Background: an optimization exercise with open tools, aiming at small area and a short achievable clock period. Do not read the settings as production practice. In this exercise RTL edits were held to simulation tests only and were not proved equivalent to the original. Not every run is shown, and edits may drop behaviour that the tests do not exercise. Power and IR drop assume default switching activity. The clock port is modelled as an ideal driver; clocking choices that lean on that would not hold on a real chip.

==> flow/design.v <==
module RankerCore (
    input  wire        clk,
    input  wire        rst,
    input  wire        valid,
    input  wire        pos_hi_zero,
    input  wire [9:0]  pos_lo,
    input  wire [31:0] base_score,
    input  wire        base_valid,
    output wire [31:0] result,
    output reg  [15:0] rank,
    output reg         seen
);
    wire [9:0] bias_lut;
    bias_table lut (.p(pos_lo), .bias_lut(bias_lut));
    wire [9:0] bias = {10{pos_hi_zero}} & bias_lut;
    wire [10:0] lo_sum = {1'b0, {10{base_valid}} & base_score[9:0]} + {1'b0, bias};
    wire [21:0] hi_sum = base_score[31:10] + {21'd0, lo_sum[10]};
    reg  [31:0] res_q;
    reg         hi_valid;
    always @(posedge clk) begin
        if (valid) begin
            res_q    <= {hi_sum, lo_sum[9:0]};
            hi_valid <= base_valid;
        end
    end
    assign result = {{22{hi_valid}} & res_q[31:10], res_q[9:0]};
    always @(posedge clk or posedge rst) begin
        if (rst) begin
            rank <= 16'd0;
            seen <= 1'b0;
        end else begin
            rank <= rank + {15'd0, valid & seen};
            seen <= seen | valid;
        end
    end
endmodule
module bias_table(p, bias_lut);
  input [9:0] p;
  wire [9:0] p;
  output [9:0] bias_lut;
  wire [9:0] bias_lut;
  wire _000_;
  wire _001_;
  wire _002_;
  wire _003_;
  wire _004_;
  wire _005_;
  wire _006_;
  wire _007_;
  wire _008_;
  wire _009_;
  wire _010_;
  wire _011_;
  wire _012_;
  wire _013_;
  wire _014_;
  wire _015_;
  wire _016_;
  wire _017_;
  wire _018_;
  wire _019_;
  wire _020_;
  wire _021_;
  wire _022_;
  wire _023_;
  wire _024_;
  wire _025_;
  wire _026_;
  wire _027_;
  wire _028_;
  wire _029_;
  wire _030_;
  wire _031_;
  wire _032_;
  wire _033_;
  wire _034_;
  wire _035_;
  wire _036_;
  wire _037_;
  wire _038_;
  wire _039_;
  wire _040_;
  wire _041_;
  wire _042_;
  wire _043_;
  wire _044_;
  wire _045_;
  wire _046_;
  wire _047_;
  wire _048_;
  wire _049_;
  wire _050_;
  wire _051_;
  wire _052_;
  wire _053_;
  wire _054_;
  wire _055_;
  wire _056_;
  wire _057_;
  wire _058_;
  wire _059_;
  wire _060_;
  wire _061_;
  wire _062_;
  wire _063_;
  wire _064_;
  wire _065_;
  wire _066_;
  wire _067_;
  wire _068_;
  wire _069_;
  wire _070_;
  wire _071_;
  wire _072_;
  wire _073_;
  wire _074_;
  wire _075_;
  wire _076_;
  wire _077_;
  wire _078_;
  wire _079_;
  wire _080_;
  wire _081_;
  wire _082_;
  wire _083_;
  wire _084_;
  wire _085_;
  wire _086_;
  wire _087_;
  wire _088_;
  wire _089_;
  wire _090_;
  wire _091_;
  wire _092_;
  wire _093_;
  wire _094_;
  wire _095_;
  wire _096_;
  wire _097_;
  wire _098_;
  wire _099_;
  wire _100_;
  wire _101_;
  wire _102_;
  wire _103_;
  wire _104_;
  wire _105_;
  wire _106_;
  wire _107_;
  wire _108_;
  wire _109_;
  wire _110_;
  wire _111_;
  wire _112_;
  wire _113_;
  wire _114_;
  wire _115_;
  wire _116_;
  wire _117_;
  wire _118_;
  wire _119_;
  wire _120_;
  wire _121_;
  wire _122_;
  wire _123_;
  wire _124_;
  wire _125_;
  wire _126_;
  wire _127_;
  wire _128_;
  wire _129_;
  wire _130_;
  wire _131_;
  wire _132_;
  wire _133_;
  wire _134_;
  wire _135_;
  wire _136_;
  wire _137_;
  wire _138_;
  wire _139_;
  wire _140_;
  wire _141_;
  wire _142_;
  wire _143_;
  wire _144_;
  wire _145_;
  wire _146_;
  wire _147_;
  wire _148_;
  wire _149_;
  wire _150_;
  wire _151_;
  wire _152_;
  wire _153_;
  wire _154_;
  wire _155_;
  wire _156_;
  wire _157_;
  wire _158_;
  wire _159_;
  wire _160_;
  wire _161_;
  wire _162_;
  wire _163_;
  wire _164_;
  wire _165_;
  wire _166_;
  wire _167_;
  wire _168_;
  wire _169_;
  wire _170_;
  wire _171_;
  wire _172_;
  wire _173_;
  wire _174_;
  wire _175_;
  wire _176_;
  wire _177_;
  wire _178_;
  wire _179_;
  wire _180_;
  wire _181_;
  wire _182_;
  wire _183_;
  wire _184_;
  wire _185_;
  wire _186_;
  wire _187_;
  wire _188_;
  wire _189_;
  wire _190_;
  wire _191_;
  wire _192_;
  wire _193_;
  wire _194_;
  wire _195_;
  wire _196_;
  wire _197_;
  wire _198_;
  wire _199_;
  wire _200_;
  wire _201_;
  wire _202_;
  wire _203_;
  wire _204_;
  wire _205_;
  wire _206_;
  wire _207_;
  wire _208_;
  wire _209_;
  wire _210_;
  wire _211_;
  wire _212_;
  wire _213_;
  wire _214_;
  wire _215_;
  wire _216_;
  wire _217_;
  wire _218_;
  wire _219_;
  wire _220_;
  wire _221_;
  wire _222_;
  wire _223_;
  wire _224_;
  wire _225_;
  wire _226_;
  wire _227_;
  wire _228_;
  wire _229_;
  wire _230_;
  wire _231_;
  wire _232_;
  wire _233_;
  wire _234_;
  wire _235_;
  wire _236_;
  wire _237_;
  wire _238_;
  wire _239_;
  wire _240_;
  wire _241_;
  wire _242_;
  wire _243_;
  wire _244_;
  wire _245_;
  wire _246_;
  wire _247_;
  wire _248_;
  wire _249_;
  wire _250_;
  wire _251_;
  wire _252_;
  wire _253_;
  wire _254_;
  wire _255_;
  wire _256_;
  wire _257_;
  wire _258_;
  wire _259_;
  wire _260_;
  wire _261_;
  wire _262_;
  wire _263_;
  wire _264_;
  wire _265_;
  wire _266_;
  wire _267_;
  wire _268_;
  wire _269_;
  wire _270_;
  wire _271_;
  wire _272_;
  wire _273_;
  wire _274_;
  wire _275_;
  wire _276_;
  wire _277_;
  wire _278_;
  wire _279_;
  wire _280_;
  wire _281_;
  wire _282_;
  wire _283_;
  wire _284_;
  wire _285_;
  wire _286_;
  wire _287_;
  wire _288_;
  wire _289_;
  wire _290_;
  wire _291_;
  wire _292_;
  wire _293_;
  wire _294_;
  wire _295_;
  wire _296_;
  wire _297_;
  wire _298_;
  wire _299_;
  wire _300_;
  wire _301_;
  wire _302_;
  wire _303_;
  wire _304_;
  wire _305_;
  wire _306_;
  wire _307_;
  wire _308_;
  wire _309_;
  wire _310_;
  wire _311_;
  wire _312_;
  wire _313_;
  wire _314_;
  wire _315_;
  assign _109_ = 4'h1 >> p[9:8];
  assign _120_ = 4'h1 >> p[7:6];
  assign _130_ = 4'h8 >> { _120_, _109_ };
  assign _141_ = 4'h4 >> { _109_, p[7] };
  assign _152_ = 4'h4 >> { _141_, p[6] };
  assign _163_ = 4'h1 >> p[5:4];
  assign _174_ = 4'h4 >> { _163_, p[3] };
  assign _185_ = 4'h1 >> { p[5], p[3] };
  assign _196_ = 4'h4 >> { _185_, p[4] };
  assign _207_ = 4'h8 >> { _217_, _216_ };
  assign _215_ = 4'h2 >> { _185_, p[6] };
  assign _226_ = 4'h8 >> { p[0], p[1] };
  assign _235_ = 4'h1 >> { _226_, p[2] };
  assign _245_ = 4'h4 >> { _235_, _215_ };
  assign bias_lut[8] = 4'h8 >> { _245_, _207_ };
  assign _252_ = 4'h4 >> { p[5], p[3] };
  assign _253_ = 4'h8 >> p[2:1];
  assign _254_ = 4'h1 >> { _253_, p[4] };
  assign _255_ = 4'h8 >> { _254_, _252_ };
  assign _256_ = 4'h2 >> { _255_, p[7] };
  assign _257_ = 4'h8 >> p[5:4];
  assign _258_ = 4'h1 >> p[2:1];
  assign _259_ = 4'h2 >> { _258_, p[3] };
  assign _260_ = 4'h8 >> { p[3], p[1] };
  assign _261_ = 4'h8 >> p[3:2];
  assign _262_ = 4'h1 >> { _261_, _260_ };
  assign _263_ = 4'h2 >> { _218_, _257_ };
  assign _264_ = 4'h1 >> { _254_, p[5] };
  assign _265_ = 4'h1 >> { _264_, p[6] };
  assign _266_ = 4'h1 >> { _265_, _217_ };
  assign _267_ = 4'h4 >> { _266_, _263_ };
  assign _268_ = 4'h1 >> { _263_, _217_ };
  assign _269_ = 4'h4 >> { _268_, _265_ };
  assign _270_ = 4'h2 >> { _219_, _256_ };
  assign _271_ = 4'h2 >> p[7:6];
  assign _272_ = 4'h1 >> { p[0], p[1] };
  assign _273_ = 4'h2 >> { _272_, _261_ };
  assign _274_ = 4'h2 >> { _273_, _257_ };
  assign _275_ = 4'h4 >> p[4:3];
  assign _276_ = 4'h8 >> { _275_, _235_ };
  assign _277_ = 4'h1 >> { _276_, _274_ };
  assign _278_ = 4'h8 >> { _277_, _271_ };
  assign _279_ = 4'h2 >> { _276_, _271_ };
  assign _280_ = 4'h4 >> { _279_, _274_ };
  assign _281_ = 4'h2 >> { p[4], p[1] };
  assign _282_ = 4'h1 >> p[3:2];
  assign _283_ = 4'h1 >> { _282_, _281_ };
  assign _284_ = 4'h8 >> { _261_, _226_ };
  assign _285_ = 4'h1 >> { p[5], p[2] };
  assign _286_ = 4'h2 >> p[3:2];
  assign _287_ = 4'h1 >> { _286_, _260_ };
  assign _288_ = 4'h4 >> { _287_, _285_ };
  assign _289_ = 4'h1 >> { _285_, _260_ };
  assign _290_ = 4'h4 >> { _289_, _286_ };
  assign _291_ = 4'h1 >> { _221_, _284_ };
  assign _292_ = 4'h1 >> { _291_, _283_ };
  assign _293_ = 4'h4 >> p[3:2];
  assign _294_ = 4'h8 >> { _293_, _281_ };
  assign _295_ = 4'h1 >> { _294_, p[5] };
  assign _296_ = 4'h4 >> { _295_, _258_ };
  assign _297_ = 4'h4 >> { _296_, _275_ };
  assign _298_ = 4'h1 >> { _275_, _258_ };
  assign _299_ = 4'h8 >> { _298_, _295_ };
  assign _300_ = 4'h1 >> { _222_, _292_ };
  assign _301_ = 4'h8 >> { _300_, _220_ };
  assign _302_ = 4'h2 >> { _292_, _220_ };
  assign _303_ = 4'h4 >> { _302_, _222_ };
  assign _304_ = 4'h2 >> { _222_, _220_ };
  assign _305_ = 4'h4 >> { _304_, _292_ };
  assign _306_ = 4'h1 >> { _223_, _270_ };
  assign _307_ = 4'h1 >> { _306_, p[8] };
  assign _308_ = 4'h1 >> { p[4], p[0] };
  assign _309_ = 4'h4 >> { _308_, p[5] };
  assign _310_ = 4'h4 >> { _163_, p[0] };
  assign _311_ = 4'h1 >> { _224_, _257_ };
  assign _312_ = 4'h4 >> { p[3], p[1] };
  assign _313_ = 4'h2 >> { p[3], p[1] };
  assign _314_ = 4'h1 >> { _313_, _312_ };
  assign _315_ = 4'h1 >> { _314_, p[6] };
  assign _000_ = 4'h1 >> { p[3], p[1] };
  assign _001_ = 4'h1 >> { _260_, p[6] };
  assign _002_ = 4'h4 >> { _001_, _000_ };
  assign _003_ = 4'h4 >> { _225_, _311_ };
  assign _004_ = 4'h1 >> { _003_, p[2] };
  assign _005_ = 4'h8 >> { _308_, _252_ };
  assign _006_ = 4'h2 >> { _005_, p[2] };
  assign _007_ = 4'h1 >> { _006_, _004_ };
  assign _008_ = 4'h1 >> { _221_, _276_ };
  assign _009_ = 4'h2 >> { _257_, p[0] };
  assign _010_ = 4'h4 >> { _009_, _008_ };
  assign _011_ = 4'h8 >> { _286_, _226_ };
  assign _012_ = 4'h2 >> { p[5], p[2] };
  assign _013_ = 4'h8 >> { _012_, _275_ };
  assign _014_ = 4'h1 >> { _013_, p[8] };
  assign _015_ = 4'h4 >> { _014_, _011_ };
  assign _016_ = 4'h1 >> { _011_, p[8] };
  assign _017_ = 4'h4 >> { _016_, _013_ };
  assign _018_ = 4'h8 >> { _284_, p[4] };
  assign _019_ = 4'h2 >> { _018_, _227_ };
  assign _020_ = 4'h8 >> { _263_, _253_ };
  assign _021_ = 4'h1 >> { _308_, _285_ };
  assign _022_ = 4'h2 >> { _021_, _260_ };
  assign _023_ = 4'h4 >> { _022_, _224_ };
  assign _024_ = 4'h2 >> { _224_, _260_ };
  assign _025_ = 4'h4 >> { _024_, _021_ };
  assign _026_ = 4'h1 >> { _228_, _020_ };
  assign _027_ = 4'h8 >> { _026_, _019_ };
  assign _028_ = 4'h1 >> { _020_, p[8] };
  assign _029_ = 4'h1 >> { _013_, _011_ };
  assign _030_ = 4'h4 >> { _029_, _018_ };
  assign _031_ = 4'h4 >> { _030_, _228_ };
  assign _032_ = 4'h8 >> { _031_, _028_ };
  assign _033_ = 4'h4 >> { _229_, _010_ };
  assign _034_ = 4'h4 >> { _033_, _007_ };
  assign _035_ = 4'h4 >> { _229_, _007_ };
  assign _036_ = 4'h4 >> { _035_, _010_ };
  assign _037_ = 4'h1 >> { p[6], p[2] };
  assign _038_ = 4'h4 >> { _037_, _260_ };
  assign _039_ = 4'h4 >> { _038_, _000_ };
  assign _040_ = 4'h4 >> { _039_, _311_ };
  assign _041_ = 4'h1 >> { _040_, _228_ };
  assign _042_ = 4'h4 >> { _041_, _020_ };
  assign _043_ = 4'h8 >> { _005_, p[2] };
  assign _044_ = 4'h1 >> { _043_, _018_ };
  assign _045_ = 4'h8 >> { _044_, _227_ };
  assign _046_ = 4'h4 >> { _045_, _010_ };
  assign _047_ = 4'h8 >> { _046_, _042_ };
  assign _048_ = 4'h1 >> { _273_, p[4] };
  assign _049_ = 4'h1 >> { p[7], p[5] };
  assign _050_ = 4'h8 >> { _049_, _048_ };
  assign _051_ = 4'h1 >> { _050_, _120_ };
  assign _052_ = 4'h4 >> { _048_, p[5] };
  assign _053_ = 4'h2 >> { _273_, _163_ };
  assign _054_ = 4'h2 >> { _231_, p[6] };
  assign _055_ = 4'h1 >> { _054_, p[7] };
  assign _056_ = 4'h4 >> { _232_, _230_ };
  assign _057_ = 4'h8 >> { p[7], p[5] };
  assign _058_ = 4'h8 >> { _057_, p[6] };
  assign _059_ = 4'h8 >> p[6:5];
  assign _060_ = 4'h8 >> { _059_, p[7] };
  assign _061_ = 4'h8 >> { _233_, p[8] };
  assign _062_ = 4'h2 >> { _282_, p[4] };
  assign _063_ = 4'h8 >> { _062_, _061_ };
  assign _064_ = 4'h1 >> { _063_, p[9] };
  assign _065_ = 4'h4 >> { _064_, _056_ };
  assign _066_ = 4'h4 >> { _065_, _307_ };
  assign bias_lut[7] = 4'h8 >> { _066_, _207_ };
  assign _067_ = 4'h1 >> { _272_, _226_ };
  assign _068_ = 4'h8 >> { _067_, _286_ };
  assign _069_ = 4'h2 >> { _284_, _163_ };
  assign _070_ = 4'h8 >> { _069_, _216_ };
  assign _071_ = 4'h2 >> { _284_, _216_ };
  assign _072_ = 4'h8 >> { _071_, _163_ };
  assign _073_ = 4'h4 >> { _234_, _068_ };
  assign _074_ = 4'h1 >> { _284_, p[6] };
  assign _075_ = 4'h8 >> { _163_, _141_ };
  assign _076_ = 4'h4 >> { _075_, _068_ };
  assign _077_ = 4'h8 >> { _076_, _074_ };
  assign _078_ = 4'h8 >> { _261_, _254_ };
  assign _079_ = 4'h2 >> { _078_, _216_ };
  assign _080_ = 4'h2 >> { _018_, _295_ };
  assign _081_ = 4'h4 >> { _308_, _258_ };
  assign _082_ = 4'h2 >> { _081_, _080_ };
  assign _083_ = 4'h8 >> { _082_, _079_ };
  assign _084_ = 4'h2 >> { _081_, _216_ };
  assign _085_ = 4'h4 >> { _084_, _078_ };
  assign _086_ = 4'h8 >> { _085_, _080_ };
  assign _087_ = 4'h1 >> { _308_, _283_ };
  assign _088_ = 4'h2 >> { _087_, _080_ };
  assign _089_ = 4'h1 >> { _020_, p[6] };
  assign _090_ = 4'h4 >> { _089_, _088_ };
  assign _091_ = 4'h8 >> { _090_, _141_ };
  assign _092_ = 4'h2 >> { _020_, _216_ };
  assign _093_ = 4'h4 >> { _092_, _088_ };
  assign _094_ = 4'h4 >> { _224_, _253_ };
  assign _095_ = 4'h4 >> { _258_, p[0] };
  assign _096_ = 4'h4 >> { _272_, p[2] };
  assign _097_ = 4'h4 >> { _236_, _257_ };
  assign _098_ = 4'h1 >> { _097_, _094_ };
  assign _099_ = 4'h1 >> { _275_, _226_ };
  assign _100_ = 4'h2 >> { _099_, _012_ };
  assign _101_ = 4'h8 >> { _012_, _226_ };
  assign _102_ = 4'h1 >> { _101_, _013_ };
  assign _103_ = 4'h4 >> { _185_, p[1] };
  assign _104_ = 4'h4 >> { _000_, p[5] };
  assign _105_ = 4'h1 >> p[4:3];
  assign _106_ = 4'h4 >> { _105_, _238_ };
  assign _107_ = 4'h2 >> { _106_, _237_ };
  assign _108_ = 4'h8 >> { _107_, _098_ };
  assign _110_ = 4'h8 >> { _237_, _098_ };
  assign _111_ = 4'h4 >> { _110_, _106_ };
  assign _112_ = 4'h4 >> { _237_, _094_ };
  assign _113_ = 4'h1 >> { _106_, _097_ };
  assign _114_ = 4'h8 >> { _113_, _112_ };
  assign _115_ = 4'h8 >> { _257_, p[6] };
  assign _116_ = 4'h8 >> { _115_, _273_ };
  assign _117_ = 4'h8 >> { _273_, _257_ };
  assign _118_ = 4'h8 >> { _117_, p[6] };
  assign _119_ = 4'h1 >> { _240_, _089_ };
  assign _121_ = 4'h2 >> { _119_, _239_ };
  assign _122_ = 4'h4 >> { _020_, p[6] };
  assign _123_ = 4'h2 >> { _117_, p[6] };
  assign _124_ = 4'h2 >> { _123_, _239_ };
  assign _125_ = 4'h4 >> { _124_, _122_ };
  assign bias_lut[3] = 4'h2 >> { _241_, _141_ };
  assign _126_ = 4'h1 >> { _119_, _252_ };
  assign _127_ = 4'h1 >> { _020_, p[7] };
  assign _128_ = 4'h1 >> { _245_, _163_ };
  assign _129_ = 4'h8 >> { _128_, _127_ };
  assign _131_ = 4'h4 >> { _129_, _126_ };
  assign _132_ = 4'h1 >> { _123_, _252_ };
  assign _133_ = 4'h2 >> { _132_, _128_ };
  assign _134_ = 4'h8 >> { _133_, _127_ };
  assign _135_ = 4'h4 >> { _233_, _218_ };
  assign _136_ = 4'h2 >> p[2:1];
  assign _137_ = 4'h2 >> { _312_, p[5] };
  assign _138_ = 4'h4 >> { _137_, _136_ };
  assign _139_ = 4'h1 >> { _000_, _253_ };
  assign _140_ = 4'h2 >> { _139_, p[5] };
  assign _142_ = 4'h2 >> { _243_, _120_ };
  assign _143_ = 4'h4 >> { _142_, _284_ };
  assign _144_ = 4'h2 >> { _284_, _120_ };
  assign _145_ = 4'h4 >> { _074_, p[7] };
  assign _146_ = 4'h4 >> { _244_, _243_ };
  assign _147_ = 4'h1 >> { _246_, _135_ };
  assign _148_ = 4'h1 >> { _282_, p[4] };
  assign _149_ = 4'h2 >> { _148_, _226_ };
  assign _150_ = 4'h2 >> { _285_, p[4] };
  assign _151_ = 4'h4 >> { _150_, _238_ };
  assign _153_ = 4'h8 >> { _105_, _272_ };
  assign _154_ = 4'h8 >> { _000_, _308_ };
  assign _155_ = 4'h8 >> { _260_, _163_ };
  assign _156_ = 4'h1 >> { _155_, _247_ };
  assign _157_ = 4'h4 >> { _236_, _163_ };
  assign _158_ = 4'h2 >> { _157_, _156_ };
  assign _159_ = 4'h4 >> { _158_, _151_ };
  assign _160_ = 4'h4 >> { _159_, _149_ };
  assign _161_ = 4'h4 >> { _156_, _151_ };
  assign _162_ = 4'h1 >> { _157_, _149_ };
  assign _164_ = 4'h8 >> { _162_, _161_ };
  assign _165_ = 4'h1 >> { _248_, _147_ };
  assign _166_ = 4'h2 >> { _165_, _109_ };
  assign _167_ = 4'h4 >> { _166_, _242_ };
  assign _168_ = 4'h2 >> { _242_, _109_ };
  assign _169_ = 4'h4 >> { _168_, _165_ };
  assign _170_ = 4'h1 >> { _252_, _163_ };
  assign _171_ = 4'h2 >> { _170_, _258_ };
  assign _172_ = 4'h4 >> { _067_, _253_ };
  assign _173_ = 4'h4 >> { _264_, _258_ };
  assign _175_ = 4'h8 >> { _173_, _172_ };
  assign _176_ = 4'h1 >> { _258_, _253_ };
  assign _177_ = 4'h8 >> { _176_, _067_ };
  assign _178_ = 4'h8 >> { _177_, _264_ };
  assign _179_ = 4'h1 >> { _249_, _171_ };
  assign _180_ = 4'h1 >> { _179_, _308_ };
  assign _181_ = 4'h8 >> { p[5], p[3] };
  assign _182_ = 4'h4 >> { _181_, _048_ };
  assign _183_ = 4'h1 >> { _182_, _011_ };
  assign _184_ = 4'h4 >> { p[4], p[0] };
  assign _186_ = 4'h1 >> { _184_, _157_ };
  assign _187_ = 4'h1 >> { _293_, _260_ };
  assign _188_ = 4'h1 >> { _187_, _186_ };
  assign _189_ = 4'h4 >> { _094_, _293_ };
  assign _190_ = 4'h8 >> { _005_, p[1] };
  assign _191_ = 4'h1 >> { _190_, _189_ };
  assign _192_ = 4'h4 >> { _191_, _188_ };
  assign _193_ = 4'h8 >> { _192_, _183_ };
  assign _194_ = 4'h1 >> { _190_, _011_ };
  assign _195_ = 4'h4 >> { _194_, _189_ };
  assign _197_ = 4'h4 >> { _195_, _182_ };
  assign _198_ = 4'h4 >> { _197_, _188_ };
  assign _199_ = 4'h4 >> { _250_, _180_ };
  assign _200_ = 4'h2 >> { _199_, _127_ };
  assign _201_ = 4'h8 >> { _256_, p[5] };
  assign _202_ = 4'h1 >> { _201_, p[6] };
  assign _203_ = 4'h4 >> { _202_, _200_ };
  assign _204_ = 4'h2 >> { _087_, _185_ };
  assign _205_ = 4'h2 >> { _204_, _148_ };
  assign _206_ = 4'h1 >> { _135_, _220_ };
  assign _208_ = 4'h1 >> { _206_, _205_ };
  assign _209_ = 4'h1 >> { _208_, p[8] };
  assign _210_ = 4'h4 >> { _209_, _203_ };
  assign bias_lut[1] = 4'h2 >> { _210_, _064_ };
  assign _211_ = 4'h2 >> { _105_, _061_ };
  assign _212_ = 4'h8 >> { _211_, p[9] };
  assign _213_ = 4'h2 >> { _105_, p[9] };
  assign _214_ = 4'h8 >> { _213_, _061_ };
  assign bias_lut[0] = 4'h1 >> { _251_, _066_ };
  assign bias_lut[9] = 4'h8 >> { _272_, bias_lut[8] };
  assign _216_ = 4'he >> { _130_, _152_ };
  assign _217_ = 4'he >> { _174_, _196_ };
  assign _218_ = 4'hb >> { _259_, _262_ };
  assign _219_ = 4'he >> { _267_, _269_ };
  assign _220_ = 4'he >> { _278_, _280_ };
  assign _221_ = 4'he >> { _288_, _290_ };
  assign _222_ = 4'he >> { _297_, _299_ };
  assign _223_ = 8'hfe >> { _301_, _303_, _305_ };
  assign _224_ = 4'he >> { _309_, _310_ };
  assign _225_ = 4'he >> { _315_, _002_ };
  assign _227_ = 4'he >> { _015_, _017_ };
  assign _228_ = 4'he >> { _023_, _025_ };
  assign _229_ = 4'he >> { _027_, _032_ };
  assign _230_ = 8'hfe >> { _034_, _036_, _047_ };
  assign _231_ = 4'he >> { _052_, _053_ };
  assign _232_ = 4'hb >> { _051_, _055_ };
  assign _233_ = 4'he >> { _058_, _060_ };
  assign _234_ = 4'he >> { _070_, _072_ };
  assign bias_lut[6] = 4'he >> { _073_, _077_ };
  assign bias_lut[5] = 4'he >> { _083_, _086_ };
  assign bias_lut[4] = 4'he >> { _091_, _093_ };
  assign _236_ = 4'he >> { _095_, _096_ };
  assign _237_ = 4'hb >> { _100_, _102_ };
  assign _238_ = 4'he >> { _103_, _104_ };
  assign _239_ = 8'hfe >> { _108_, _111_, _114_ };
  assign _240_ = 4'he >> { _116_, _118_ };
  assign _241_ = 4'he >> { _121_, _125_ };
  assign _242_ = 4'he >> { _131_, _134_ };
  assign _243_ = 4'he >> { _138_, _140_ };
  assign _244_ = 4'he >> { _144_, _145_ };
  assign _246_ = 4'he >> { _143_, _146_ };
  assign _247_ = 4'he >> { _153_, _154_ };
  assign _248_ = 4'he >> { _160_, _164_ };
  assign bias_lut[2] = 4'he >> { _167_, _169_ };
  assign _249_ = 4'he >> { _175_, _178_ };
  assign _250_ = 4'he >> { _193_, _198_ };
  assign _251_ = 4'he >> { _212_, _214_ };
endmodule
module top_level (
    input wire clk,
    input wire rst_n,
    input  wire [15:0] axi_awaddr,
    input  wire        axi_awvalid,
    output wire        axi_awready,
    input  wire [2:0]  axi_awprot,
    input  wire [31:0] axi_wdata,
    input  wire [3:0]  axi_wstrb,
    input  wire        axi_wvalid,
    output wire        axi_wready,
    output wire [1:0]  axi_bresp,
    output wire        axi_bvalid,
    input  wire        axi_bready,
    input  wire [15:0] axi_araddr,
    input  wire        axi_arvalid,
    output wire        axi_arready,
    input  wire [2:0]  axi_arprot,
    output wire [31:0] axi_rdata,
    output wire [1:0]  axi_rresp,
    output wire        axi_rvalid,
    input  wire        axi_rready,
    output wire [31:0] mem_addr,
    output wire [15:0] mem_wdata,
    input  wire [15:0] mem_rdata,
    output wire        mem_we,
    output wire        mem_oe,
    output wire        mem_ce,
    input  wire        mem_ready,
    output wire [7:0]  led_status,
    output wire        led_error,
    output wire        irq_out
);
    wire reset = !rst_n;
    reg wr_dat, wr_rsp;
    wire wr_idle = !wr_dat & !wr_rsp;
    always @(posedge clk or posedge reset) begin
        if (reset) begin
            wr_dat <= 1'b0;
            wr_rsp <= 1'b0;
        end else begin
            wr_dat <= wr_idle & axi_awvalid & axi_wvalid;
            wr_rsp <= wr_dat | (wr_rsp & !axi_bready);
        end
    end
    reg rd_dat, rd_rsp;
    wire rd_idle = !rd_dat & !rd_rsp;
    always @(posedge clk or posedge reset) begin
        if (reset) begin
            rd_dat <= 1'b0;
            rd_rsp <= 1'b0;
        end else begin
            rd_dat <= rd_idle & axi_arvalid;
            rd_rsp <= rd_dat | (rd_rsp & !axi_rready);
        end
    end
    assign axi_awready = wr_dat;
    assign axi_wready  = wr_dat;
    assign axi_bvalid  = wr_rsp;
    assign axi_bresp   = 2'b00;
    assign axi_arready = rd_dat;
    assign axi_rvalid  = rd_rsp;
    assign axi_rresp   = 2'b00;
    reg       wa_hit, ra_hit;
    reg [3:0] wa_idx, ra_idx;
    always @(posedge clk) begin
        wa_hit <= (axi_awaddr[15:6] == 10'd0) & (axi_awaddr[1:0] == 2'b00);
        wa_idx <= axi_awaddr[5:2];
        ra_hit <= (axi_araddr[15:6] == 10'd0) & (axi_araddr[1:0] == 2'b00);
        ra_idx <= axi_araddr[5:2];
    end
    wire [15:0] wsel = {16{wr_dat & wa_hit}} & (16'd1 << wa_idx);
    wire [15:0] rsel = {16{ra_hit}} & (16'd1 << ra_idx);
    reg [31:0] score_q, ctrl_q, cfg_q, keyl_q, keyh_q, root_q, hashl_q, hashh_q, segl_q, segh_q, posl_q, posh_q;
    reg        score_v, ctrl_v, cfg_v, keyl_v, keyh_v, root_v, hashl_v, hashh_v, segl_v, segh_v, posl_v, posh_v;
    always @(posedge clk) begin
        if (wsel[0])  ctrl_q  <= axi_wdata;
        if (wsel[2])  cfg_q   <= axi_wdata;
        if (wsel[4])  keyl_q  <= axi_wdata;
        if (wsel[5])  keyh_q  <= axi_wdata;
        if (wsel[6])  root_q  <= axi_wdata;
        if (wsel[8])  hashl_q <= axi_wdata;
        if (wsel[9])  hashh_q <= axi_wdata;
        if (wsel[10]) segl_q  <= axi_wdata;
        if (wsel[11]) segh_q  <= axi_wdata;
        if (wsel[12]) posl_q  <= axi_wdata;
        if (wsel[13]) posh_q  <= axi_wdata;
        if (wsel[14]) score_q <= axi_wdata;
    end
    always @(posedge clk or posedge reset) begin
        if (reset) begin
            ctrl_v <= 1'b0; cfg_v <= 1'b0; keyl_v <= 1'b0; keyh_v <= 1'b0;
            root_v <= 1'b0; hashl_v <= 1'b0; hashh_v <= 1'b0; segl_v <= 1'b0;
            segh_v <= 1'b0; posl_v <= 1'b0; posh_v <= 1'b0;
            score_v <= 1'b0;
        end else begin
            if (wsel[0])  ctrl_v  <= 1'b1;
            if (wsel[2])  cfg_v   <= 1'b1;
            if (wsel[4])  keyl_v  <= 1'b1;
            if (wsel[5])  keyh_v  <= 1'b1;
            if (wsel[6])  root_v  <= 1'b1;
            if (wsel[8])  hashl_v <= 1'b1;
            if (wsel[9])  hashh_v <= 1'b1;
            if (wsel[10]) segl_v  <= 1'b1;
            if (wsel[11]) segh_v  <= 1'b1;
            if (wsel[12]) posl_v  <= 1'b1;
            if (wsel[13]) posh_v  <= 1'b1;
            if (wsel[14]) score_v <= 1'b1;
        end
    end
    wire ranker_valid = ctrl_v & ctrl_q[1];
    wire [31:0] rnk_res;
    wire [15:0] rnk_rank;
    wire        rnk_seen;
    wire        pos_hi_zero = (!posh_v | (posh_q == 32'd0)) & (!posl_v | (posl_q[31:10] == 22'd0));
    wire [9:0]  pos_lo = {10{posl_v}} & posl_q[9:0];
    RankerCore ranker (
        .clk(clk),
        .rst(reset),
        .valid(ranker_valid),
        .pos_hi_zero(pos_hi_zero),
        .pos_lo(pos_lo),
        .base_score(score_q),
        .base_valid(score_v),
        .result(rnk_res),
        .rank(rnk_rank),
        .seen(rnk_seen)
    );
    wire [31:0] rmux =
          ({32{rsel[0]  & ctrl_v}}  & ctrl_q)
        | ({32{rsel[1]}}            & {rnk_rank, 14'd0, rnk_seen, 1'b0})
        | ({32{rsel[2]  & cfg_v}}   & cfg_q)
        | ({32{rsel[4]  & keyl_v}}  & keyl_q)
        | ({32{rsel[5]  & keyh_v}}  & keyh_q)
        | ({32{rsel[6]  & root_v}}  & root_q)
        | ({32{rsel[8]  & hashl_v}} & hashl_q)
        | ({32{rsel[9]  & hashh_v}} & hashh_q)
        | ({32{rsel[10] & segl_v}}  & segl_q)
        | ({32{rsel[11] & segh_v}}  & segh_q)
        | ({32{rsel[12] & posl_v}}  & posl_q)
        | ({32{rsel[13] & posh_v}}  & posh_q)
        | ({32{rsel[14] & score_v}} & score_q)
        | ({32{rsel[15] & rnk_seen}} & rnk_res)
        | ({32{!ra_hit}}            & 32'hDEADBEEF);
    reg [31:0] rd_data_q;
    always @(posedge clk or posedge reset) begin
        if (reset)
            rd_data_q <= 32'd0;
        else
            rd_data_q <= ({32{rd_dat}} & rmux) | ({32{!rd_dat}} & rd_data_q);
    end
    assign axi_rdata = rd_data_q;
    assign mem_addr   = 32'd0;
    assign mem_wdata  = 16'd0;
    assign mem_we     = 1'b0;
    assign mem_oe     = 1'b0;
    assign mem_ce     = 1'b0;
    assign led_status = {1'b0, ranker_valid, 1'b0, mem_ready, 4'b0000};
    assign led_error  = 1'b0;
    assign irq_out    = ranker_valid;
endmodule
==> flow/flow/run.sh <==
#!/bin/bash
# Own layout flow: the standard ORFS flow (standard.sh), with buf_1 as
# the port buffer cell and CTS without dummy loads.
set -euo pipefail
cd "$(dirname "$0")/.."
{
  echo 'export BUFFER_PORTS_ARGS = -buffer_cell sky130_fd_sc_hd__buf_1'
  echo 'export CTS_ARGS = -sink_clustering_enable -repair_clock_nets -dont_use_dummy_load -buf_list sky130_fd_sc_hd__clkbuf_16 -sink_clustering_size 30 -sink_clustering_max_diameter 100'
} >> config.mk
bash standard.sh > standard_flow.log 2>&1
==> flow/standard.sh <==
#!/bin/bash
# synth_recipe.tcl (not shown) runs the flow's synth.tcl, then flattens the netlist and writes it again
# the make line also repeats each setting of config.mk as NAME=value (left out here)
make -C /OpenROAD-flow-scripts/flow DESIGN_CONFIG=/design/flow/config.mk WORK_HOME=/design/flow/orfs CLKGATE_MAP_FILE= SYNTH_SCRIPT=/design/flow/synth_recipe.tcl "${@:-finish}"
==> flow/config.mk <==
export PLATFORM = sky130hd
export DESIGN_NAME = top_level
export DESIGN_NICKNAME = top_level
export VERILOG_FILES = /design/flow/design.v
export SDC_FILE = /design/flow/constraint.sdc
export NUM_CORES = 4
export LEC_CHECK = 0
export CAP_MARGIN = 0
export CORE_MARGIN = 2
export CORE_UTILIZATION = 45
export GPL_ROUTABILITY_DRIVEN = 1
export GPL_TIMING_DRIVEN = 0
export PLACE_DENSITY = 0.6
export SLEW_MARGIN = 0
export BUFFER_PORTS_ARGS = -buffer_cell sky130_fd_sc_hd__buf_1
export CTS_ARGS = -sink_clustering_enable -repair_clock_nets -dont_use_dummy_load -buf_list sky130_fd_sc_hd__clkbuf_16 -sink_clustering_size 30 -sink_clustering_max_diameter 100
==> flow/constraint.sdc <==
create_clock -name core_clock -period 300.0 [get_ports {clk}]
set_input_delay 60.0000 -clock core_clock [delete_from_list [all_inputs] [get_ports {clk}]]
set_output_delay 60.0000 -clock core_clock [all_outputs]
set_load 0.01 [all_outputs]
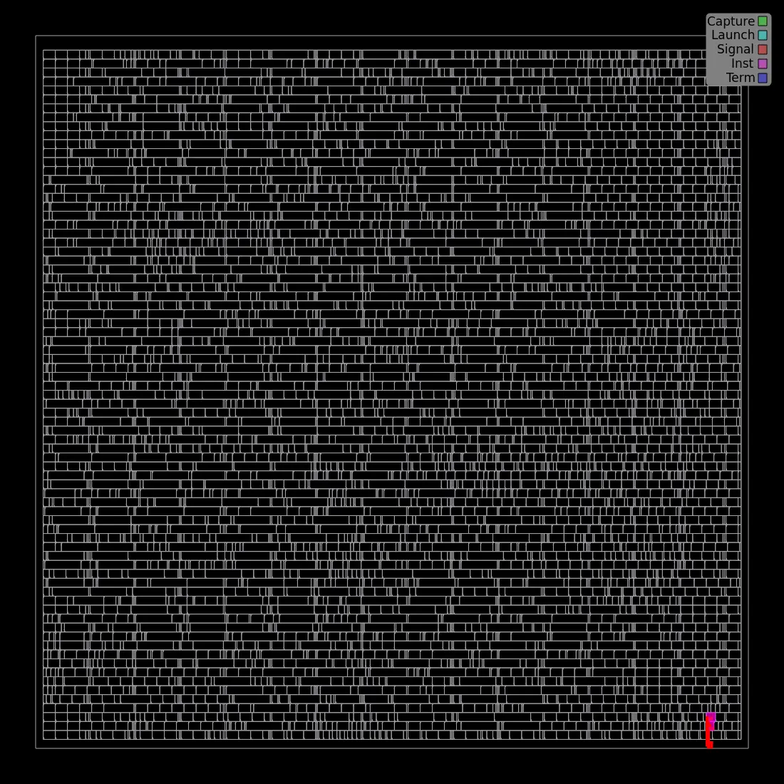
Figure 1: run 1, the worst timing path.
Min Clock Period, post-route: 120.22 ns
post-layout util: 0.514
Setup TNS: 0 ns
Finished Layout Cells: 2208
Final WS setup: 179.78 ns

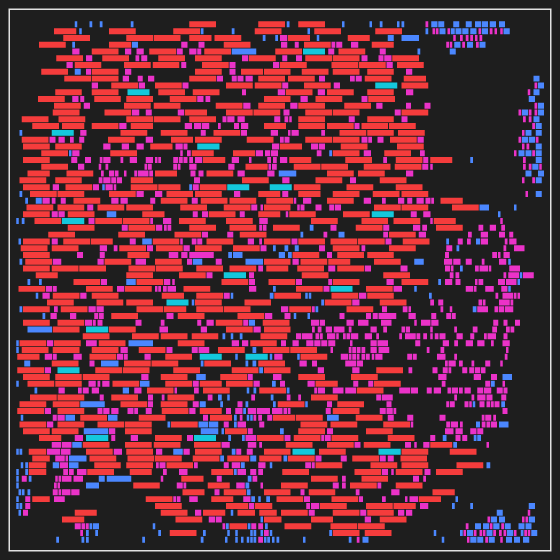
Figure 2: run 1, placed cells, one color a class.
class	color	cells	share of their area
flops	red	492	65%
clock drivers	cyan	20	2.3%
combinational and other logic	magenta	809	25%
other buffers and delay cells	blue	294	8.3%
post-route cell area: 0.0228 sq mm
Core Footprint: 0.0444 sq mm

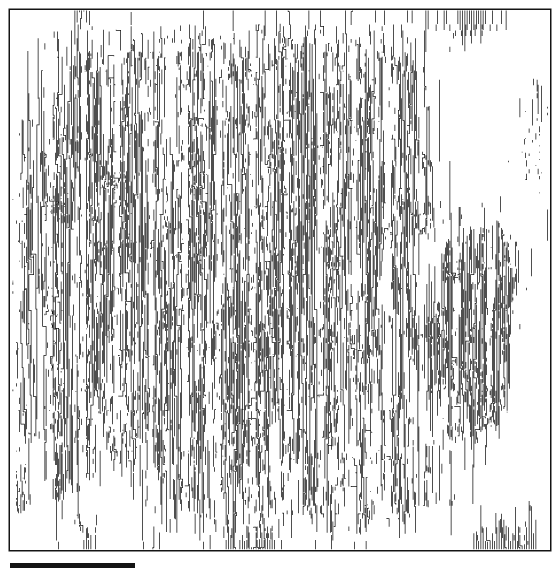
Figure 3: run 1, the metal 2 layer.
The bar under the picture is 50 um long.
wire length on this layer	31.8 mm
share of all routed wire	48%
longest straight run	103 um
nets with wire on the layer	1416
DR vias: 13.7k
DRT Wirelength: 66200 um
routing usage on met2: 0.460

-- run 1: synthesized netlist by cell type (15+ instances only) --
library cell	n	area [sq um]
xnor2_1	27	236
ha_1	22	275
a21oi_1	19	95.1
o22a_1	17	149
nand2_1	65	244
dfrtp_1	65	1630
a22oi_1	162	1220
nor4_1	20	125
and3_1	17	106
or2_2	15	93.8
nor2_1	45	169
nand3_1	55	275
nand4_1	31	194
buf_2	30	150
edfxtp_1	417	12500
nor3_1	18	90.1
clkbuf_1	44	165
inv_1	17	63.8
o21ai_0	16	80.1
buf_4	66	495
a221oi_1	28	245
-- run 1: placed cells by master (no fill, tap or decap), types with 18 or more instances in the layout --
| cell | instances |
|---|---|
| nand3_1 | 55 |
| nor2_1 | 38 |
| dfrtp_1 | 65 |
| ha_1 | 22 |
| a22oi_1 | 162 |
| nand2_1 | 65 |
| edfxtp_1 | 417 |
| conb_1 | 62 |
| a21oi_1 | 19 |
| a221oi_1 | 28 |
| nand4_1 | 31 |
| buf_6 | 18 |
| buf_2 | 31 |
| xnor2_1 | 27 |
| nor4_1 | 19 |
| buf_1 | 110 |
| clkbuf_1 | 44 |
| buf_4 | 77 |
| clkbuf_16 | 20 |
-- run 1: how the worst min path moves through the flow --
stage                 start       to  slack (ns)  depth (start not counted)
CTS                  wr_rsp   wr_dat        0.46                          1
global placement     wr_rsp   wr_dat        0.44                          1
finish               wr_rsp   wr_dat        0.46                          1
detailed placement   wr_rsp   wr_dat        0.45                          1
floorplan           hashh_v  hashh_v        0.43                          1
global route         wr_rsp   wr_dat        0.49                          1
-- run 1: logic make-up (layout without fill, tap and decap cells) --
family          count (synthesis)  in the layout  synth area share
buf+inv                       165            333            0.0465
other cells                     1             63          0.000184
compound gates                332            332             0.126
fa+ha+maj                      23             23            0.0145
mux                             3              3           0.00148
flops                         492            492             0.706
xor+xnor                       41             41            0.0177
simple gates                  329            329            0.0881
-- run 1: layer usage --
metal / track usage / up-vias / wire [um]
met5: 0 / - / 13
met4: 0.0991 / 2 / 2460
met3: 0.0296 / 120 / 5300
met2: 0.460 / 718 / 31800
met1: 0.387 / 7004 / 26600
li1: - / 5812 / -
-- run 1: area by class of cell --
class	count	share of cell area
timing repair buffer	148	0.0418
multi-input combinational	790	0.234
sequential	492	0.628
clock buffer	20	0.0219
inverter	19	0.00318
tap	592	0.0324
buffer	146	0.0382
antenna	1	0.000110
-- run 1: metrics by stage --
stage / instance area (sq um) / std cells / setup slack [ns] / utilization / total power, W
6_report: 22800 / 2208 / 179.78 / 0.514 / 0.000111
3_5_place_dp: 22300 / 2187 / 179.78 / 0.503 / 0.0000810
5_1_grt: 22800 / 2208 / 179.77 / 0.514 / 0.000114
2_1_floorplan: 20600 / 1447 / 179.88 / - / 0.0000785
4_1_cts: 22800 / 2207 / 179.78 / 0.514 / 0.000111
3_3_place_gp: 21700 / 2149 / 179.78 / 0.489 / 0.0000808
-- run 1: power by group through the flow --
stage          sequential [W]   clock, W  combinational [W]
5_1_grt             0.0000752  0.0000340         0.00000482
3_5_place_dp        0.0000766          0         0.00000437
4_1_cts             0.0000751  0.0000319         0.00000438
6_report            0.0000751  0.0000315         0.00000436
3_3_place_gp        0.0000766          0         0.00000416
2_1_floorplan       0.0000766          0         0.00000184
-- run 1: state kept, by name (all words and copies together), names as in the netlist, 4 cells and up, named ones only --
name,flops
hashl_q,32
keyl_q,32
ctrl_q,32
root_q,32
segh_q,32
ranker.res_q,32
segl_q,32
hashh_q,32
ranker.rank,16
wa_idx,4
posh_q,32
keyh_q,32
cfg_q,32
score_q,32
ra_idx,4
posl_q,32
==> summary.txt, run 1 <==
Worst setup path
  • Worst-path cell chain: buf_4, buf_1
  • Crit-path max cell delay: 0.12 ns
  • Critical Path RT: 240.00 ns
  • FF-to-FF End: ranker.res_q[29]
  • Critical-path top delay cell: buf_1
  • CP endpoint kind: primary output
  • Startpoint type of the worst setup path: input port
  • Crit path depth: 2
  • Reg2Reg Setup Slack: 293.02 ns
  • Critical path destination: led_status[4]
  • Arr. time, crit path: 60.22 ns
  • Worst path top cell family by delay: buffers and inverters

Clock network
  • CTS root buffer: clkbuf_16
  • Num Clock Sinks: 492
  • Post-cts resize count: 0
  • Clock latency (worst-skew pair): 0.56 ns
  • TritonCTS Buffers: 20
  • H-tree depth reported by CTS: 1

Pwr
  • P_sw: 0.0000228 W
  • Leak Pwr: 7.76 nW
  • Reg power frac: 0.677
  • Clock share of power: 0.284
  • Sw Ratio: 0.205
  • PwrDens: 4.86 mW/mm^2
  • P_int: 0.0000881 W

Timing
  • Worst-Margin Slew: 1.43 ns
  • Final count of hold timing violations: 0
  • Hold Slack: 0.457 ns
  • Setup violators final: 0
  • Max_slew headroom: 0.0391
  • Fmax achieved: 8.32 MHz
  • Period utilization: 0.401
  • Pins Over Slew Limit: 0
  • RSZ-0062 raised after global routing: false

Drt
  • Number of nets with antenna violations after routing: 0
  • Starting DRT DRC Count: 1859
  • DR vias/cell: 6.18
  • DRC Markers: 0
  • Drt wl/cell: 30.0 um

Floorplanning
  • Initial Util: 0.458
  • Row count: 77
  • Die ar.: 0.0469 sq mm
  • # IOs: 200
  • Die Wd: 217 um

Job
  • Max Cap Viol: 0

Worst hold path
  • Hold Crit Class: flip-flop to flip-flop

Synthesis
  • Yosys cell types: 78
  • FFs w/ async S/R, synth: 0.132
  • Syn_area_per_cell: 14.7 sq um
  • Post-synthesis sequential area ratio: 0.706
  • Syn. warnings: 2

GRT
  • Total congestion overflow: 0
  • Vias in the first global route: 13.1k
  • Initial antenna violation count: 2
  • Largest net degree at the start of global routing: 31

Finish
  • Layout area overhead: 12.3%
  • Layout cell share with drive strength beyond 1: 0.124
  • Nets@finish: 1738
  • Area of the multi-input gates: 0.00535 sq mm
  • Fillers: 3791

Outcome
  • Status: no timing/DRC/antenna violations

Placement
  • GPL Wtd Cong: 0.906
  • Port Buffers: 110
  • Post-DP HPWL: 45600 um
Figure 4. Zoomed window (run 1).
Region (96, 96) to (121, 121) um. Cells in gray, sequential cells in the stronger gray; small squares are vias.
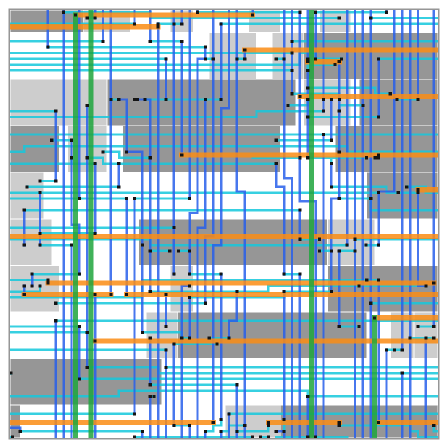

--- run 2 (diff from run 1) ---
--- a/flow/config.mk
+++ b/flow/config.mk
@@ -7,10 +7,10 @@
 export LEC_CHECK = 0
 export CAP_MARGIN = 0
 export CORE_MARGIN = 2
-export CORE_UTILIZATION = 45
+export CORE_UTILIZATION = 65
 export GPL_ROUTABILITY_DRIVEN = 1
 export GPL_TIMING_DRIVEN = 0
-export PLACE_DENSITY = 0.6
+export PLACE_DENSITY = 0.75
 export SLEW_MARGIN = 0
 export BUFFER_PORTS_ARGS = -buffer_cell sky130_fd_sc_hd__buf_1
 export CTS_ARGS = -sink_clustering_enable -repair_clock_nets -dont_use_dummy_load -buf_list sky130_fd_sc_hd__clkbuf_16 -sink_clustering_size 30 -sink_clustering_max_diameter 100
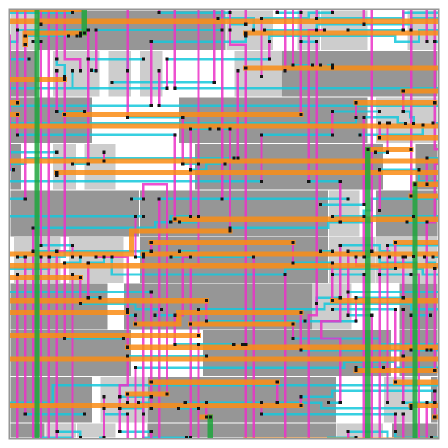
Figure 5: run 2, zoomed window.
Region (78, 78) to (103, 103) um. Cells in gray, sequential cells in the stronger gray; small squares are vias.
layer	color
metal 4	green
metal 1	cyan
metal 3	orange
metal 2	magenta
sequential cells in the window	12
netlist names of flops here include	`cfg_q` (2), `ctrl_q` (2), `keyl_q` (2)
most frequent	edfxtp_1 (12), a22oi_1 (5)
cells with their middle in the window	31

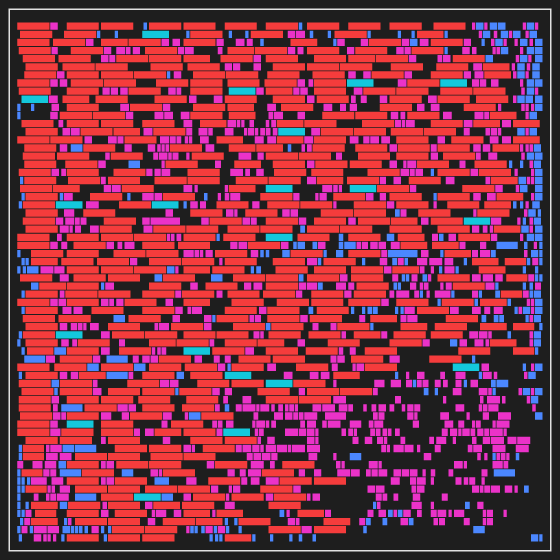
Figure 6: run 2, placed cells, one color a class.
class	color	cells	share of their area
combinational and other logic	magenta	809	25%
clock drivers	cyan	20	2.3%
other buffers and delay cells	blue	289	7.8%
flops	red	492	65%
post-layout util: 0.733
row count: 64
Core Footprint: 0.0307 sq mm
register share of the cell area: 0.638
post-route cell area: 0.0225 sq mm

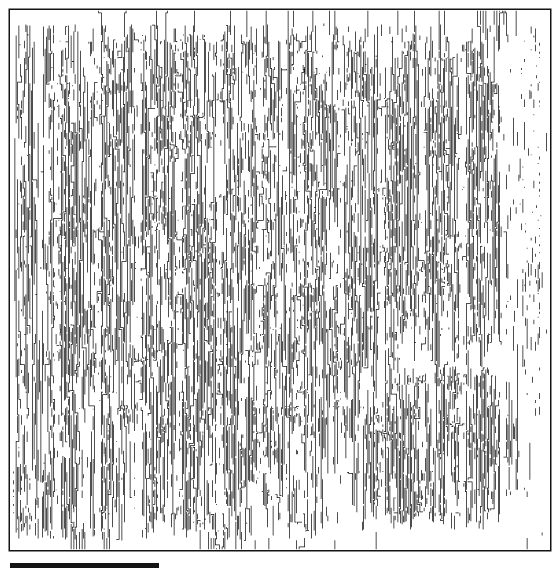
Figure 7: run 2, the metal 2 layer.
The bar under the picture is 50 um long.
nets with wire on the layer	1451
main direction	vertical
longest straight run	93.1 um
wire length on this layer	27.5 mm
DR vias: 14.1k
DRT Wirelength: 61500 um
routing usage on met2: 0.562

==> run 2 against run 1 <==
  * Critical path depth stayed put
  * Die area is 30% lower
  * Sequential power hardly changed
  * Synthesized cell count stayed put
  * Highest routed layer is now met4
==> summary.txt, run 2 <==
Outcome
  • Status: no timing/DRC/antenna violations

GRT
  • Initial antenna violation count: 0
  • Total congestion overflow: 0
  • Largest net degree at the start of global routing: 31
  • Vias in the first global route: 13.1k
  • Global-route wire length before repair: 88300 um

Synthesis
  • Top cells by count, synth: edfxtp_1 (417), a22oi_1 (162), buf_4 (66)
  • Post-synth top area share: 0.616
  • Post-synth top area cell: edfxtp_1
  • Post-synthesis sequential area ratio: 0.706
  • Yosys cell types: 78
  • Post-synth top flop: edfxtp_1
  • Syn. warnings: 2
  • FFs w/ async S/R, synth: 0.132
  • Most frequent cell after synthesis: edfxtp_1
  • Area contributors post-synth: edfxtp_1 (62%), dfrtp_1 (8.0%), a22oi_1 (6.0%)

Timing
  • Worst-Margin Slew: 1.38 ns
  • RSZ-0062 raised after global routing: false
  • Min Clock Period, post-route: 120.22 ns
  • Fmax achieved: 8.32 MHz
  • Setup violators final: 0
  • Setup TNS: 0 ns
  • Period utilization: 0.401
  • Max_slew headroom: 0.0695
  • Final count of hold timing violations: 0

Worst setup path
  • Startpoint type of the worst setup path: input port
  • Reg2Reg Setup Slack: 292.93 ns
  • Worst path top cell family by delay: buffers and inverters
  • FF-to-FF End: ranker.res_q[26]
  • Critical-path top delay cell: buf_1
  • Crit-path max cell delay: 0.11 ns
  • CP endpoint kind: primary output
  • Critical Path RT: 240.00 ns
  • Worst-path cell chain: buf_4, buf_1

Worst hold path
  • HP Start: segl_v
  • Hold Crit Class: flip-flop to flip-flop
  • Hold path cells: 1
  • Worst Hold Path EP: segl_v

Finish
  • Layout area overhead: 10.6%
  • Layout cell share with drive strength beyond 1: 0.122
  • Finished Layout Cells: 2006
  • Most common cell after layout, fill and taps aside: edfxtp_1
  • Most frequent cells in the layout: edfxtp_1 (417), a22oi_1 (162), buf_1 (110), buf_4 (77)
  • Nets@finish: 1733
  • # diodes: 0

Placement
  • Port Buffers: 110
  • Post-DP HPWL: 42400 um
  • DP Cell Count: 1986
  • GPL Wtd Cong: 0.920

Clock network
  • CTS root buffer: clkbuf_16
  • Post-cts resize count: 0
  • Clock latency (worst-skew pair): 0.58 ns
  • TritonCTS Buffers: 20
  • Num Clock Sinks: 492
  • H-tree depth reported by CTS: 1

Pwr
  • PwrDens: 4.93 mW/mm^2
  • Leak Pwr: 7.71 nW

Floorplanning
  • # IOs: 200
  • Die ar.: 0.0327 sq mm
  • Initial Util: 0.663
  • Die Wd: 181 um

Drt
  • Starting DRT DRC Count: 2403
  • DRC Markers: 0
  • Drt wl/cell: 30.7 um
  • DR vias/cell: 7.02
  • Number of nets with antenna violations after routing: 0

Job
  • Max Cap Viol: 0
-- run 2: cell counts after synthesis --
No cell type changed its count.
-- run 2: cell families (layout without fill, tap and decap cells) --
kind of cell	Yosys count	count (layout)	synth area share
buf+inv	165	328	0.0465
flops	492	492	0.706
simple gates	329	329	0.0881
fa+ha+maj	23	23	0.0145
compound gates	332	332	0.126
mux	3	3	0.00148
other cells	1	62	0.000184
xor+xnor	41	41	0.0177
-- run 2: worst max-delay path by stage --
stage	from	end	slack, ns	cells past startpoint
after floorplan	mem_ready	led_status[4]	179.88	1
after global placement	mem_ready	led_status[4]	179.78	2
after detailed placement	mem_ready	led_status[4]	179.78	2
after CTS	mem_ready	led_status[4]	179.78	2
after global routing	mem_ready	led_status[4]	179.78	2
final	mem_ready	led_status[4]	179.78	2
-- run 2: report_power, final --
part           internal [W]  switching (W)
clock             0.0000121      0.0000193
sequential        0.0000745    0.000000565
combinational    0.00000148     0.00000283
-- run 2: layout make-up --
class,count,area [sq um]
Sequential cell,492,14300
Fill cell,1961,8190
Multi-Input combinational cell,790,5350
Buffer,146,873
Timing Repair Buffer,143,840
Clock buffer,20,500
Tap cell,396,495
Inverter,19,72.6
-- run 2: metal layers --
layer | up-vias | track usage | wire, um | share of wire
met4 | 0 | 0.115 | 2050 | 0.033
met3 | 142 | 0.0996 | 9750 | 0.16
met2 | 1270 | 0.562 | 27500 | 0.45
met1 | 6883 | 0.543 | 22200 | 0.36
li1 | 5797 | - | - | -
met5 | - | 0 | 0 | 0
-- run 2: per-stage QoR --
stage          total power, W  instance area [sq um]  hold slack (ns)  worst slack, ns
6_report             0.000111                  22500            0.466           179.78
5_1_grt              0.000113                  22500            0.490           179.78
4_1_cts              0.000110                  22500            0.462           179.78
3_5_place_dp        0.0000808                  22000            0.448           179.78
3_3_place_gp        0.0000806                  21500            0.439           179.78
2_1_floorplan       0.0000785                  20600            0.430           179.88
-- run 2: worst register-to-register path, delay by kind of cell (launching register included) --
kind / cells / cell delay [ns]
adders and majority gates: 5 / 1.28
buffers and inverters: 6 / 1.42
and+or+nand+nor: 5 / 1.18
xor gates and xnor gates: 1 / 0.15
AOI/OAI and AO/OA: 9 / 2.49
DFF: 1 / 0.34
Figure 8. The worst timing path (run 2).
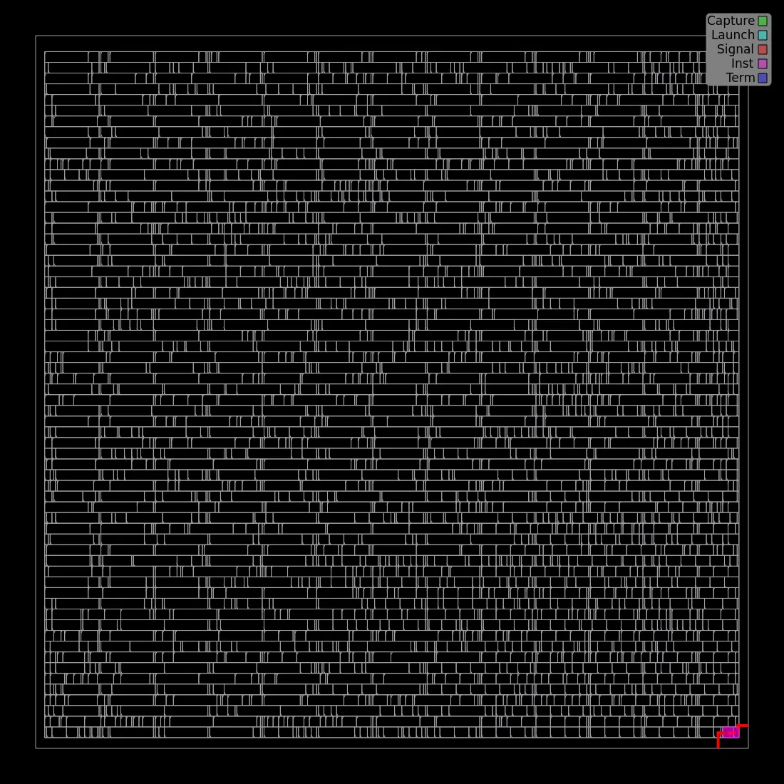

--- run 3 (diff from run 2) ---
==> flow/config.mk (replaced) <==
export PLATFORM = sky130hd
export DESIGN_NAME = top_level
export DESIGN_NICKNAME = top_level
export VERILOG_FILES = /design/flow/design.v
export SDC_FILE = /design/flow/constraint.sdc
export NUM_CORES = 4
export LEC_CHECK = 0
export CAP_MARGIN = 10
export CORE_MARGIN = 2
export CORE_UTILIZATION = 45
export GPL_ROUTABILITY_DRIVEN = 1
export PLACE_DENSITY = 0.6
export SLEW_MARGIN = 10
export BUFFER_PORTS_ARGS = -buffer_cell sky130_fd_sc_hd__buf_1
export CTS_ARGS = -sink_clustering_enable -repair_clock_nets -dont_use_dummy_load -buf_list sky130_fd_sc_hd__clkbuf_16 -sink_clustering_size 30 -sink_clustering_max_diameter 100
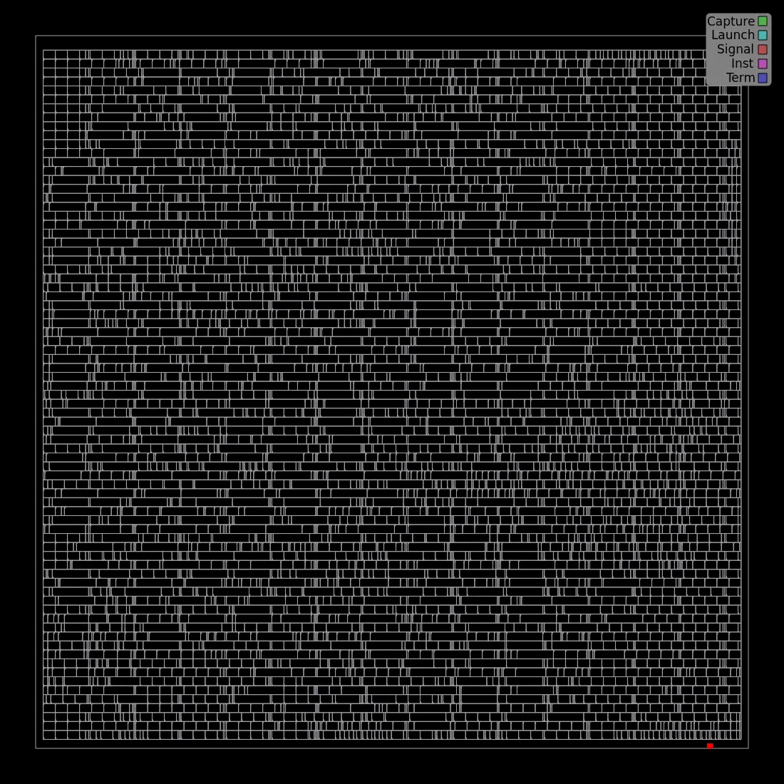
Figure 9: run 3, the worst timing path.
Finished Layout Cells: 2055
Final WS setup: 180.00 ns
post-layout util: 0.489

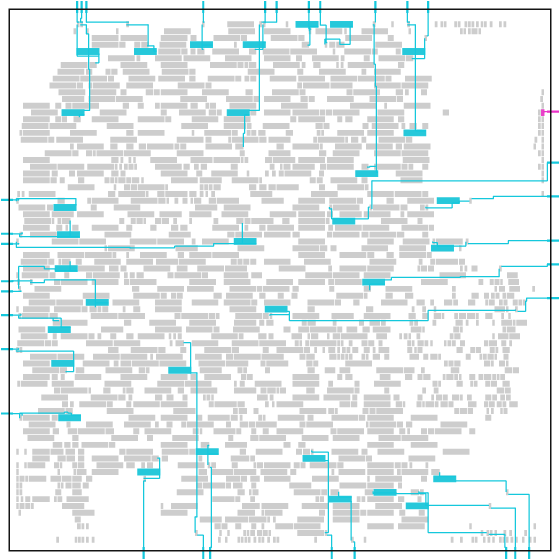
Figure 10: run 3, port wiring.
port	color	bits	direction	end cells	buffers	wire
`axi_rdata`	cyan	32	output	32	32	1690 um
`mem_ce`	magenta	1	output	1	0	2.20 um
Port Buffers: 109
# IOs: 200

==> run 3 against run 2 <==
  * Still clean on timing, DRC and antenna
  * Synthesized cell count unchanged
  * Sequential cell count unchanged
  * Global-route usage down 13 points
  * Critical endpoint unchanged
  * Largest cell class unchanged
==> summary.txt, run 3 <==
Outcome
  • Status: no timing/DRC/antenna violations

Synthesis
  • Top cells by count, synth: edfxtp_1 (417), a22oi_1 (162), buf_4 (66)
  • Syn. warnings: 2
  • FFs w/ async S/R, synth: 0.132
  • Post-synth top flop: edfxtp_1
  • Post-synth top area cell: edfxtp_1
  • Post-synth top area share: 0.616
  • Most frequent cell after synthesis: edfxtp_1
  • Syn_area_per_cell: 14.7 sq um
  • Area contributors post-synth: edfxtp_1 (62%), dfrtp_1 (8.0%), a22oi_1 (6.0%)
  • Post-synthesis sequential area ratio: 0.706
  • Yosys cell types: 78
  • Seq cells post-synth: 492

Worst setup path
  • Reg2Reg Setup Slack: 293.67 ns
  • Critical Path RT: 240.00 ns
  • Arr. time, crit path: 60.00 ns
  • Startpoint type of the worst setup path: input port
  • Crit path depth: 0
  • CP endpoint kind: primary output
  • Depth of the worst register-to-register path: 22

Drt
  • DR vias/cell: 6.21
  • Starting DRT DRC Count: 1673
  • Drt wl/cell: 27.8 um
  • DRC Markers: 0
  • Number of nets with antenna violations after routing: 0
  • DR vias: 12.8k

Placement
  • Post-DP HPWL: 33200 um
  • GPL Wtd Cong: 0.853

Pwr
  • Clock share of power: 0.286
  • Reg power frac: 0.684
  • Design Power: 0.000110 W
  • P_int: 0.0000875 W
  • Leak Pwr: 7.09 nW
  • P_sw: 0.0000224 W
  • PwrDens: 5.06 mW/mm^2
  • Sw Ratio: 0.204
  • Comb pwr share: 0.031

Floorplanning
  • Die ar.: 0.0469 sq mm
  • Die Wd: 217 um
  • Row count: 77
  • Initial Util: 0.458

Timing
  • Pins Over Slew Limit: 0
  • RSZ-0062 raised after global routing: false
  • Final count of hold timing violations: 0
  • Setup violators final: 0
  • Period utilization: 0.400
  • Min Clock Period, post-route: 120.00 ns
  • Worst-Margin Slew: 1.09 ns
  • Fmax achieved: 8.33 MHz
  • Setup TNS: 0 ns

Clock network
  • Num Clock Sinks: 492
  • Clk slew on worst S/H paths: 0.11 ns
  • H-tree depth reported by CTS: 1
  • Clock latency (worst-skew pair): 0.56 ns
  • TritonCTS Buffers: 20
  • Post-cts resize count: 0

GRT
  • Largest net degree at the start of global routing: 58
  • Initial antenna violation count: 2
  • Vias in the first global route: 12.5k
  • Total congestion overflow: 0

Worst hold path
  • Hold Crit Class: flip-flop to flip-flop

Job
  • Max Cap Viol: 0

Finish
  • Most frequent cells in the layout: edfxtp_1 (417), a22oi_1 (162), buf_1 (108), nand2_1 (64), dfrtp_1 (64)
  • Most common cell after layout, fill and taps aside: edfxtp_1
  • Fillers: 3816
  • Layout cell share with drive strength beyond 1: 0.0684
  • # diodes: 0
  • Nets@finish: 1586
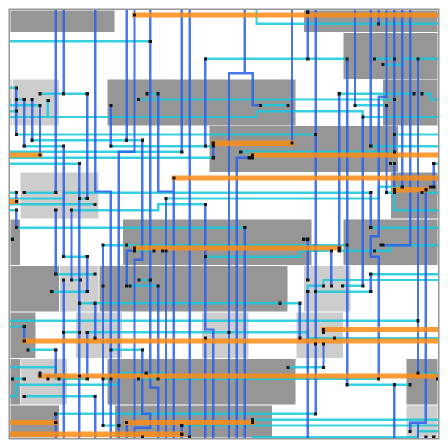
Figure 11: run 3, zoomed window.
Region (96, 96) to (121, 121) um. Cells in gray, sequential cells in the stronger gray; small squares are vias.
layer	color
metal 1	cyan
metal 2	blue
metal 3	orange
most frequent	edfxtp_1 (7), a22oi_1 (4)
cells with their middle in the window	17
sequential cells in the window	8

## run 3: cell count changes in the layout (fill, tap and decap cells not counted), sizes merged
cell,change
buf,-103
clkbuf,-44
## run 3: layout make-up
type	instances	area, sq um	share of cell area
Timing Repair Buffer	142	661	0.0304
Clock buffer	20	500	0.0231
Inverter	19	72.6	0.00334
Tap cell	592	741	0.0341
Multi-Input combinational cell	790	5380	0.248
Sequential cell	492	14400	0.661
## run 3: worst paths after layout
| path | from | to |
|---|---|---|
| min | rd_rsp | rd_dat |
| max | mem_ready | led_status[4] |
| min in group asynchronous | rst_n | asynchronous set/reset pin |
| max reg2reg | posl_v | ranker.res_q[26] |
| max in group asynchronous | rst_n | wr_dat |
| min reg2reg | rd_rsp | rd_dat |
## run 3: cells by family after synthesis
| group | Yosys count | synth area share |
|---|---|---|
| adder cells (fa/ha/maj) | 23 | 0.0145 |
| AO/OA/AOI/OAI | 332 | 0.126 |
| XOR/XNOR | 41 | 0.0177 |
| AND/OR/NAND/NOR | 329 | 0.0881 |
| buffers and inverters | 165 | 0.0465 |
| other | 1 | 0.000184 |
| flip-flops | 492 | 0.706 |
| multiplexers | 3 | 0.00148 |
## run 3: metal layers
metal  GRT usage  wire length, um
met1       0.349            24500
met2       0.392            27200
met3      0.0241             4150
met4      0.0594             1210
met5           0               27
## run 3: power groups by stage
stage,Combinational [W],Clock (W),Sequential (W)
detailed placement,0.00000339,0,0.0000767
floorplan,0.00000184,0,0.0000766
finish,0.00000337,0.0000314,0.0000752
CTS,0.00000341,0.0000319,0.0000751
global route,0.00000373,0.0000340,0.0000752
global placement,0.00000332,0,0.0000766
## run 3: stage by stage
stage          hold slack [ns]  worst slack (ns)  std cells   util  cell area [sq um]
4_1_cts                  0.461            180.00       2055  0.489              21700
5_1_grt                  0.468            180.00       2055  0.489              21700
2_1_floorplan            0.430            179.88       1447      -              20600
3_5_place_dp             0.444            180.00       2035  0.477              21200
3_3_place_gp             0.438            180.00       2035  0.477              21200
6_report                 0.457            180.00       2055  0.489              21700
Figure 12. Placed cells, one color a class (run 3).
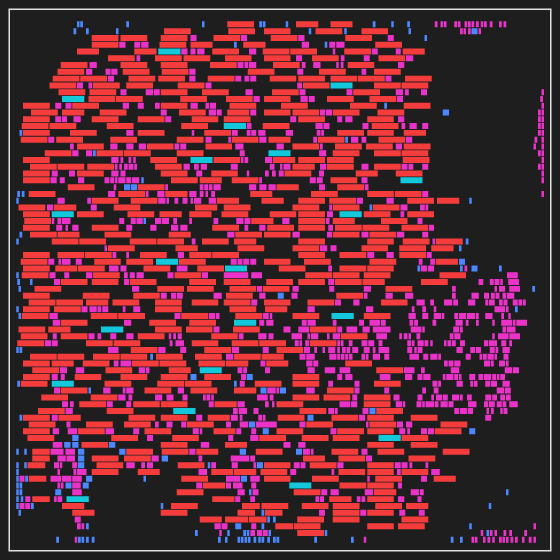

--- run 4 (diff from run 3) ---
==> flow/flow/run.sh (replaced) <==
#!/bin/bash
# Own layout flow: the standard ORFS flow (standard.sh) with a few
# ORFS variables added to config.mk.
set -euo pipefail
cd "$(dirname "$0")/.."
{
  echo 'export BUFFER_PORTS_ARGS = -buffer_cell sky130_fd_sc_hd__buf_1'
  echo 'export CTS_ARGS = -sink_clustering_enable -repair_clock_nets -dont_use_dummy_load -buf_list sky130_fd_sc_hd__clkbuf_16 -sink_clustering_size 30 -sink_clustering_max_diameter 100'
  echo 'export SKIP_REPAIR_TIE_FANOUT = 1'
} >> config.mk
bash standard.sh > standard_flow.log 2>&1
--- a/flow/config.mk
+++ b/flow/config.mk
@@ -7,9 +7,10 @@
 export LEC_CHECK = 0
 export CAP_MARGIN = 10
 export CORE_MARGIN = 2
-export CORE_UTILIZATION = 45
+export CORE_UTILIZATION = 60
 export GPL_ROUTABILITY_DRIVEN = 1
-export PLACE_DENSITY = 0.6
+export PLACE_DENSITY = 0.7
 export SLEW_MARGIN = 10
 export BUFFER_PORTS_ARGS = -buffer_cell sky130_fd_sc_hd__buf_1
 export CTS_ARGS = -sink_clustering_enable -repair_clock_nets -dont_use_dummy_load -buf_list sky130_fd_sc_hd__clkbuf_16 -sink_clustering_size 30 -sink_clustering_max_diameter 100
+export SKIP_REPAIR_TIE_FANOUT = 1
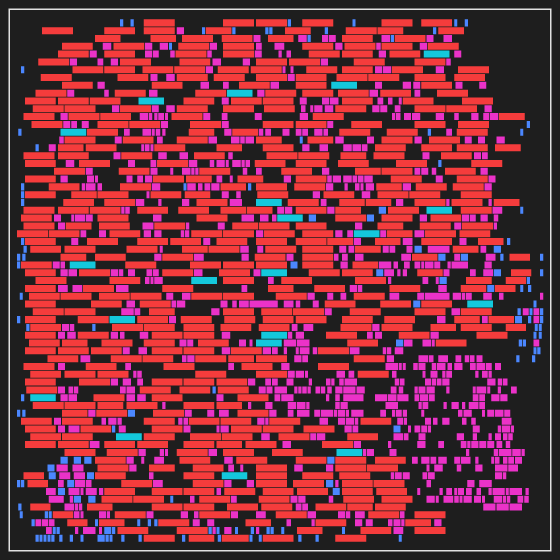
Figure 13: run 4, placed cells, one color a class.
class	color	cells	share of their area
clock drivers	cyan	20	2.4%
flops	red	492	69%
combinational and other logic	magenta	748	25%
other buffers and delay cells	blue	140	3.1%

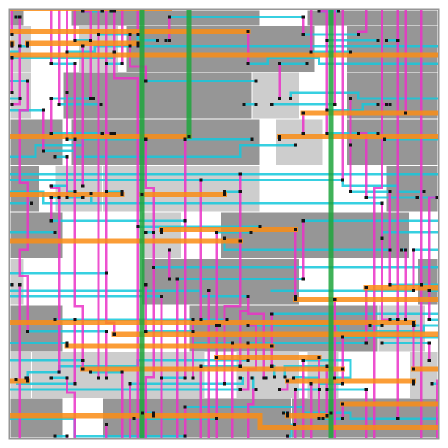
Figure 14: run 4, zoomed window.
Region (82, 82) to (107, 107) um. Cells in gray, sequential cells in the stronger gray; small squares are vias.
layer	color
metal 2	magenta
metal 4	green
metal 3	orange
metal 1	cyan
most frequent	edfxtp_1 (7), a22oi_1 (3)
cells with their middle in the window	19
sequential cells in the window	8

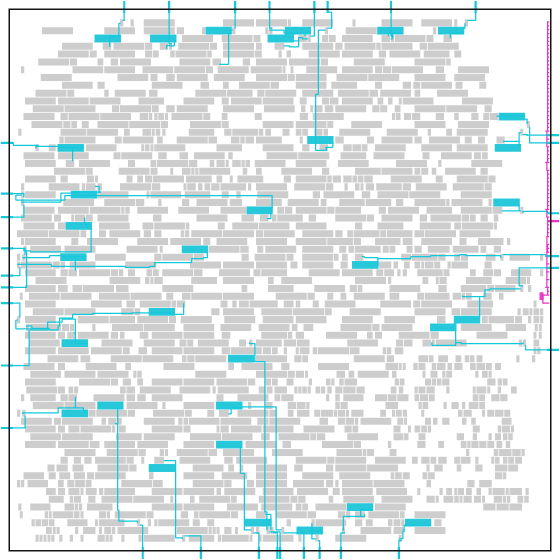
Figure 15: run 4, port wiring.
port	color	bits	direction	end cells	buffers	wire
`mem_ce`	magenta	1	output	1	0	136 um
`axi_rdata`	cyan	32	output	32	32	1340 um

==> run 4 against run 3 <==
  * Still clean
  * Via count grew 0.14%
  * Maximum frequency is the same
  * Non-clock buffer count shrank 2
  * Hold slack gained 0.0057 ns
  * Highest routed layer is now met4
==> summary.txt, run 4 <==
Outcome
  • Status: no timing/DRC/antenna violations

Worst setup path
  • Critical Path RT: 240.00 ns
  • Critical path startpoint: mem_ready
  • Reg2reg start: posl_v
  • Setup CP Type: input port to primary output
  • Startpoint type of the worst setup path: input port
  • Arr. time, crit path: 60.00 ns
  • CP endpoint kind: primary output

Worst hold path
  • HP Start: rd_rsp
  • Hold Crit Class: flip-flop to flip-flop

Timing
  • Fmax achieved: 8.33 MHz
  • Final WS setup: 180.00 ns
  • Min Clock Period, post-route: 120.00 ns
  • Setup violators final: 0
  • Period utilization: 0.400
  • Max_slew headroom: 0.206
  • Pins Over Slew Limit: 0
  • Final count of hold timing violations: 0
  • Worst-Margin Slew: 1.19 ns
  • Setup TNS: 0 ns
  • RSZ-0062 raised after global routing: false
  • Setup Skew: 0.0567 ns

Synthesis
  • Yosys cell types: 78
  • Post-synth top area cell: edfxtp_1
  • Syn_area_per_cell: 14.7 sq um
  • Area contributors post-synth: edfxtp_1 (62%), dfrtp_1 (8.0%), a22oi_1 (6.0%)
  • Seq cells post-synth: 492
  • Syn Std Cell Area: 0.0203 sq mm
  • Top cells by count, synth: edfxtp_1 (417), a22oi_1 (162), buf_4 (66)
  • Post-synth top area share: 0.616
  • Post-synthesis sequential area ratio: 0.706
  • FFs w/ async S/R, synth: 0.132
  • Gate Count Post-Synth: 1386
  • Most frequent cell after synthesis: edfxtp_1
  • Syn. warnings: 2
  • Post-synth top flop: edfxtp_1

Drt
  • DRT Wirelength: 54700 um
  • DRC Markers: 0
  • DR vias: 12.8k
  • Number of nets with antenna violations after routing: 0
  • Drt wl/cell: 29.6 um
  • DR vias/cell: 6.91
  • Starting DRT DRC Count: 1879
  • DR pass1 iterations: 6

Clock network
  • Hold Buf Count CTS: 0
  • Setup Fix Bufs, Post-CTS: 0
  • Clock latency (worst-skew pair): 0.55 ns
  • Clk slew on worst S/H paths: 0.11 ns
  • CTS max path bufs: 3
  • CTS tree: done
  • H-tree depth reported by CTS: 1
  • Post-cts resize count: 0
  • CTS root buffer: clkbuf_16
  • TritonCTS Buffers: 20
  • Num Clock Sinks: 492

GRT
  • Overall global routing resource usage: 0.310
  • Global-route wire length before repair: 80700 um
  • Vias in the first global route: 12.3k
  • Initial antenna violation count: 1
  • Total congestion overflow: 0
  • Largest net degree at the start of global routing: 65

Finish
  • Finished Layout Cells: 1849
  • Post-route cell area: 0.0213 sq mm
  • Fillers: 2465
  • Most frequent cells in the layout: edfxtp_1 (417), a22oi_1 (162), buf_1 (108), nand2_1 (65), dfrtp_1 (64)
  • Layout area overhead: 4.66%
  • Layout cell share with drive strength beyond 1: 0.0679
  • Most common cell after layout, fill and taps aside: edfxtp_1
  • Nets@finish: 1523

Pwr
  • Leak Pwr: 6.88 nW
  • Peak supply drop: 0.00000588 V
  • Design Power: 0.000110 W
  • PwrDens: 5.15 mW/mm^2

Placement
  • DP Cell Count: 1828
  • Place WS: 180.00 ns
  • Post-DP HPWL: 30800 um
  • Port Buffers: 109
  • Post-DP Area: 0.0208 sq mm
  • GPL Wtd Cong: 0.929

Floorplanning
  • Initial Util: 0.608
  • Die height: 188 um
  • Core Footprint: 0.0334 sq mm
  • Die Wd: 188 um
  • Die ar.: 0.0354 sq mm
  • Row count: 67
  • # IOs: 200

Job
  • Max Cap Viol: 0
run 4: cell counts after synthesis:
No cell type changed its count.
run 4: cell type report:
class                           count  area, sq um  share of cell area
Antenna cell                        1         2.50            0.000118
Multi-Input combinational cell    729         5150               0.242
Clock buffer                       20          500              0.0235
Sequential cell                   492        14400               0.674
Inverter                           19         72.6             0.00341
Tap cell                          448          561              0.0263
Timing Repair Buffer              140          646              0.0303
run 4: where the power goes:
| part | internal [W] | total [W] | switching, W |
|---|---|---|---|
| registers | 0.0000745 | 0.0000752 | 0.000000620 |
| logic | 0.000000867 | 0.00000325 | 0.00000238 |
| clock network | 0.0000121 | 0.0000313 | 0.0000192 |
| total | 0.0000875 | 0.000110 | 0.0000222 |
run 4: per-stage QoR:
stage,util,hold slack (ns)
after floorplan,-,0.430
after global placement,0.621,0.436
after detailed placement,0.621,0.449
after CTS,0.636,0.463
after global routing,0.636,0.484
final,0.636,0.463
run 4: routing by layer:
layer | vias to the layer above | global-route usage | share of wire
li1 | 5439 | - | -
met1 | 6498 | 0.465 | 0.41
met2 | 757 | 0.488 | 0.46
met3 | 90 | 0.0402 | 0.11
met4 | 0 | 0.0809 | 0.024
met5 | - | 0 | 0
run 4: cells by family after synthesis:
logic type      count (synthesis)  share of synthesized area
buf+inv                       165                     0.0465
xor+xnor                       41                     0.0177
other cells                     1                   0.000184
fa+ha+maj                      23                     0.0145
compound gates                332                      0.126
mux                             3                    0.00148
flops                         492                      0.706
simple gates                  329                     0.0881
run 4: path summary, 6_finish.rpt:
check / endpoint / slack (ns) / cells after the start
max: led_status[4] / 180.00 / 0
min: rd_dat / 0.46 / 1
max reg2reg: ranker.res_q[29] / 293.49 / 22
min reg2reg: rd_dat / 0.46 / 1
max in group asynchronous: posl_v / 239.52 / 2
min in group asynchronous: wr_rsp / 59.23 / 1
Figure 16. The metal 2 layer (run 4).
The bar under the picture is 50 um long.
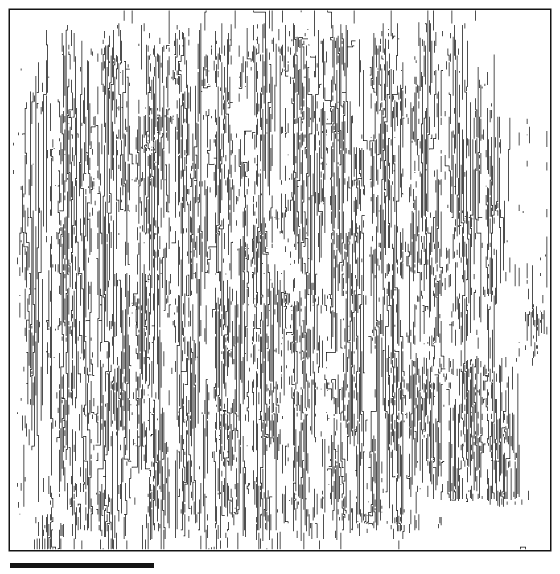

--- run 5 (diff from run 4) ---
--- a/flow/config.mk
+++ b/flow/config.mk
@@ -7,9 +7,9 @@
 export LEC_CHECK = 0
 export CAP_MARGIN = 10
 export CORE_MARGIN = 2
-export CORE_UTILIZATION = 60
+export CORE_UTILIZATION = 50
 export GPL_ROUTABILITY_DRIVEN = 1
-export PLACE_DENSITY = 0.7
+export PLACE_DENSITY = 0.85
 export SLEW_MARGIN = 10
 export BUFFER_PORTS_ARGS = -buffer_cell sky130_fd_sc_hd__buf_1
 export CTS_ARGS = -sink_clustering_enable -repair_clock_nets -dont_use_dummy_load -buf_list sky130_fd_sc_hd__clkbuf_16 -sink_clustering_size 30 -sink_clustering_max_diameter 100
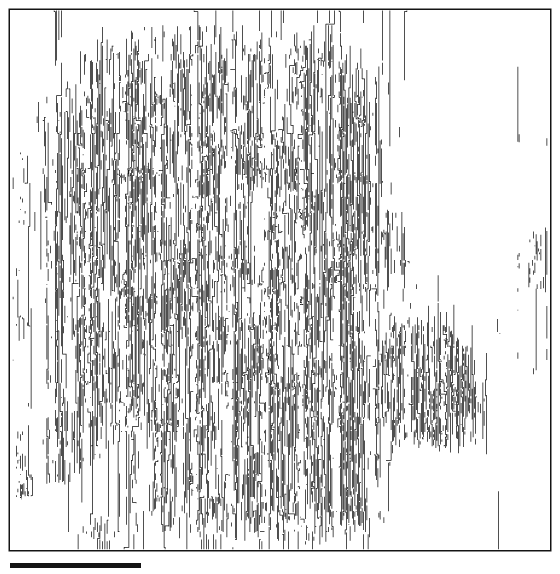
Figure 17: run 5, the metal 2 layer.
The bar under the picture is 50 um long.
wire length on this layer	24.9 mm
share of all routed wire	46%
longest straight run	79.0 um

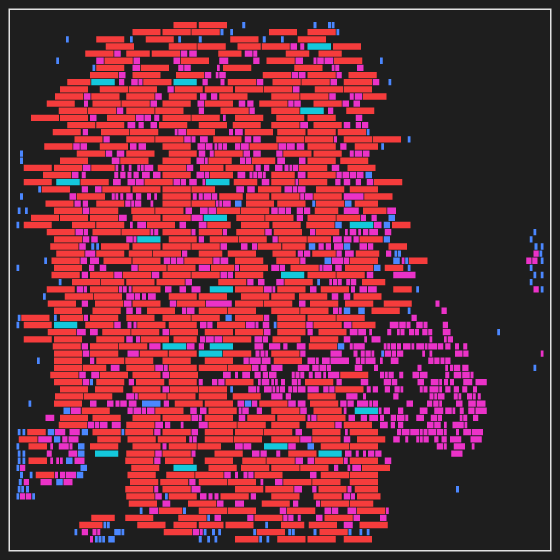
Figure 18: run 5, placed cells, one color a class.
class	color	cells	share of their area
clock drivers	cyan	20	2.4%
flops	red	492	69%
other buffers and delay cells	blue	139	3.1%
combinational and other logic	magenta	748	25%
Core Footprint: 0.0399 sq mm
register share of the cell area: 0.671
post-layout util: 0.536

==> run 5 against run 4 <==
  * Core utilization is 10 points lower
  * Power is 0.42% lower
  * Final area is 0.50% higher
  * Non-clock buffer count is 1 lower
  * Register-to-register slack better by 0.18 ns
  * Highest routed layer unchanged
  * Critical path depth stayed put
  * Synthesized cell count stayed put
==> summary.txt, run 5 <==
Drt
  • Starting DRT DRC Count: 2027
  • Number of nets with antenna violations after routing: 0
  • DR vias/cell: 6.74
  • Drt wl/cell: 27.8 um
  • DR vias: 13.0k
  • DR pass1 iterations: 6
  • DRC Markers: 0
  • DRT Wirelength: 53600 um

Floorplanning
  • Die Wd: 206 um
  • Initial Util: 0.509
  • # IOs: 200
  • Die ar.: 0.0423 sq mm
  • Die height: 206 um
  • Row count: 73

Timing
  • Worst-Margin Slew: 1.21 ns
  • Setup TNS: 0 ns
  • Period utilization: 0.400
  • Setup violators final: 0
  • Max_slew headroom: 0.190
  • Setup Skew: 0.0243 ns
  • Final WS setup: 180.00 ns
  • Fmax achieved: 8.33 MHz
  • Pins Over Slew Limit: 0
  • RSZ-0062 raised after global routing: false
  • Final count of hold timing violations: 0

Synthesis
  • Simple-Gate Fraction of Synth Area: 0.0881
  • Yosys cell types: 78
  • Seq cells post-synth: 492
  • Post-synth top area share: 0.616
  • Most frequent cell after synthesis: edfxtp_1
  • Gate Count Post-Synth: 1386
  • Syn_area_per_cell: 14.7 sq um
  • Post-synth top area cell: edfxtp_1
  • Compound-cell area share of the yosys netlist: 0.126
  • FFs w/ async S/R, synth: 0.132
  • XOR/XNOR Fraction of Synth Area: 0.0177
  • EDFF count, synth: 417
  • Post-synthesis sequential area ratio: 0.706
  • Synth Area in Adders: 0.0145
  • Syn. warnings: 2
  • Top cells by count, synth: edfxtp_1 (417), a22oi_1 (162), buf_4 (66)
  • Syn Std Cell Area: 0.0203 sq mm
  • Largest family of logic cells by synthesized area: compound AO/OA/AOI/OAI gates
  • Post-synth top flop: edfxtp_1
  • Area contributors post-synth: edfxtp_1 (62%), dfrtp_1 (8.0%), a22oi_1 (6.0%)
  • Mux contribution to synthesized area: 0.00148

Clock network
  • H-tree depth reported by CTS: 1
  • Setup Fix Bufs, Post-CTS: 0
  • Clk slew on worst S/H paths: 0.09 ns
  • Hold Buf Count CTS: 0
  • Clock latency (worst-skew pair): 0.54 ns
  • Num Clock Sinks: 492
  • CTS max path bufs: 3
  • CTS root buffer: clkbuf_16
  • CTS tree: done
  • Post-cts resize count: 0
  • TritonCTS Buffers: 20

Worst hold path
  • Hold Crit Class: flip-flop to flip-flop
  • Hold path cells: 1

GRT
  • Total congestion overflow: 0
  • Global-route wire length before repair: 79000 um
  • Overall global routing resource usage: 0.252
  • Initial antenna violation count: 3
  • Largest net degree at the start of global routing: 66
  • Vias in the first global route: 12.8k

Finish
  • Most frequent cells in the layout: edfxtp_1 (417), a22oi_1 (162), buf_1 (108), nand2_1 (65), dfrtp_1 (64)
  • Layout cell share with drive strength beyond 1: 0.0672
  • Nets@finish: 1522
  • Fillers: 3107
  • FF/Latch Area: 0.0144 sq mm
  • Area of the multi-input gates: 0.00515 sq mm
  • Most common cell after layout, fill and taps aside: edfxtp_1
  • Layout area overhead: 5.18%

Worst setup path
  • Crit path depth: 0
  • Setup CP Type: input port to primary output
  • Depth of the worst register-to-register path: 22
  • Arr. time, crit path: 60.00 ns
  • Critical Path RT: 240.00 ns
  • Startpoint type of the worst setup path: input port
  • CP endpoint kind: primary output
  • Worst Path Max Fanout: 1

Pwr
  • PwrDens: 5.11 mW/mm^2
  • Leak Pwr: 6.88 nW
  • Peak supply drop: 0.00000529 V

Outcome
  • Status: no timing/DRC/antenna violations

Job
  • Max Cap Viol: 0

Placement
  • Place WS: 180.00 ns
  • Port Buffers: 109
  • GPL Wtd Cong: 0.927
  • Post-DP HPWL: 30700 um
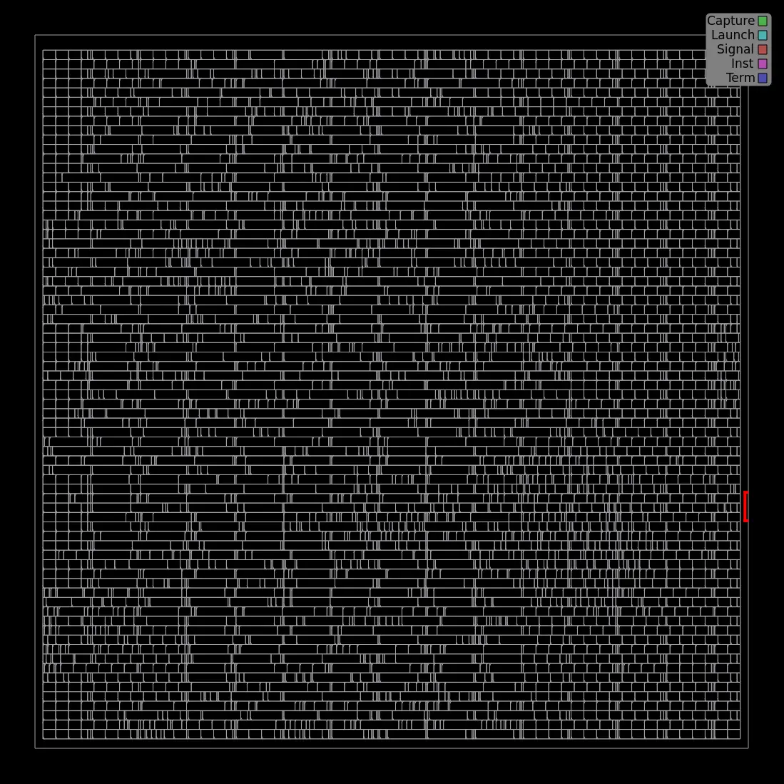
Figure 19: run 5, the worst timing path.
Min Clock Period, post-route: 120.00 ns
Finished Layout Cells: 1927

run 5: cell count changes in the layout (fill, tap and decap cells not counted):
cell / delta
diode_2: +2
buf_4: -2
buf_12: +1
run 5: logic make-up after synthesis:
kind of cell             after synthesis
AO/OA/AOI/OAI                        332
buffers and inverters                165
XOR/XNOR                              41
adder cells (fa/ha/maj)               23
flip-flops                           492
multiplexers                           3
other                                  1
AND/OR/NAND/NOR                      329
run 5: metal layers:
layer | GRT usage | up-vias | wire (um)
li1 | - | 5431 | -
met1 | 0.338 | 6385 | 19600
met2 | 0.395 | 1017 | 24900
met3 | 0.0562 | 150 | 7120
met4 | 0.118 | 0 | 2010
met5 | 0 | - | 0
run 5: cell type report:
class,count,area share
well taps,525,0.0307
clock buffers,20,0.0234
diodes,3,0.000351
repair buffers,139,0.0304
multi-input cells,729,0.241
flip-flops and latches,492,0.671
inverters,19,0.00339
run 5: report_power, final:
part,switching (W),internal (W),total [W]
logic,0.00000244,0.000000870,0.00000331
registers,0.000000661,0.0000745,0.0000752
clock network,0.0000186,0.0000121,0.0000307
run 5: final timing paths:
check                          start                         end  slack, ns
setup / recovery           mem_ready               led_status[4]     180.00
hold / removal                wr_rsp                      wr_dat       0.46
setup reg to reg              posl_v            ranker.res_q[29]     293.67
hold reg to reg               wr_rsp                      wr_dat       0.46
max in group asynchronous      rst_n  asynchronous set/reset pin     239.55
min in group asynchronous      rst_n  asynchronous set/reset pin      59.71
run 5: per-stage QoR:
step / power [W] / instances / hold WS, ns / instance area (sq um)
finish: 0.000109 / 1927 / 0.463 / 21400
global route: 0.000112 / 1926 / 0.485 / 21400
CTS: 0.000109 / 1923 / 0.461 / 21400
detailed placement: 0.0000800 / 1903 / 0.448 / 20900
global placement: 0.0000798 / 1903 / 0.435 / 20900
floorplan: 0.0000785 / 1386 / 0.430 / 20300
Figure 20. Port wiring (run 5).
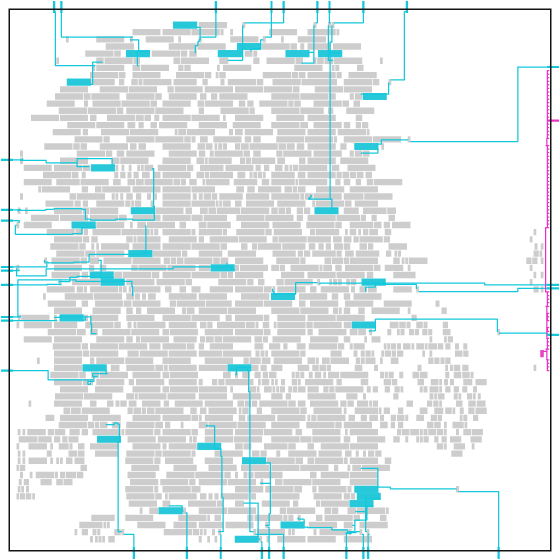

--- run 6 (diff from run 5) ---
--- a/flow/config.mk
+++ b/flow/config.mk
@@ -5,11 +5,12 @@
 export SDC_FILE = /design/flow/constraint.sdc
 export NUM_CORES = 4
 export LEC_CHECK = 0
+export ABC_AREA = 1
 export CAP_MARGIN = 10
 export CORE_MARGIN = 2
-export CORE_UTILIZATION = 50
+export CORE_UTILIZATION = 45
 export GPL_ROUTABILITY_DRIVEN = 1
-export PLACE_DENSITY = 0.85
+export PLACE_DENSITY = 0.6
 export SLEW_MARGIN = 10
 export BUFFER_PORTS_ARGS = -buffer_cell sky130_fd_sc_hd__buf_1
 export CTS_ARGS = -sink_clustering_enable -repair_clock_nets -dont_use_dummy_load -buf_list sky130_fd_sc_hd__clkbuf_16 -sink_clustering_size 30 -sink_clustering_max_diameter 100
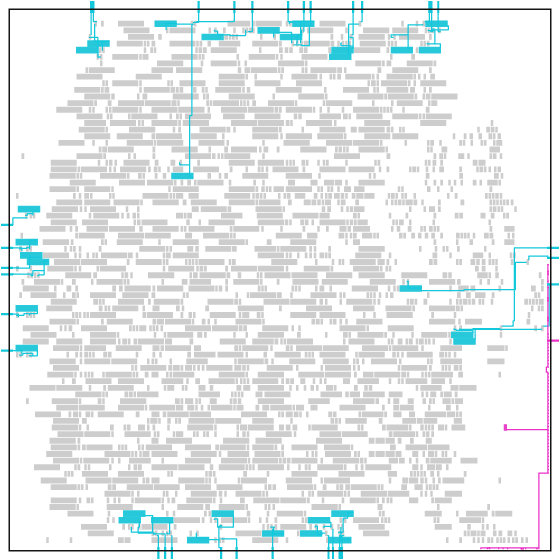
Figure 21: run 6, port wiring.
port	color	bits	direction	end cells	buffers	wire
`mem_ce`	magenta	1	output	1	0	185 um
`axi_rdata`	cyan	32	output	32	32	907 um

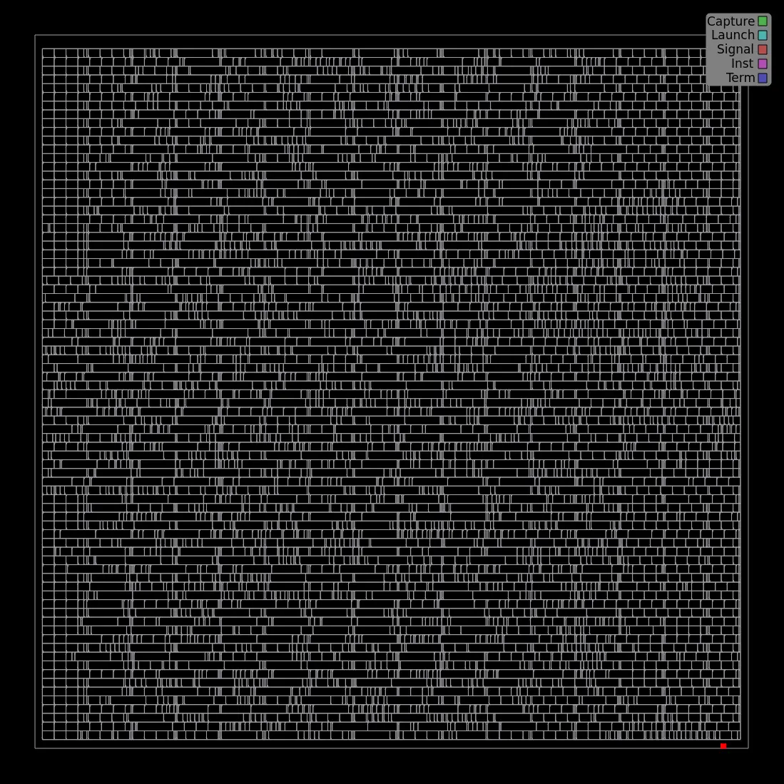
Figure 22: run 6, the worst timing path.
post-layout util: 0.483
Finished Layout Cells: 2630

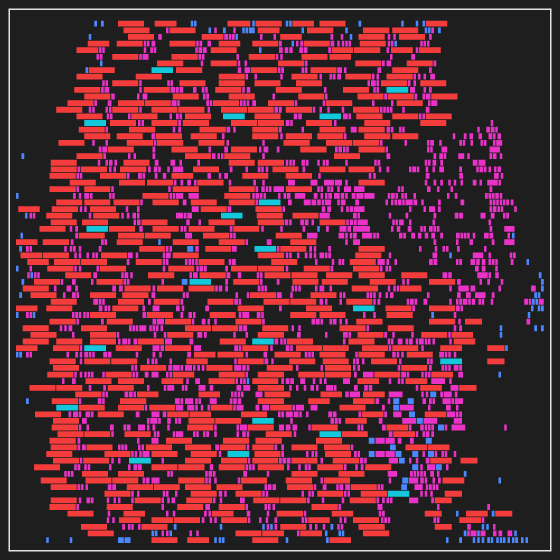
Figure 23: run 6, placed cells, one color a class.
class	color	cells	share of their area
flops	red	492	66%
other buffers and delay cells	blue	132	2.7%
combinational and other logic	magenta	1378	29%
clock drivers	cyan	20	2.3%

==> run 6 against run 5 <==
  * Sequential power about the same
  * Global-route usage down 0.71 points
  * Worst setup slack unchanged
  * Maximum frequency unchanged
  * Via count up 9.9%
  * Clock-buffer cell count unchanged
  * Synthesized cell count up 43%
  * Critical path depth unchanged
  * Largest power group unchanged
  * Final cell count up 36%
  * First-iteration DRC count down 23%
  * Non-clock buffer count down 7
==> summary.txt, run 6 <==
Drt
  • Drt wl/cell: 22.9 um
  • DR vias/cell: 5.43
  • DRC Markers: 0
  • DR pass1 iterations: 7
  • Number of nets with antenna violations after routing: 0
  • DRT Wirelength: 60200 um
  • DR vias: 14.3k
  • Starting DRT DRC Count: 1561

Synthesis
  • Top cells by count, synth: nand2_1 (564), edfxtp_1 (417), nor2_1 (235)
  • EDFF count, synth: 417
  • Syn. warnings: 2
  • Area contributors post-synth: edfxtp_1 (59%), nand2_1 (9.9%), dfrtp_1 (7.6%)
  • Seq cells post-synth: 492
  • Gate Count Post-Synth: 1983
  • Yosys cell types: 43
  • Most frequent cell after synthesis: nand2_1
  • Syn_area_per_cell: 10.8 sq um
  • FFs w/ async S/R, synth: 0.132
  • Syn Std Cell Area: 0.0214 sq mm
  • Post-synthesis sequential area ratio: 0.672
  • Post-synth top area share: 0.586
  • Post-synth top flop: edfxtp_1
  • Post-synth top area cell: edfxtp_1

Finish
  • Layout area overhead: 5.46%
  • Most common cell after layout, fill and taps aside: nand2_1
  • Most frequent cells in the layout: nand2_1 (564), edfxtp_1 (417), nor2_1 (226), inv_1 (167), buf_1 (108)
  • Nets@finish: 2145
  • Layout cell share with drive strength beyond 1: 0.0485

Worst hold path
  • Hold Crit Class: flip-flop to flip-flop
  • Hold path cells: 1
  • Worst Hold Path EP: rd_dat
  • HP Start: rd_rsp

Timing
  • Fmax achieved: 8.33 MHz
  • Max_slew headroom: 0.277
  • Pins Over Slew Limit: 0
  • Setup Skew: 0.0310 ns
  • Final WS setup: 180.00 ns
  • Final count of hold timing violations: 0
  • Period utilization: 0.400
  • Setup violators final: 0
  • Hold Slack: 0.456 ns
  • Min Clock Period, post-route: 120.00 ns
  • Setup TNS: 0 ns
  • Worst-Margin Slew: 1.08 ns
  • RSZ-0062 raised after global routing: false

Clock network
  • Clk slew on worst S/H paths: 0.11 ns
  • Setup Fix Bufs, Post-CTS: 0
  • Post-cts resize count: 0
  • CTS root buffer: clkbuf_16
  • Num Clock Sinks: 492
  • CTS max path bufs: 3
  • Clock latency (worst-skew pair): 0.56 ns
  • H-tree depth reported by CTS: 1
  • CTS tree: done
  • TritonCTS Buffers: 20
  • Hold Buf Count CTS: 0

Floorplanning
  • Core Footprint: 0.0467 sq mm
  • Die Wd: 222 um
  • Die height: 222 um
  • Die ar.: 0.0492 sq mm
  • Initial Util: 0.458
  • Row count: 79
  • # IOs: 200

Worst setup path
  • Critical Path RT: 240.00 ns
  • CP endpoint kind: primary output
  • Startpoint type of the worst setup path: input port
  • Arr. time, crit path: 60.00 ns
  • Setup CP Type: input port to primary output
  • Reg2Reg Setup Slack: 293.67 ns
  • Depth of the worst register-to-register path: 31
  • Worst Path Max Fanout: 1
  • FF-to-FF End: ranker.res_q[28]
  • Reg2reg start: posl_v

GRT
  • Largest net degree at the start of global routing: 66
  • Global-route wire length before repair: 89700 um
  • Initial antenna violation count: 2
  • Total congestion overflow: 0
  • Vias in the first global route: 13.9k
  • Overall global routing resource usage: 0.245

Outcome
  • Status: no timing/DRC/antenna violations

Placement
  • DP Cell Count: 2609
  • Port Buffers: 109
  • Post-DP HPWL: 35900 um
  • Place WS: 180.00 ns
  • GPL Wtd Cong: 0.829

Pwr
  • Design Power: 0.000110 W
  • Peak supply drop: 0.00000353 V
  • Leak Pwr: 8.56 nW
  • PwrDens: 4.90 mW/mm^2

Job
  • Max Cap Viol: 0
run 6: changes by cell type in the layout (fill, tap and decap cells not counted), sizes merged, moves of 19 or more:
cell	delta
a21oi	+28
nor2	+192
nand3	+34
nor3	+20
xnor2	-19
nand2	+504
a221oi	-28
xor2	+19
a22oi	-160
inv	+163
o21ai	+56
run 6: logic make-up (layout without fill, tap and decap cells):
kind of cell    after synthesis  in the layout  synth area share
xor+xnor                     41             41            0.0168
buf+inv                     294            333            0.0681
compound gates              147            147            0.0370
simple gates                985            985             0.192
fa+ha+maj                    23             23            0.0138
flops                       492            492             0.672
other cells                   1              2          0.000176
run 6: worst max path at each step:
stage,slack [ns],depth (start not counted),from,endpoint
floorplan,179.88,1,mem_ready,led_status[4]
global placement,180.00,0,mem_ready,led_status[4]
detailed placement,180.00,0,mem_ready,led_status[4]
CTS,180.00,0,mem_ready,led_status[4]
global route,180.00,0,mem_ready,led_status[4]
finish,180.00,0,mem_ready,led_status[4]
run 6: metrics by stage:
stage | instance area (sq um) | utilization
2_1_floorplan | 21400 | -
3_3_place_gp | 22000 | 0.472
3_5_place_dp | 22000 | 0.472
4_1_cts | 22500 | 0.483
5_1_grt | 22500 | 0.483
6_report | 22500 | 0.483
run 6: report_power, final:
part / switching [W] / internal [W] / leakage [nW] / total, W
combinational: 0.00000296 / 0.000000868 / 3.72 / 0.00000383
sequential: 0.000000365 / 0.0000745 / 4.60 / 0.0000749
clock: 0.0000197 / 0.0000121 / 0.246 / 0.0000318
run 6: cell type report:
cell class                      instances  area [sq um]
Clock buffer                           20           500
Antenna cell                            1          2.50
Fill cell                            4284         24100
Multi-Input combinational cell       1197          5650
Tap cell                              607           759
Timing Repair Buffer                  132           586
Sequential cell                       492         14400
Inverter                              181           679
run 6: layer usage:
| layer | vias to the layer above | share of wire | global-route usage |
|---|---|---|---|
| li1 | 6603 | - | - |
| met1 | 7074 | 0.43 | 0.347 |
| met2 | 517 | 0.48 | 0.412 |
| met3 | 72 | 0.063 | 0.0212 |
| met4 | 2 | 0.023 | 0.0615 |
| met5 | - | 0.00022 | 0 |
Figure 24. The metal 2 layer (run 6).
The bar under the picture is 50 um long.
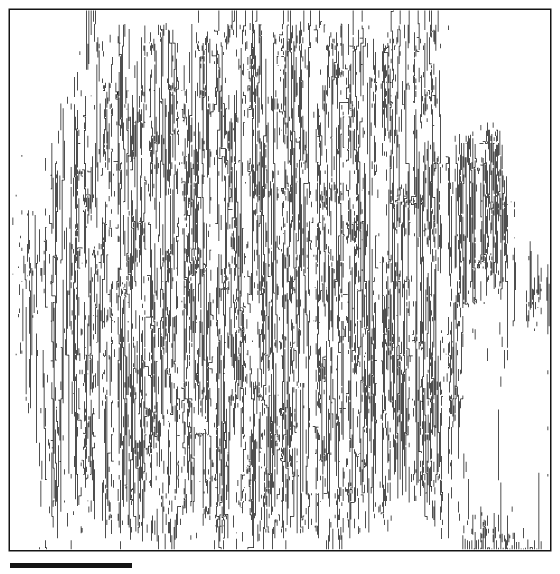

--- run 7 (diff from run 6) ---
--- a/flow/config.mk
+++ b/flow/config.mk
@@ -5,7 +5,6 @@
 export SDC_FILE = /design/flow/constraint.sdc
 export NUM_CORES = 4
 export LEC_CHECK = 0
-export ABC_AREA = 1
 export CAP_MARGIN = 10
 export CORE_MARGIN = 2
 export CORE_UTILIZATION = 45
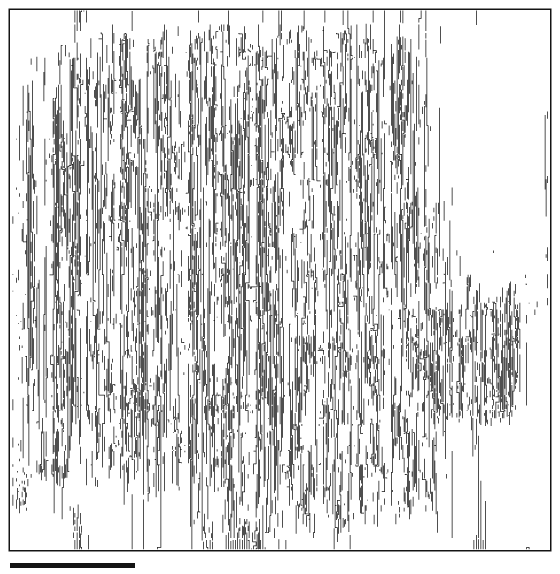
Figure 25: run 7, the metal 2 layer.
The bar under the picture is 50 um long.
share of all routed wire	48%
nets with wire on the layer	1223
main direction	vertical
wire length on this layer	26.9 mm

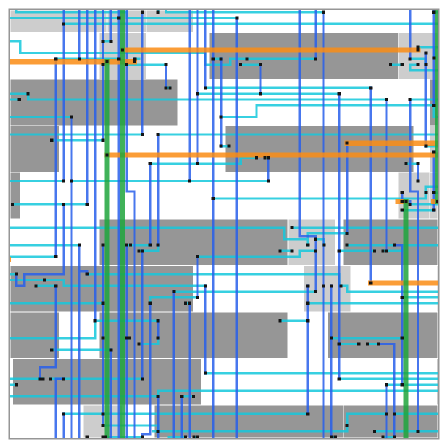
Figure 26: run 7, zoomed window.
Region (96, 96) to (121, 121) um. Cells in gray, sequential cells in the stronger gray; small squares are vias.
layer	color
metal 1	cyan
metal 4	green
metal 3	orange
metal 2	blue
sequential cells in the window	11
cells with their middle in the window	17
most frequent	edfxtp_1 (11), a22oi_1 (4)
netlist names of flops here include	`keyh_q` (2), `keyl_q` (2), `score_q` (2)

==> run 7 against run 6 <==
  * Combinational power down 11%
  * Critical path type unchanged
  * Final area down 4.7%
  * Core utilization about the same
  * Wire length down 6.6%
  * Largest power group unchanged
  * Final cell count fell by 24%
  * Highest routed layer unchanged
  * Synthesized cell count is 30% lower
  * Still clean on timing, DRC and antenna
  * Die area fell by 4.7%
  * Maximum frequency did not move
  * Clock power barely moved
==> summary.txt, run 7 <==
Synthesis
  • FFs w/ async S/R, synth: 0.132
  • Post-synth top area share: 0.616
  • Syn Std Cell Area: 0.0203 sq mm
  • Seq cells post-synth: 492
  • Post-synthesis sequential area ratio: 0.706
  • EDFF count, synth: 417
  • Syn. warnings: 2
  • Post-synth top flop: edfxtp_1
  • Syn_area_per_cell: 14.7 sq um
  • Most frequent cell after synthesis: edfxtp_1
  • Post-synth top area cell: edfxtp_1
  • Gate Count Post-Synth: 1386

Floorplanning
  • Die ar.: 0.0469 sq mm
  • # IOs: 200
  • Die Wd: 217 um
  • Core Footprint: 0.0444 sq mm
  • Initial Util: 0.458
  • Die height: 217 um
  • Row count: 77

Placement
  • Port Buffers: 109
  • DP Cell Count: 1972
  • Post-DP HPWL: 32500 um
  • GPL Wtd Cong: 0.878
  • Place WS: 180.00 ns
  • Post-DP Area: 0.0210 sq mm

Clock network
  • Clk slew on worst S/H paths: 0.11 ns
  • Post-cts resize count: 0
  • Hold Buf Count CTS: 0
  • TritonCTS Buffers: 20
  • Num Clock Sinks: 492
  • Clock latency (worst-skew pair): 0.56 ns
  • CTS root buffer: clkbuf_16
  • CTS tree: done

Drt
  • Met2 WL: 26900 um
  • Top Metal Used: met5
  • DRT Wirelength: 56200 um
  • Starting DRT DRC Count: 1542
  • DR vias: 12.6k
  • Met1 WL: 24300 um
  • Number of nets with antenna violations after routing: 0
  • DR pass1 iterations: 7
  • DRC Markers: 0
  • DR vias/cell: 6.30

Timing
  • Final WS setup: 180.00 ns
  • Setup violators final: 0
  • Worst-Margin Slew: 1.20 ns
  • Pins Over Slew Limit: 0
  • Max_slew headroom: 0.200
  • Setup Skew: 0.0432 ns
  • RSZ-0062 raised after global routing: false
  • Min Clock Period, post-route: 120.00 ns
  • Setup TNS: 0 ns

Worst setup path
  • Critical Path RT: 240.00 ns
  • CP endpoint kind: primary output
  • Startpoint type of the worst setup path: input port
  • Arr. time, crit path: 60.00 ns
  • Setup CP Type: input port to primary output
  • Worst Path Max Fanout: 1

GRT
  • Initial antenna violation count: 3
  • Global-route wire length before repair: 83000 um
  • Largest net degree at the start of global routing: 63
  • Total congestion overflow: 0
  • Overall global routing resource usage: 0.239

Outcome
  • Status: no timing/DRC/antenna violations

Pwr
  • Peak supply drop: 0.00000422 V
  • Design Power: 0.000110 W
  • PwrDens: 5.13 mW/mm^2
  • Leak Pwr: 6.88 nW

Finish
  • Post-route cell area: 0.0215 sq mm
  • Finished Layout Cells: 1993
  • Most common cell after layout, fill and taps aside: edfxtp_1
  • Layout cell share with drive strength beyond 1: 0.0700
  • Most frequent cells in the layout: edfxtp_1 (417), a22oi_1 (162), buf_1 (108), nand2_1 (64), dfrtp_1 (64)
  • Layout area overhead: 5.57%

Job
  • Max Cap Viol: 0
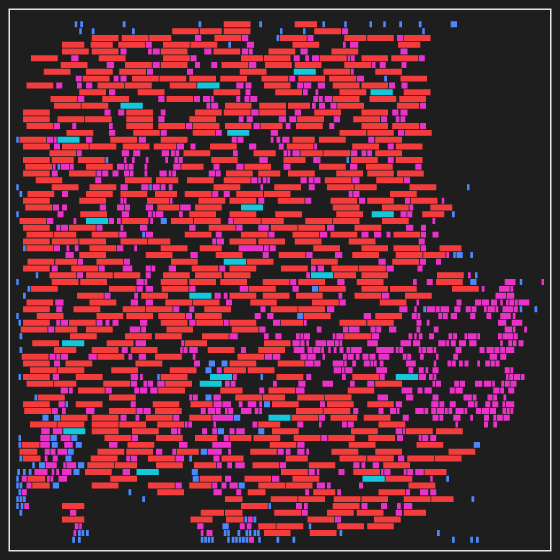
Figure 27: run 7, placed cells, one color a class.
class	color	cells	share of their area
clock drivers	cyan	20	2.4%
other buffers and delay cells	blue	140	3.1%
flops	red	492	69%
combinational and other logic	magenta	748	25%

## run 7: cell types whose count changed after synthesis, moves of 19 or more
cell,change
xnor2_1,+19
a21oi_1,-28
clkbuf_1,+37
nand2_1,-499
a22oi_1,+160
nand3_1,-28
inv_1,-152
a221oi_1,+28
o21ai_0,-50
nor2_1,-190
xor2_1,-19
## run 7: logic make-up after synthesis
kind of cell / after synthesis / synth area share
buf+inv: 165 / 0.0465
fa+ha+maj: 23 / 0.0145
compound gates: 332 / 0.126
flops: 492 / 0.706
mux: 3 / 0.00148
simple gates: 329 / 0.0881
other cells: 1 / 0.000184
xor+xnor: 41 / 0.0177
## run 7: final cells by class
cell class	instances	area, sq um
Clock buffer	20	500
Tap cell	592	741
Multi-Input combinational cell	729	5150
Antenna cell	1	2.50
Sequential cell	492	14400
Inverter	19	72.6
Timing Repair Buffer	140	646
Fill cell	3811	22900
## run 7: worst paths after layout
kind	cells past startpoint	slack, ns	endpoint	startpoint
min reg2reg	1	0.47	rd_dat	rd_rsp
min in group asynchronous	1	59.48	asynchronous set/reset pin	rst_n
max reg2reg	22	293.73	ranker.res_q[27]	posl_v
min	1	0.47	rd_dat	rd_rsp
max	0	180.00	led_status[4]	mem_ready
max in group asynchronous	2	239.47	rd_dat	rst_n
## run 7: per-layer routing
| layer | global-route usage | up-vias |
|---|---|---|
| met4 | 0.0543 | 4 |
| li1 | - | 5429 |
| met5 | 0 | - |
| met1 | 0.347 | 6489 |
| met2 | 0.393 | 557 |
| met3 | 0.0219 | 77 |
## run 7: where the power goes
group / switching [W] / internal, W / leakage, nW / total, W
combinational: 0.00000254 / 0.000000869 / 2.04 / 0.00000341
sequential: 0.000000582 / 0.0000745 / 4.60 / 0.0000751
clock: 0.0000195 / 0.0000121 / 0.246 / 0.0000317
## run 7: through the flow
stage | hold slack, ns | util
after floorplan | 0.430 | -
after global placement | 0.438 | 0.472
after detailed placement | 0.446 | 0.472
after CTS | 0.471 | 0.483
after global routing | 0.492 | 0.483
final | 0.467 | 0.483
Figure 28. The worst timing path (run 7).
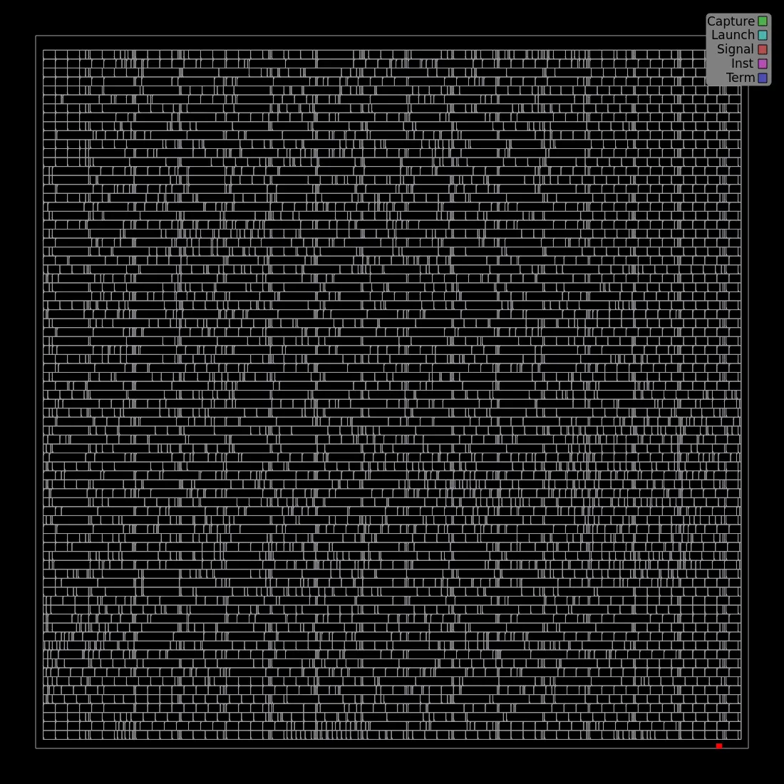

--- run 8 (diff from run 7) ---
--- a/flow/flow/run.sh
+++ b/flow/flow/run.sh
@@ -7,5 +7,6 @@
   echo 'export BUFFER_PORTS_ARGS = -buffer_cell sky130_fd_sc_hd__buf_1'
   echo 'export CTS_ARGS = -sink_clustering_enable -repair_clock_nets -dont_use_dummy_load -buf_list sky130_fd_sc_hd__clkbuf_16 -sink_clustering_size 30 -sink_clustering_max_diameter 100'
   echo 'export SKIP_REPAIR_TIE_FANOUT = 1'
+  echo 'export REMOVE_ABC_BUFFERS = 1'
 } >> config.mk
 bash standard.sh > standard_flow.log 2>&1
--- a/flow/config.mk
+++ b/flow/config.mk
@@ -9,8 +9,10 @@
 export CORE_MARGIN = 2
 export CORE_UTILIZATION = 45
 export GPL_ROUTABILITY_DRIVEN = 1
+export GPL_TIMING_DRIVEN = 0
 export PLACE_DENSITY = 0.6
 export SLEW_MARGIN = 10
 export BUFFER_PORTS_ARGS = -buffer_cell sky130_fd_sc_hd__buf_1
 export CTS_ARGS = -sink_clustering_enable -repair_clock_nets -dont_use_dummy_load -buf_list sky130_fd_sc_hd__clkbuf_16 -sink_clustering_size 30 -sink_clustering_max_diameter 100
 export SKIP_REPAIR_TIE_FANOUT = 1
+export REMOVE_ABC_BUFFERS = 1
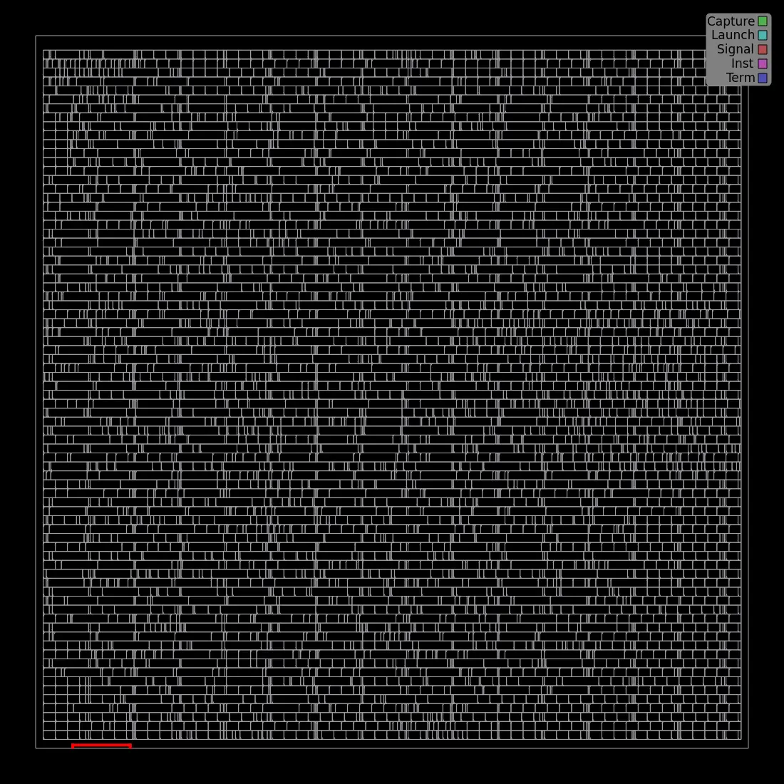
Figure 29: run 8, the worst timing path.
Finished Layout Cells: 2022
post-layout util: 0.496

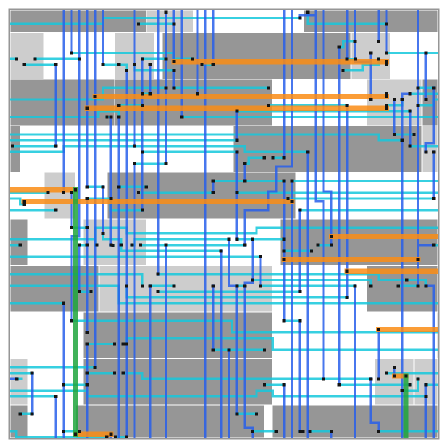
Figure 30: run 8, zoomed window.
Region (96, 96) to (121, 121) um. Cells in gray, sequential cells in the stronger gray; small squares are vias.
layer	color
metal 1	cyan
metal 3	orange
metal 2	blue
metal 4	green
most frequent	edfxtp_1 (9)
netlist names of flops here include	`hashl_q` (2), `posl_q` (2)
sequential cells in the window	10
cells with their middle in the window	19

==> run 8 against run 7 <==
  * Die area is the same
  * First-iteration DRC count shrank 9.6%
  * Sequential cell count is the same
  * Combinational power shrank 5%
  * Hold slack lost 0.0039 ns
  * Synthesized area is the same
  * Maximum frequency is the same
  * Via count grew 0.16%
  * Register-to-register slack lost 0.61 ns
  * Sequential power is essentially flat
  * Global-route usage grew 0.36 points
==> summary.txt, run 8 <==
Worst setup path
  • Startpoint type of the worst setup path: input port
  • Setup CP Type: input port to primary output
  • Worst Path Max Fanout: 1
  • CP endpoint kind: primary output
  • Critical Path RT: 240.00 ns
  • Arr. time, crit path: 60.00 ns

Finish
  • Nets@finish: 1552
  • Layout cell share with drive strength beyond 1: 0.0938
  • Most common cell after layout, fill and taps aside: edfxtp_1
  • Layout area overhead: 8.44%
  • Post-route cell area: 0.0220 sq mm
  • Most frequent cells in the layout: edfxtp_1 (417), a22oi_1 (162), buf_1 (108), nand2_1 (64), dfrtp_1 (64)

Worst hold path
  • Hold Crit Class: flip-flop to flip-flop

Clock network
  • TritonCTS Buffers: 20
  • H-tree depth reported by CTS: 1
  • CTS max path bufs: 3
  • CTS root buffer: clkbuf_16
  • Clock latency (worst-skew pair): 0.55 ns
  • Clk slew on worst S/H paths: 0.11 ns
  • Num Clock Sinks: 492
  • CTS tree: done
  • Post-cts resize count: 0
  • Hold Buf Count CTS: 0
  • Setup Fix Bufs, Post-CTS: 0

Drt
  • Starting DRT DRC Count: 1394
  • DR vias/cell: 6.22
  • Number of nets with antenna violations after routing: 0
  • DRT Wirelength: 57100 um
  • DRC Markers: 0
  • Drt wl/cell: 28.2 um
  • DR pass1 iterations: 5
  • DR vias: 12.6k

Floorplanning
  • Die Wd: 217 um
  • # IOs: 200
  • Die ar.: 0.0469 sq mm
  • Die height: 217 um
  • Initial Util: 0.458
  • Row count: 77
  • Core Footprint: 0.0444 sq mm

GRT
  • Vias in the first global route: 12.6k
  • Largest net degree at the start of global routing: 63
  • Total congestion overflow: 0
  • Global-route wire length before repair: 84100 um
  • Initial antenna violation count: 2
  • Overall global routing resource usage: 0.243

Synthesis
  • Yosys cell types: 78
  • Syn. warnings: 2
  • FFs w/ async S/R, synth: 0.132
  • EDFF count, synth: 417
  • Most frequent cell after synthesis: edfxtp_1
  • Post-synth top flop: edfxtp_1
  • Syn Std Cell Area: 0.0203 sq mm
  • Area contributors post-synth: edfxtp_1 (62%), dfrtp_1 (8.0%), a22oi_1 (6.0%)
  • Syn_area_per_cell: 14.7 sq um
  • Post-synth top area share: 0.616
  • Seq cells post-synth: 492
  • Top cells by count, synth: edfxtp_1 (417), a22oi_1 (162), buf_4 (66)
  • Post-synth top area cell: edfxtp_1
  • Gate Count Post-Synth: 1386
  • Post-synthesis sequential area ratio: 0.706

Pwr
  • PwrDens: 5.00 mW/mm^2
  • Design Power: 0.000110 W
  • Peak supply drop: 0.00000533 V
  • Leak Pwr: 7.13 nW

Placement
  • Post-DP HPWL: 37800 um
  • GPL Wtd Cong: 0.890
  • Post-DP Area: 0.0215 sq mm
  • Port Buffers: 109

Timing
  • RSZ-0062 raised after global routing: false
  • Final count of hold timing violations: 0
  • Min Clock Period, post-route: 120.00 ns
  • Worst-Margin Slew: 1.25 ns
  • Setup TNS: 0 ns
  • Fmax achieved: 8.33 MHz
  • Period utilization: 0.400
  • Pins Over Slew Limit: 0
  • Setup violators final: 0
  • Hold Slack: 0.463 ns
  • Max_slew headroom: 0.167
  • Setup Skew: 0.0281 ns

Outcome
  • Status: no timing/DRC/antenna violations

Job
  • Max Cap Viol: 0
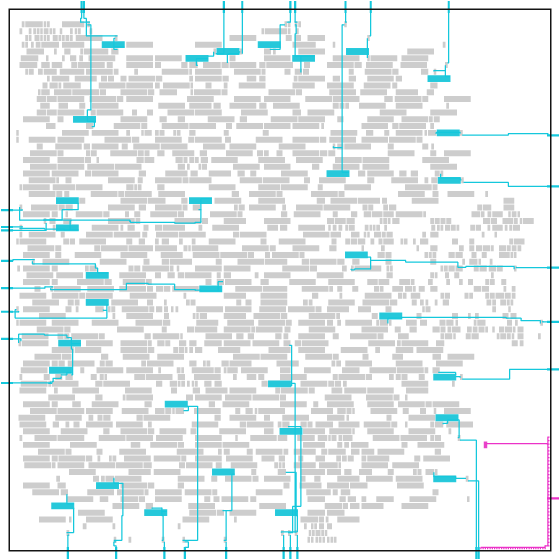
Figure 31: run 8, port wiring.
port	color	bits	direction	end cells	buffers	wire
`axi_rdata`	cyan	32	output	32	32	1560 um
`mem_ce`	magenta	1	output	1	0	130 um

==> run 8: cell counts after synthesis <==
No cell type changed its count.
==> run 8: kinds of logic after synthesis <==
group / synth area share
AOI/OAI and AO/OA: 0.126
xor gates and xnor gates: 0.0177
adders and majority gates: 0.0145
buffers and inverters: 0.0465
DFF: 0.706
muxes: 0.00148
other: 0.000184
and+or+nand+nor: 0.0881
==> run 8: worst paths after layout <==
path / from / to / slack (ns) / cells past startpoint
max: mem_ready / led_status[4] / 180.00 / 0
min: rd_rsp / rd_dat / 0.46 / 1
max reg2reg: posl_v / ranker.res_q[26] / 293.12 / 21
min reg2reg: rd_rsp / rd_dat / 0.46 / 1
max in group asynchronous: rst_n / rd_dat / 239.80 / 3
min in group asynchronous: rst_n / asynchronous set/reset pin / 59.37 / 1
==> run 8: area by class of cell <==
class                      instances  area [sq um]
antenna                            1          2.50
clock buffer                      20           500
fill                            3729         22400
inverter                          19          72.6
multi-input combinational        729          5160
sequential                       492         14400
tap                              592           741
timing repair buffer             169          1220
==> run 8: power breakdown <==
part | internal, W | total (W) | switching, W
clock | 0.0000121 | 0.0000318 | 0.0000197
sequential | 0.0000745 | 0.0000753 | 0.000000751
combinational | 0.000000965 | 0.00000325 | 0.00000228
total | 0.0000876 | 0.000110 | 0.0000227
==> run 8: routing by layer <==
layer / up-vias / global-route usage / part of all wire
met2: 474 / 0.415 / 0.49
met5: - / 0 / 0.00028
met4: 2 / 0.0642 / 0.023
li1: 5491 / - / -
met3: 83 / 0.0279 / 0.064
met1: 6526 / 0.331 / 0.42
==> run 8: through the flow <==
stage               cells  setup WS (ns)
floorplan            1240         180.00
CTS                  2021         180.00
finish               2022         180.00
detailed placement   2001         180.00
global placement     1941         180.00
global route         2022         180.00
Figure 32. Placed cells, one color a class (run 8).
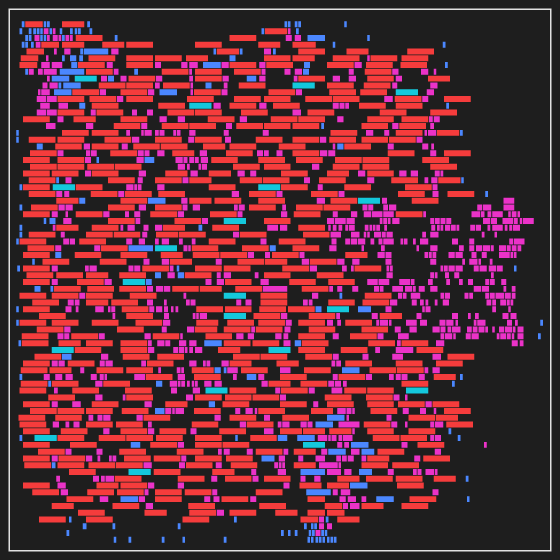

--- run 9 (diff from run 8) ---
==> flow/flow/run.sh (replaced) <==
#!/bin/bash
# Own layout flow: the standard ORFS flow (standard.sh) with a few
# ORFS variables added to config.mk.
set -euo pipefail
cd "$(dirname "$0")/.."
{
  echo 'export BUFFER_PORTS_ARGS = -buffer_cell sky130_fd_sc_hd__buf_1'
  echo 'export CTS_ARGS = -sink_clustering_enable -repair_clock_nets -dont_use_dummy_load -buf_list sky130_fd_sc_hd__clkbuf_16 -sink_clustering_size 33 -sink_clustering_max_diameter 100'
  echo 'export SKIP_REPAIR_TIE_FANOUT = 1'
} >> config.mk
bash standard.sh > standard_flow.log 2>&1
==> flow/config.mk (replaced) <==
export PLATFORM = sky130hd
export DESIGN_NAME = top_level
export DESIGN_NICKNAME = top_level
export VERILOG_FILES = /design/flow/design.v
export SDC_FILE = /design/flow/constraint.sdc
export NUM_CORES = 4
export LEC_CHECK = 0
export CAP_MARGIN = 10
export CORE_MARGIN = 2
export CORE_UTILIZATION = 45
export GPL_ROUTABILITY_DRIVEN = 1
export PLACE_DENSITY = 0.6
export SLEW_MARGIN = 10
export BUFFER_PORTS_ARGS = -buffer_cell sky130_fd_sc_hd__buf_1
export CTS_ARGS = -sink_clustering_enable -repair_clock_nets -dont_use_dummy_load -buf_list sky130_fd_sc_hd__clkbuf_16 -sink_clustering_size 33 -sink_clustering_max_diameter 100
export SKIP_REPAIR_TIE_FANOUT = 1
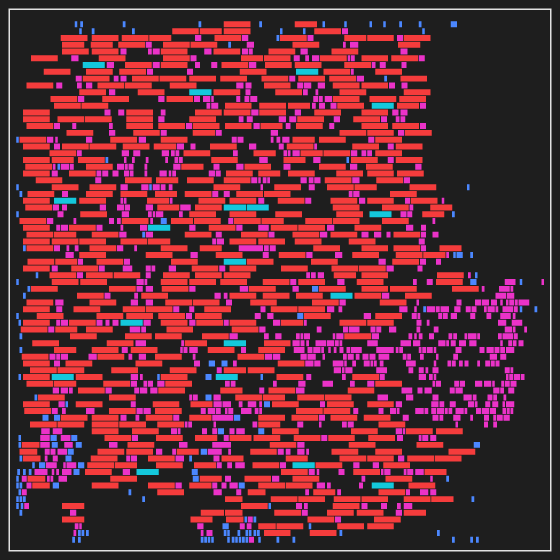
Figure 33: run 9, placed cells, one color a class.
class	color	cells	share of their area
combinational and other logic	magenta	748	25%
flops	red	492	69%
other buffers and delay cells	blue	140	3.1%
clock drivers	cyan	18	2.2%

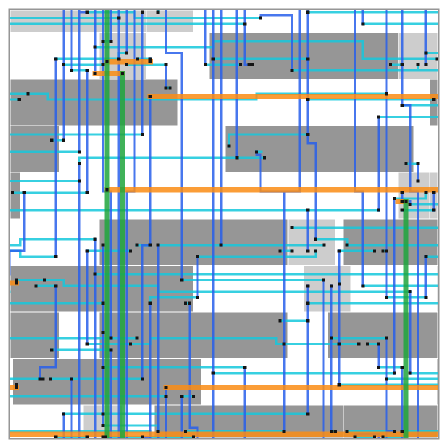
Figure 34: run 9, zoomed window.
Region (96, 96) to (121, 121) um. Cells in gray, sequential cells in the stronger gray; small squares are vias.
layer	color
metal 2	blue
metal 3	orange
metal 1	cyan
metal 4	green
cells with their middle in the window	17
sequential cells in the window	11
netlist names of flops here include	`keyh_q` (2), `keyl_q` (2), `score_q` (2)
most frequent	edfxtp_1 (11), a22oi_1 (4)

==> run 9 against run 8 <==
  * Still clean on timing, DRC and antenna
  * Synthesized area unchanged
  * Critical path type unchanged
  * Largest power group unchanged
  * Global-route usage shrank 0.45 points
  * Highest routed layer unchanged
  * Final area shrank 2.9%
  * Via count fell by 0.31%
  * Power is 1.5% lower
==> summary.txt, run 9 <==
Outcome
  • Status: no timing/DRC/antenna violations

Drt
  • Drt wl/cell: 28.3 um
  • DR vias: 12.5k
  • Starting DRT DRC Count: 1536
  • DRC Markers: 0
  • DR pass1 iterations: 8

Clock network
  • TritonCTS Buffers: 18
  • Hold Buf Count CTS: 0
  • Num Clock Sinks: 492
  • Clock latency (worst-skew pair): 0.54 ns
  • Clk slew on worst S/H paths: 0.11 ns
  • Post-cts resize count: 0
  • CTS root buffer: clkbuf_16
  • CTS tree: done
  • H-tree depth reported by CTS: 1

Placement
  • GPL Wtd Cong: 0.878
  • Port Buffers: 109
  • Post-DP Area: 0.0210 sq mm
  • Post-DP HPWL: 32500 um

Synthesis
  • Post-synth top area share: 0.616
  • Seq cells post-synth: 492
  • Post-synth top flop: edfxtp_1
  • Gate Count Post-Synth: 1386
  • Yosys cell types: 78
  • EDFF count, synth: 417
  • Syn Std Cell Area: 0.0203 sq mm
  • Most frequent cell after synthesis: edfxtp_1
  • Post-synth top area cell: edfxtp_1
  • Syn_area_per_cell: 14.7 sq um
  • FFs w/ async S/R, synth: 0.132
  • Post-synthesis sequential area ratio: 0.706

Worst setup path
  • Startpoint type of the worst setup path: input port
  • Worst Path Max Fanout: 1
  • CP endpoint kind: primary output
  • Depth of the worst register-to-register path: 22
  • Arr. time, crit path: 60.00 ns
  • Setup CP Type: input port to primary output
  • Critical Path RT: 240.00 ns
  • FF-to-FF End: ranker.res_q[26]

Timing
  • Pins Over Slew Limit: 0
  • RSZ-0062 raised after global routing: false
  • Hold Slack: 0.467 ns
  • Final count of hold timing violations: 0
  • Min Clock Period, post-route: 120.00 ns
  • Max_slew headroom: 0.214
  • Setup TNS: 0 ns
  • Fmax achieved: 8.33 MHz
  • Setup violators final: 0
  • Worst-Margin Slew: 1.18 ns

Floorplanning
  • Die Wd: 217 um
  • Core Footprint: 0.0444 sq mm
  • Die ar.: 0.0469 sq mm
  • Die height: 217 um
  • Initial Util: 0.458

GRT
  • Largest net degree at the start of global routing: 63
  • Initial antenna violation count: 3
  • Vias in the first global route: 12.4k
  • Global-route wire length before repair: 83000 um
  • Overall global routing resource usage: 0.238

Pwr
  • Peak supply drop: 0.00000517 V
  • Leak Pwr: 6.86 nW

Worst hold path
  • Worst Hold Path EP: rd_dat
  • Hold Crit Class: flip-flop to flip-flop

Finish
  • Post-layout util: 0.482
  • Layout area overhead: 5.32%
  • Layout cell share with drive strength beyond 1: 0.0687
  • Most frequent cells in the layout: edfxtp_1 (417), a22oi_1 (162), buf_1 (108), nand2_1 (64), dfrtp_1 (64)
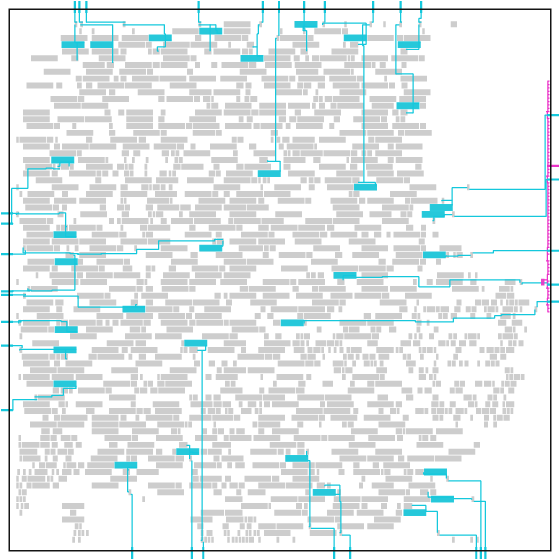
Figure 35: run 9, port wiring.
port	color	bits	direction	end cells	buffers	wire
`axi_rdata`	cyan	32	output	32	32	1620 um
`mem_ce`	magenta	1	output	1	0	123 um

-- run 9: through the flow --
| stage | setup slack (ns) | std cells |
|---|---|---|
| floorplan | 179.88 | 1386 |
| finish | 180.00 | 1991 |
| detailed placement | 180.00 | 1972 |
| global route | 180.00 | 1991 |
| global placement | 180.00 | 1972 |
| CTS | 180.00 | 1990 |
-- run 9: worst max path at each step --
stage,endpoint,slack (ns),cells after the start,start
floorplan,led_status[4],179.88,1,mem_ready
global placement,led_status[4],180.00,0,mem_ready
detailed placement,led_status[4],180.00,0,mem_ready
CTS,led_status[4],180.00,0,mem_ready
global route,led_status[4],180.00,0,mem_ready
finish,led_status[4],180.00,0,mem_ready
-- run 9: cells by family (layout without fill, tap and decap cells) --
family / count (synthesis) / in the layout / share of synthesized area
compound gates: 332 / 332 / 0.126
xor+xnor: 41 / 41 / 0.0177
fa+ha+maj: 23 / 23 / 0.0145
buf+inv: 165 / 177 / 0.0465
flops: 492 / 492 / 0.706
mux: 3 / 3 / 0.00148
other cells: 1 / 2 / 0.000184
simple gates: 329 / 329 / 0.0881
-- run 9: final cells by class --
| cell class | count | area [sq um] |
|---|---|---|
| fillers | 3821 | 23000 |
| flip-flops and latches | 492 | 14400 |
| multi-input cells | 729 | 5150 |
| well taps | 592 | 741 |
| repair buffers | 140 | 646 |
| clock buffers | 18 | 450 |
| inverters | 19 | 72.6 |
| diodes | 1 | 2.50 |
-- run 9: layer usage --
metal,share of wire,vias to the layer above,global-route usage,wire [um]
li1,-,5422,-,-
met1,0.43,6451,0.345,24200
met2,0.48,587,0.394,27000
met3,0.072,73,0.0236,4060
met4,0.019,4,0.0484,1090
met5,0.00044,-,0,25
-- run 9: report_power, final --
part	switching, W	total [W]	leakage (nW)	internal [W]
sequential	0.000000574	0.0000751	4.60	0.0000745
clock	0.0000191	0.0000301	0.222	0.0000110
combinational	0.00000252	0.00000339	2.04	0.000000869
-- run 9: worst reg2reg max path, cell delays in order (launching register included) --
cell	delay (ns)
dfrtp_1	0.34
buf_4	0.38
nand2_1	0.30
inv_1	0.30
ha_1	0.44
a21bo_2	0.27
a41oi_1	0.20
o21ai_1	0.09
o311ai_1	0.42
o31a_1	0.18
ha_1	0.19
fa_1	0.23
a21o_1	0.12
a21oi_1	0.09
o21ai_0	0.29
o41ai_1	0.15
o21ai_0	0.41
ha_1	0.25
ha_1	0.27
nand4_1	0.25
nor2_1	0.53
nand3_1	0.17
xnor2_1	0.15

## port drivers added, routing unchanged
No port has a modelled driver above. Below, the same layouts with a new extraction and two added sets of constraints.
Step 1, drivers: a clkbuf_16 drives clk and a buf_2 each remaining input, both assumed.
Step 2 moves the port delays by t, midway between the first and last clock arrival at a register: inputs arrive t later, outputs are due t later. That takes back most of the time a late clock gives input paths.
Three values: ideal, step 1, step 2; two values: the first two.
run | t (ns) | setup slack, ns | worst setup path after step 2 | worst slew at a driven data input, ns
run 1 | 0.592 | 179.779 / 179.754 / 179.754 | input to output | 0.09
run 2 | 0.589 | 179.784 / 179.763 / 179.763 | input to output | 0.06
run 3 | 0.584 | 180.000 / 179.959 / 179.959 | input to output | 0.08
run 4 | 0.578 | 180.000 / 179.959 / 179.959 | input to output | 0.08
run 5 | 0.583 | 180.000 / 179.953 / 179.953 | input to output | 0.11
run 6 | 0.603 | 180.000 / 179.959 / 179.959 | input to output | 0.09
run 7 | 0.594 | 180.000 / 179.959 / 179.959 | input to output | 0.08
run 8 | 0.595 | 180.000 / 179.954 / 179.954 | input to output | 0.10
run 9 | 0.585 | 180.000 / 179.959 / 179.959 | input to output | 0.08
After both steps setup and hold are still met in every run listed. For run 5, which loses most, drivers alone change the setup slack by -0.047 ns; drivers and shift together by -0.047 ns.
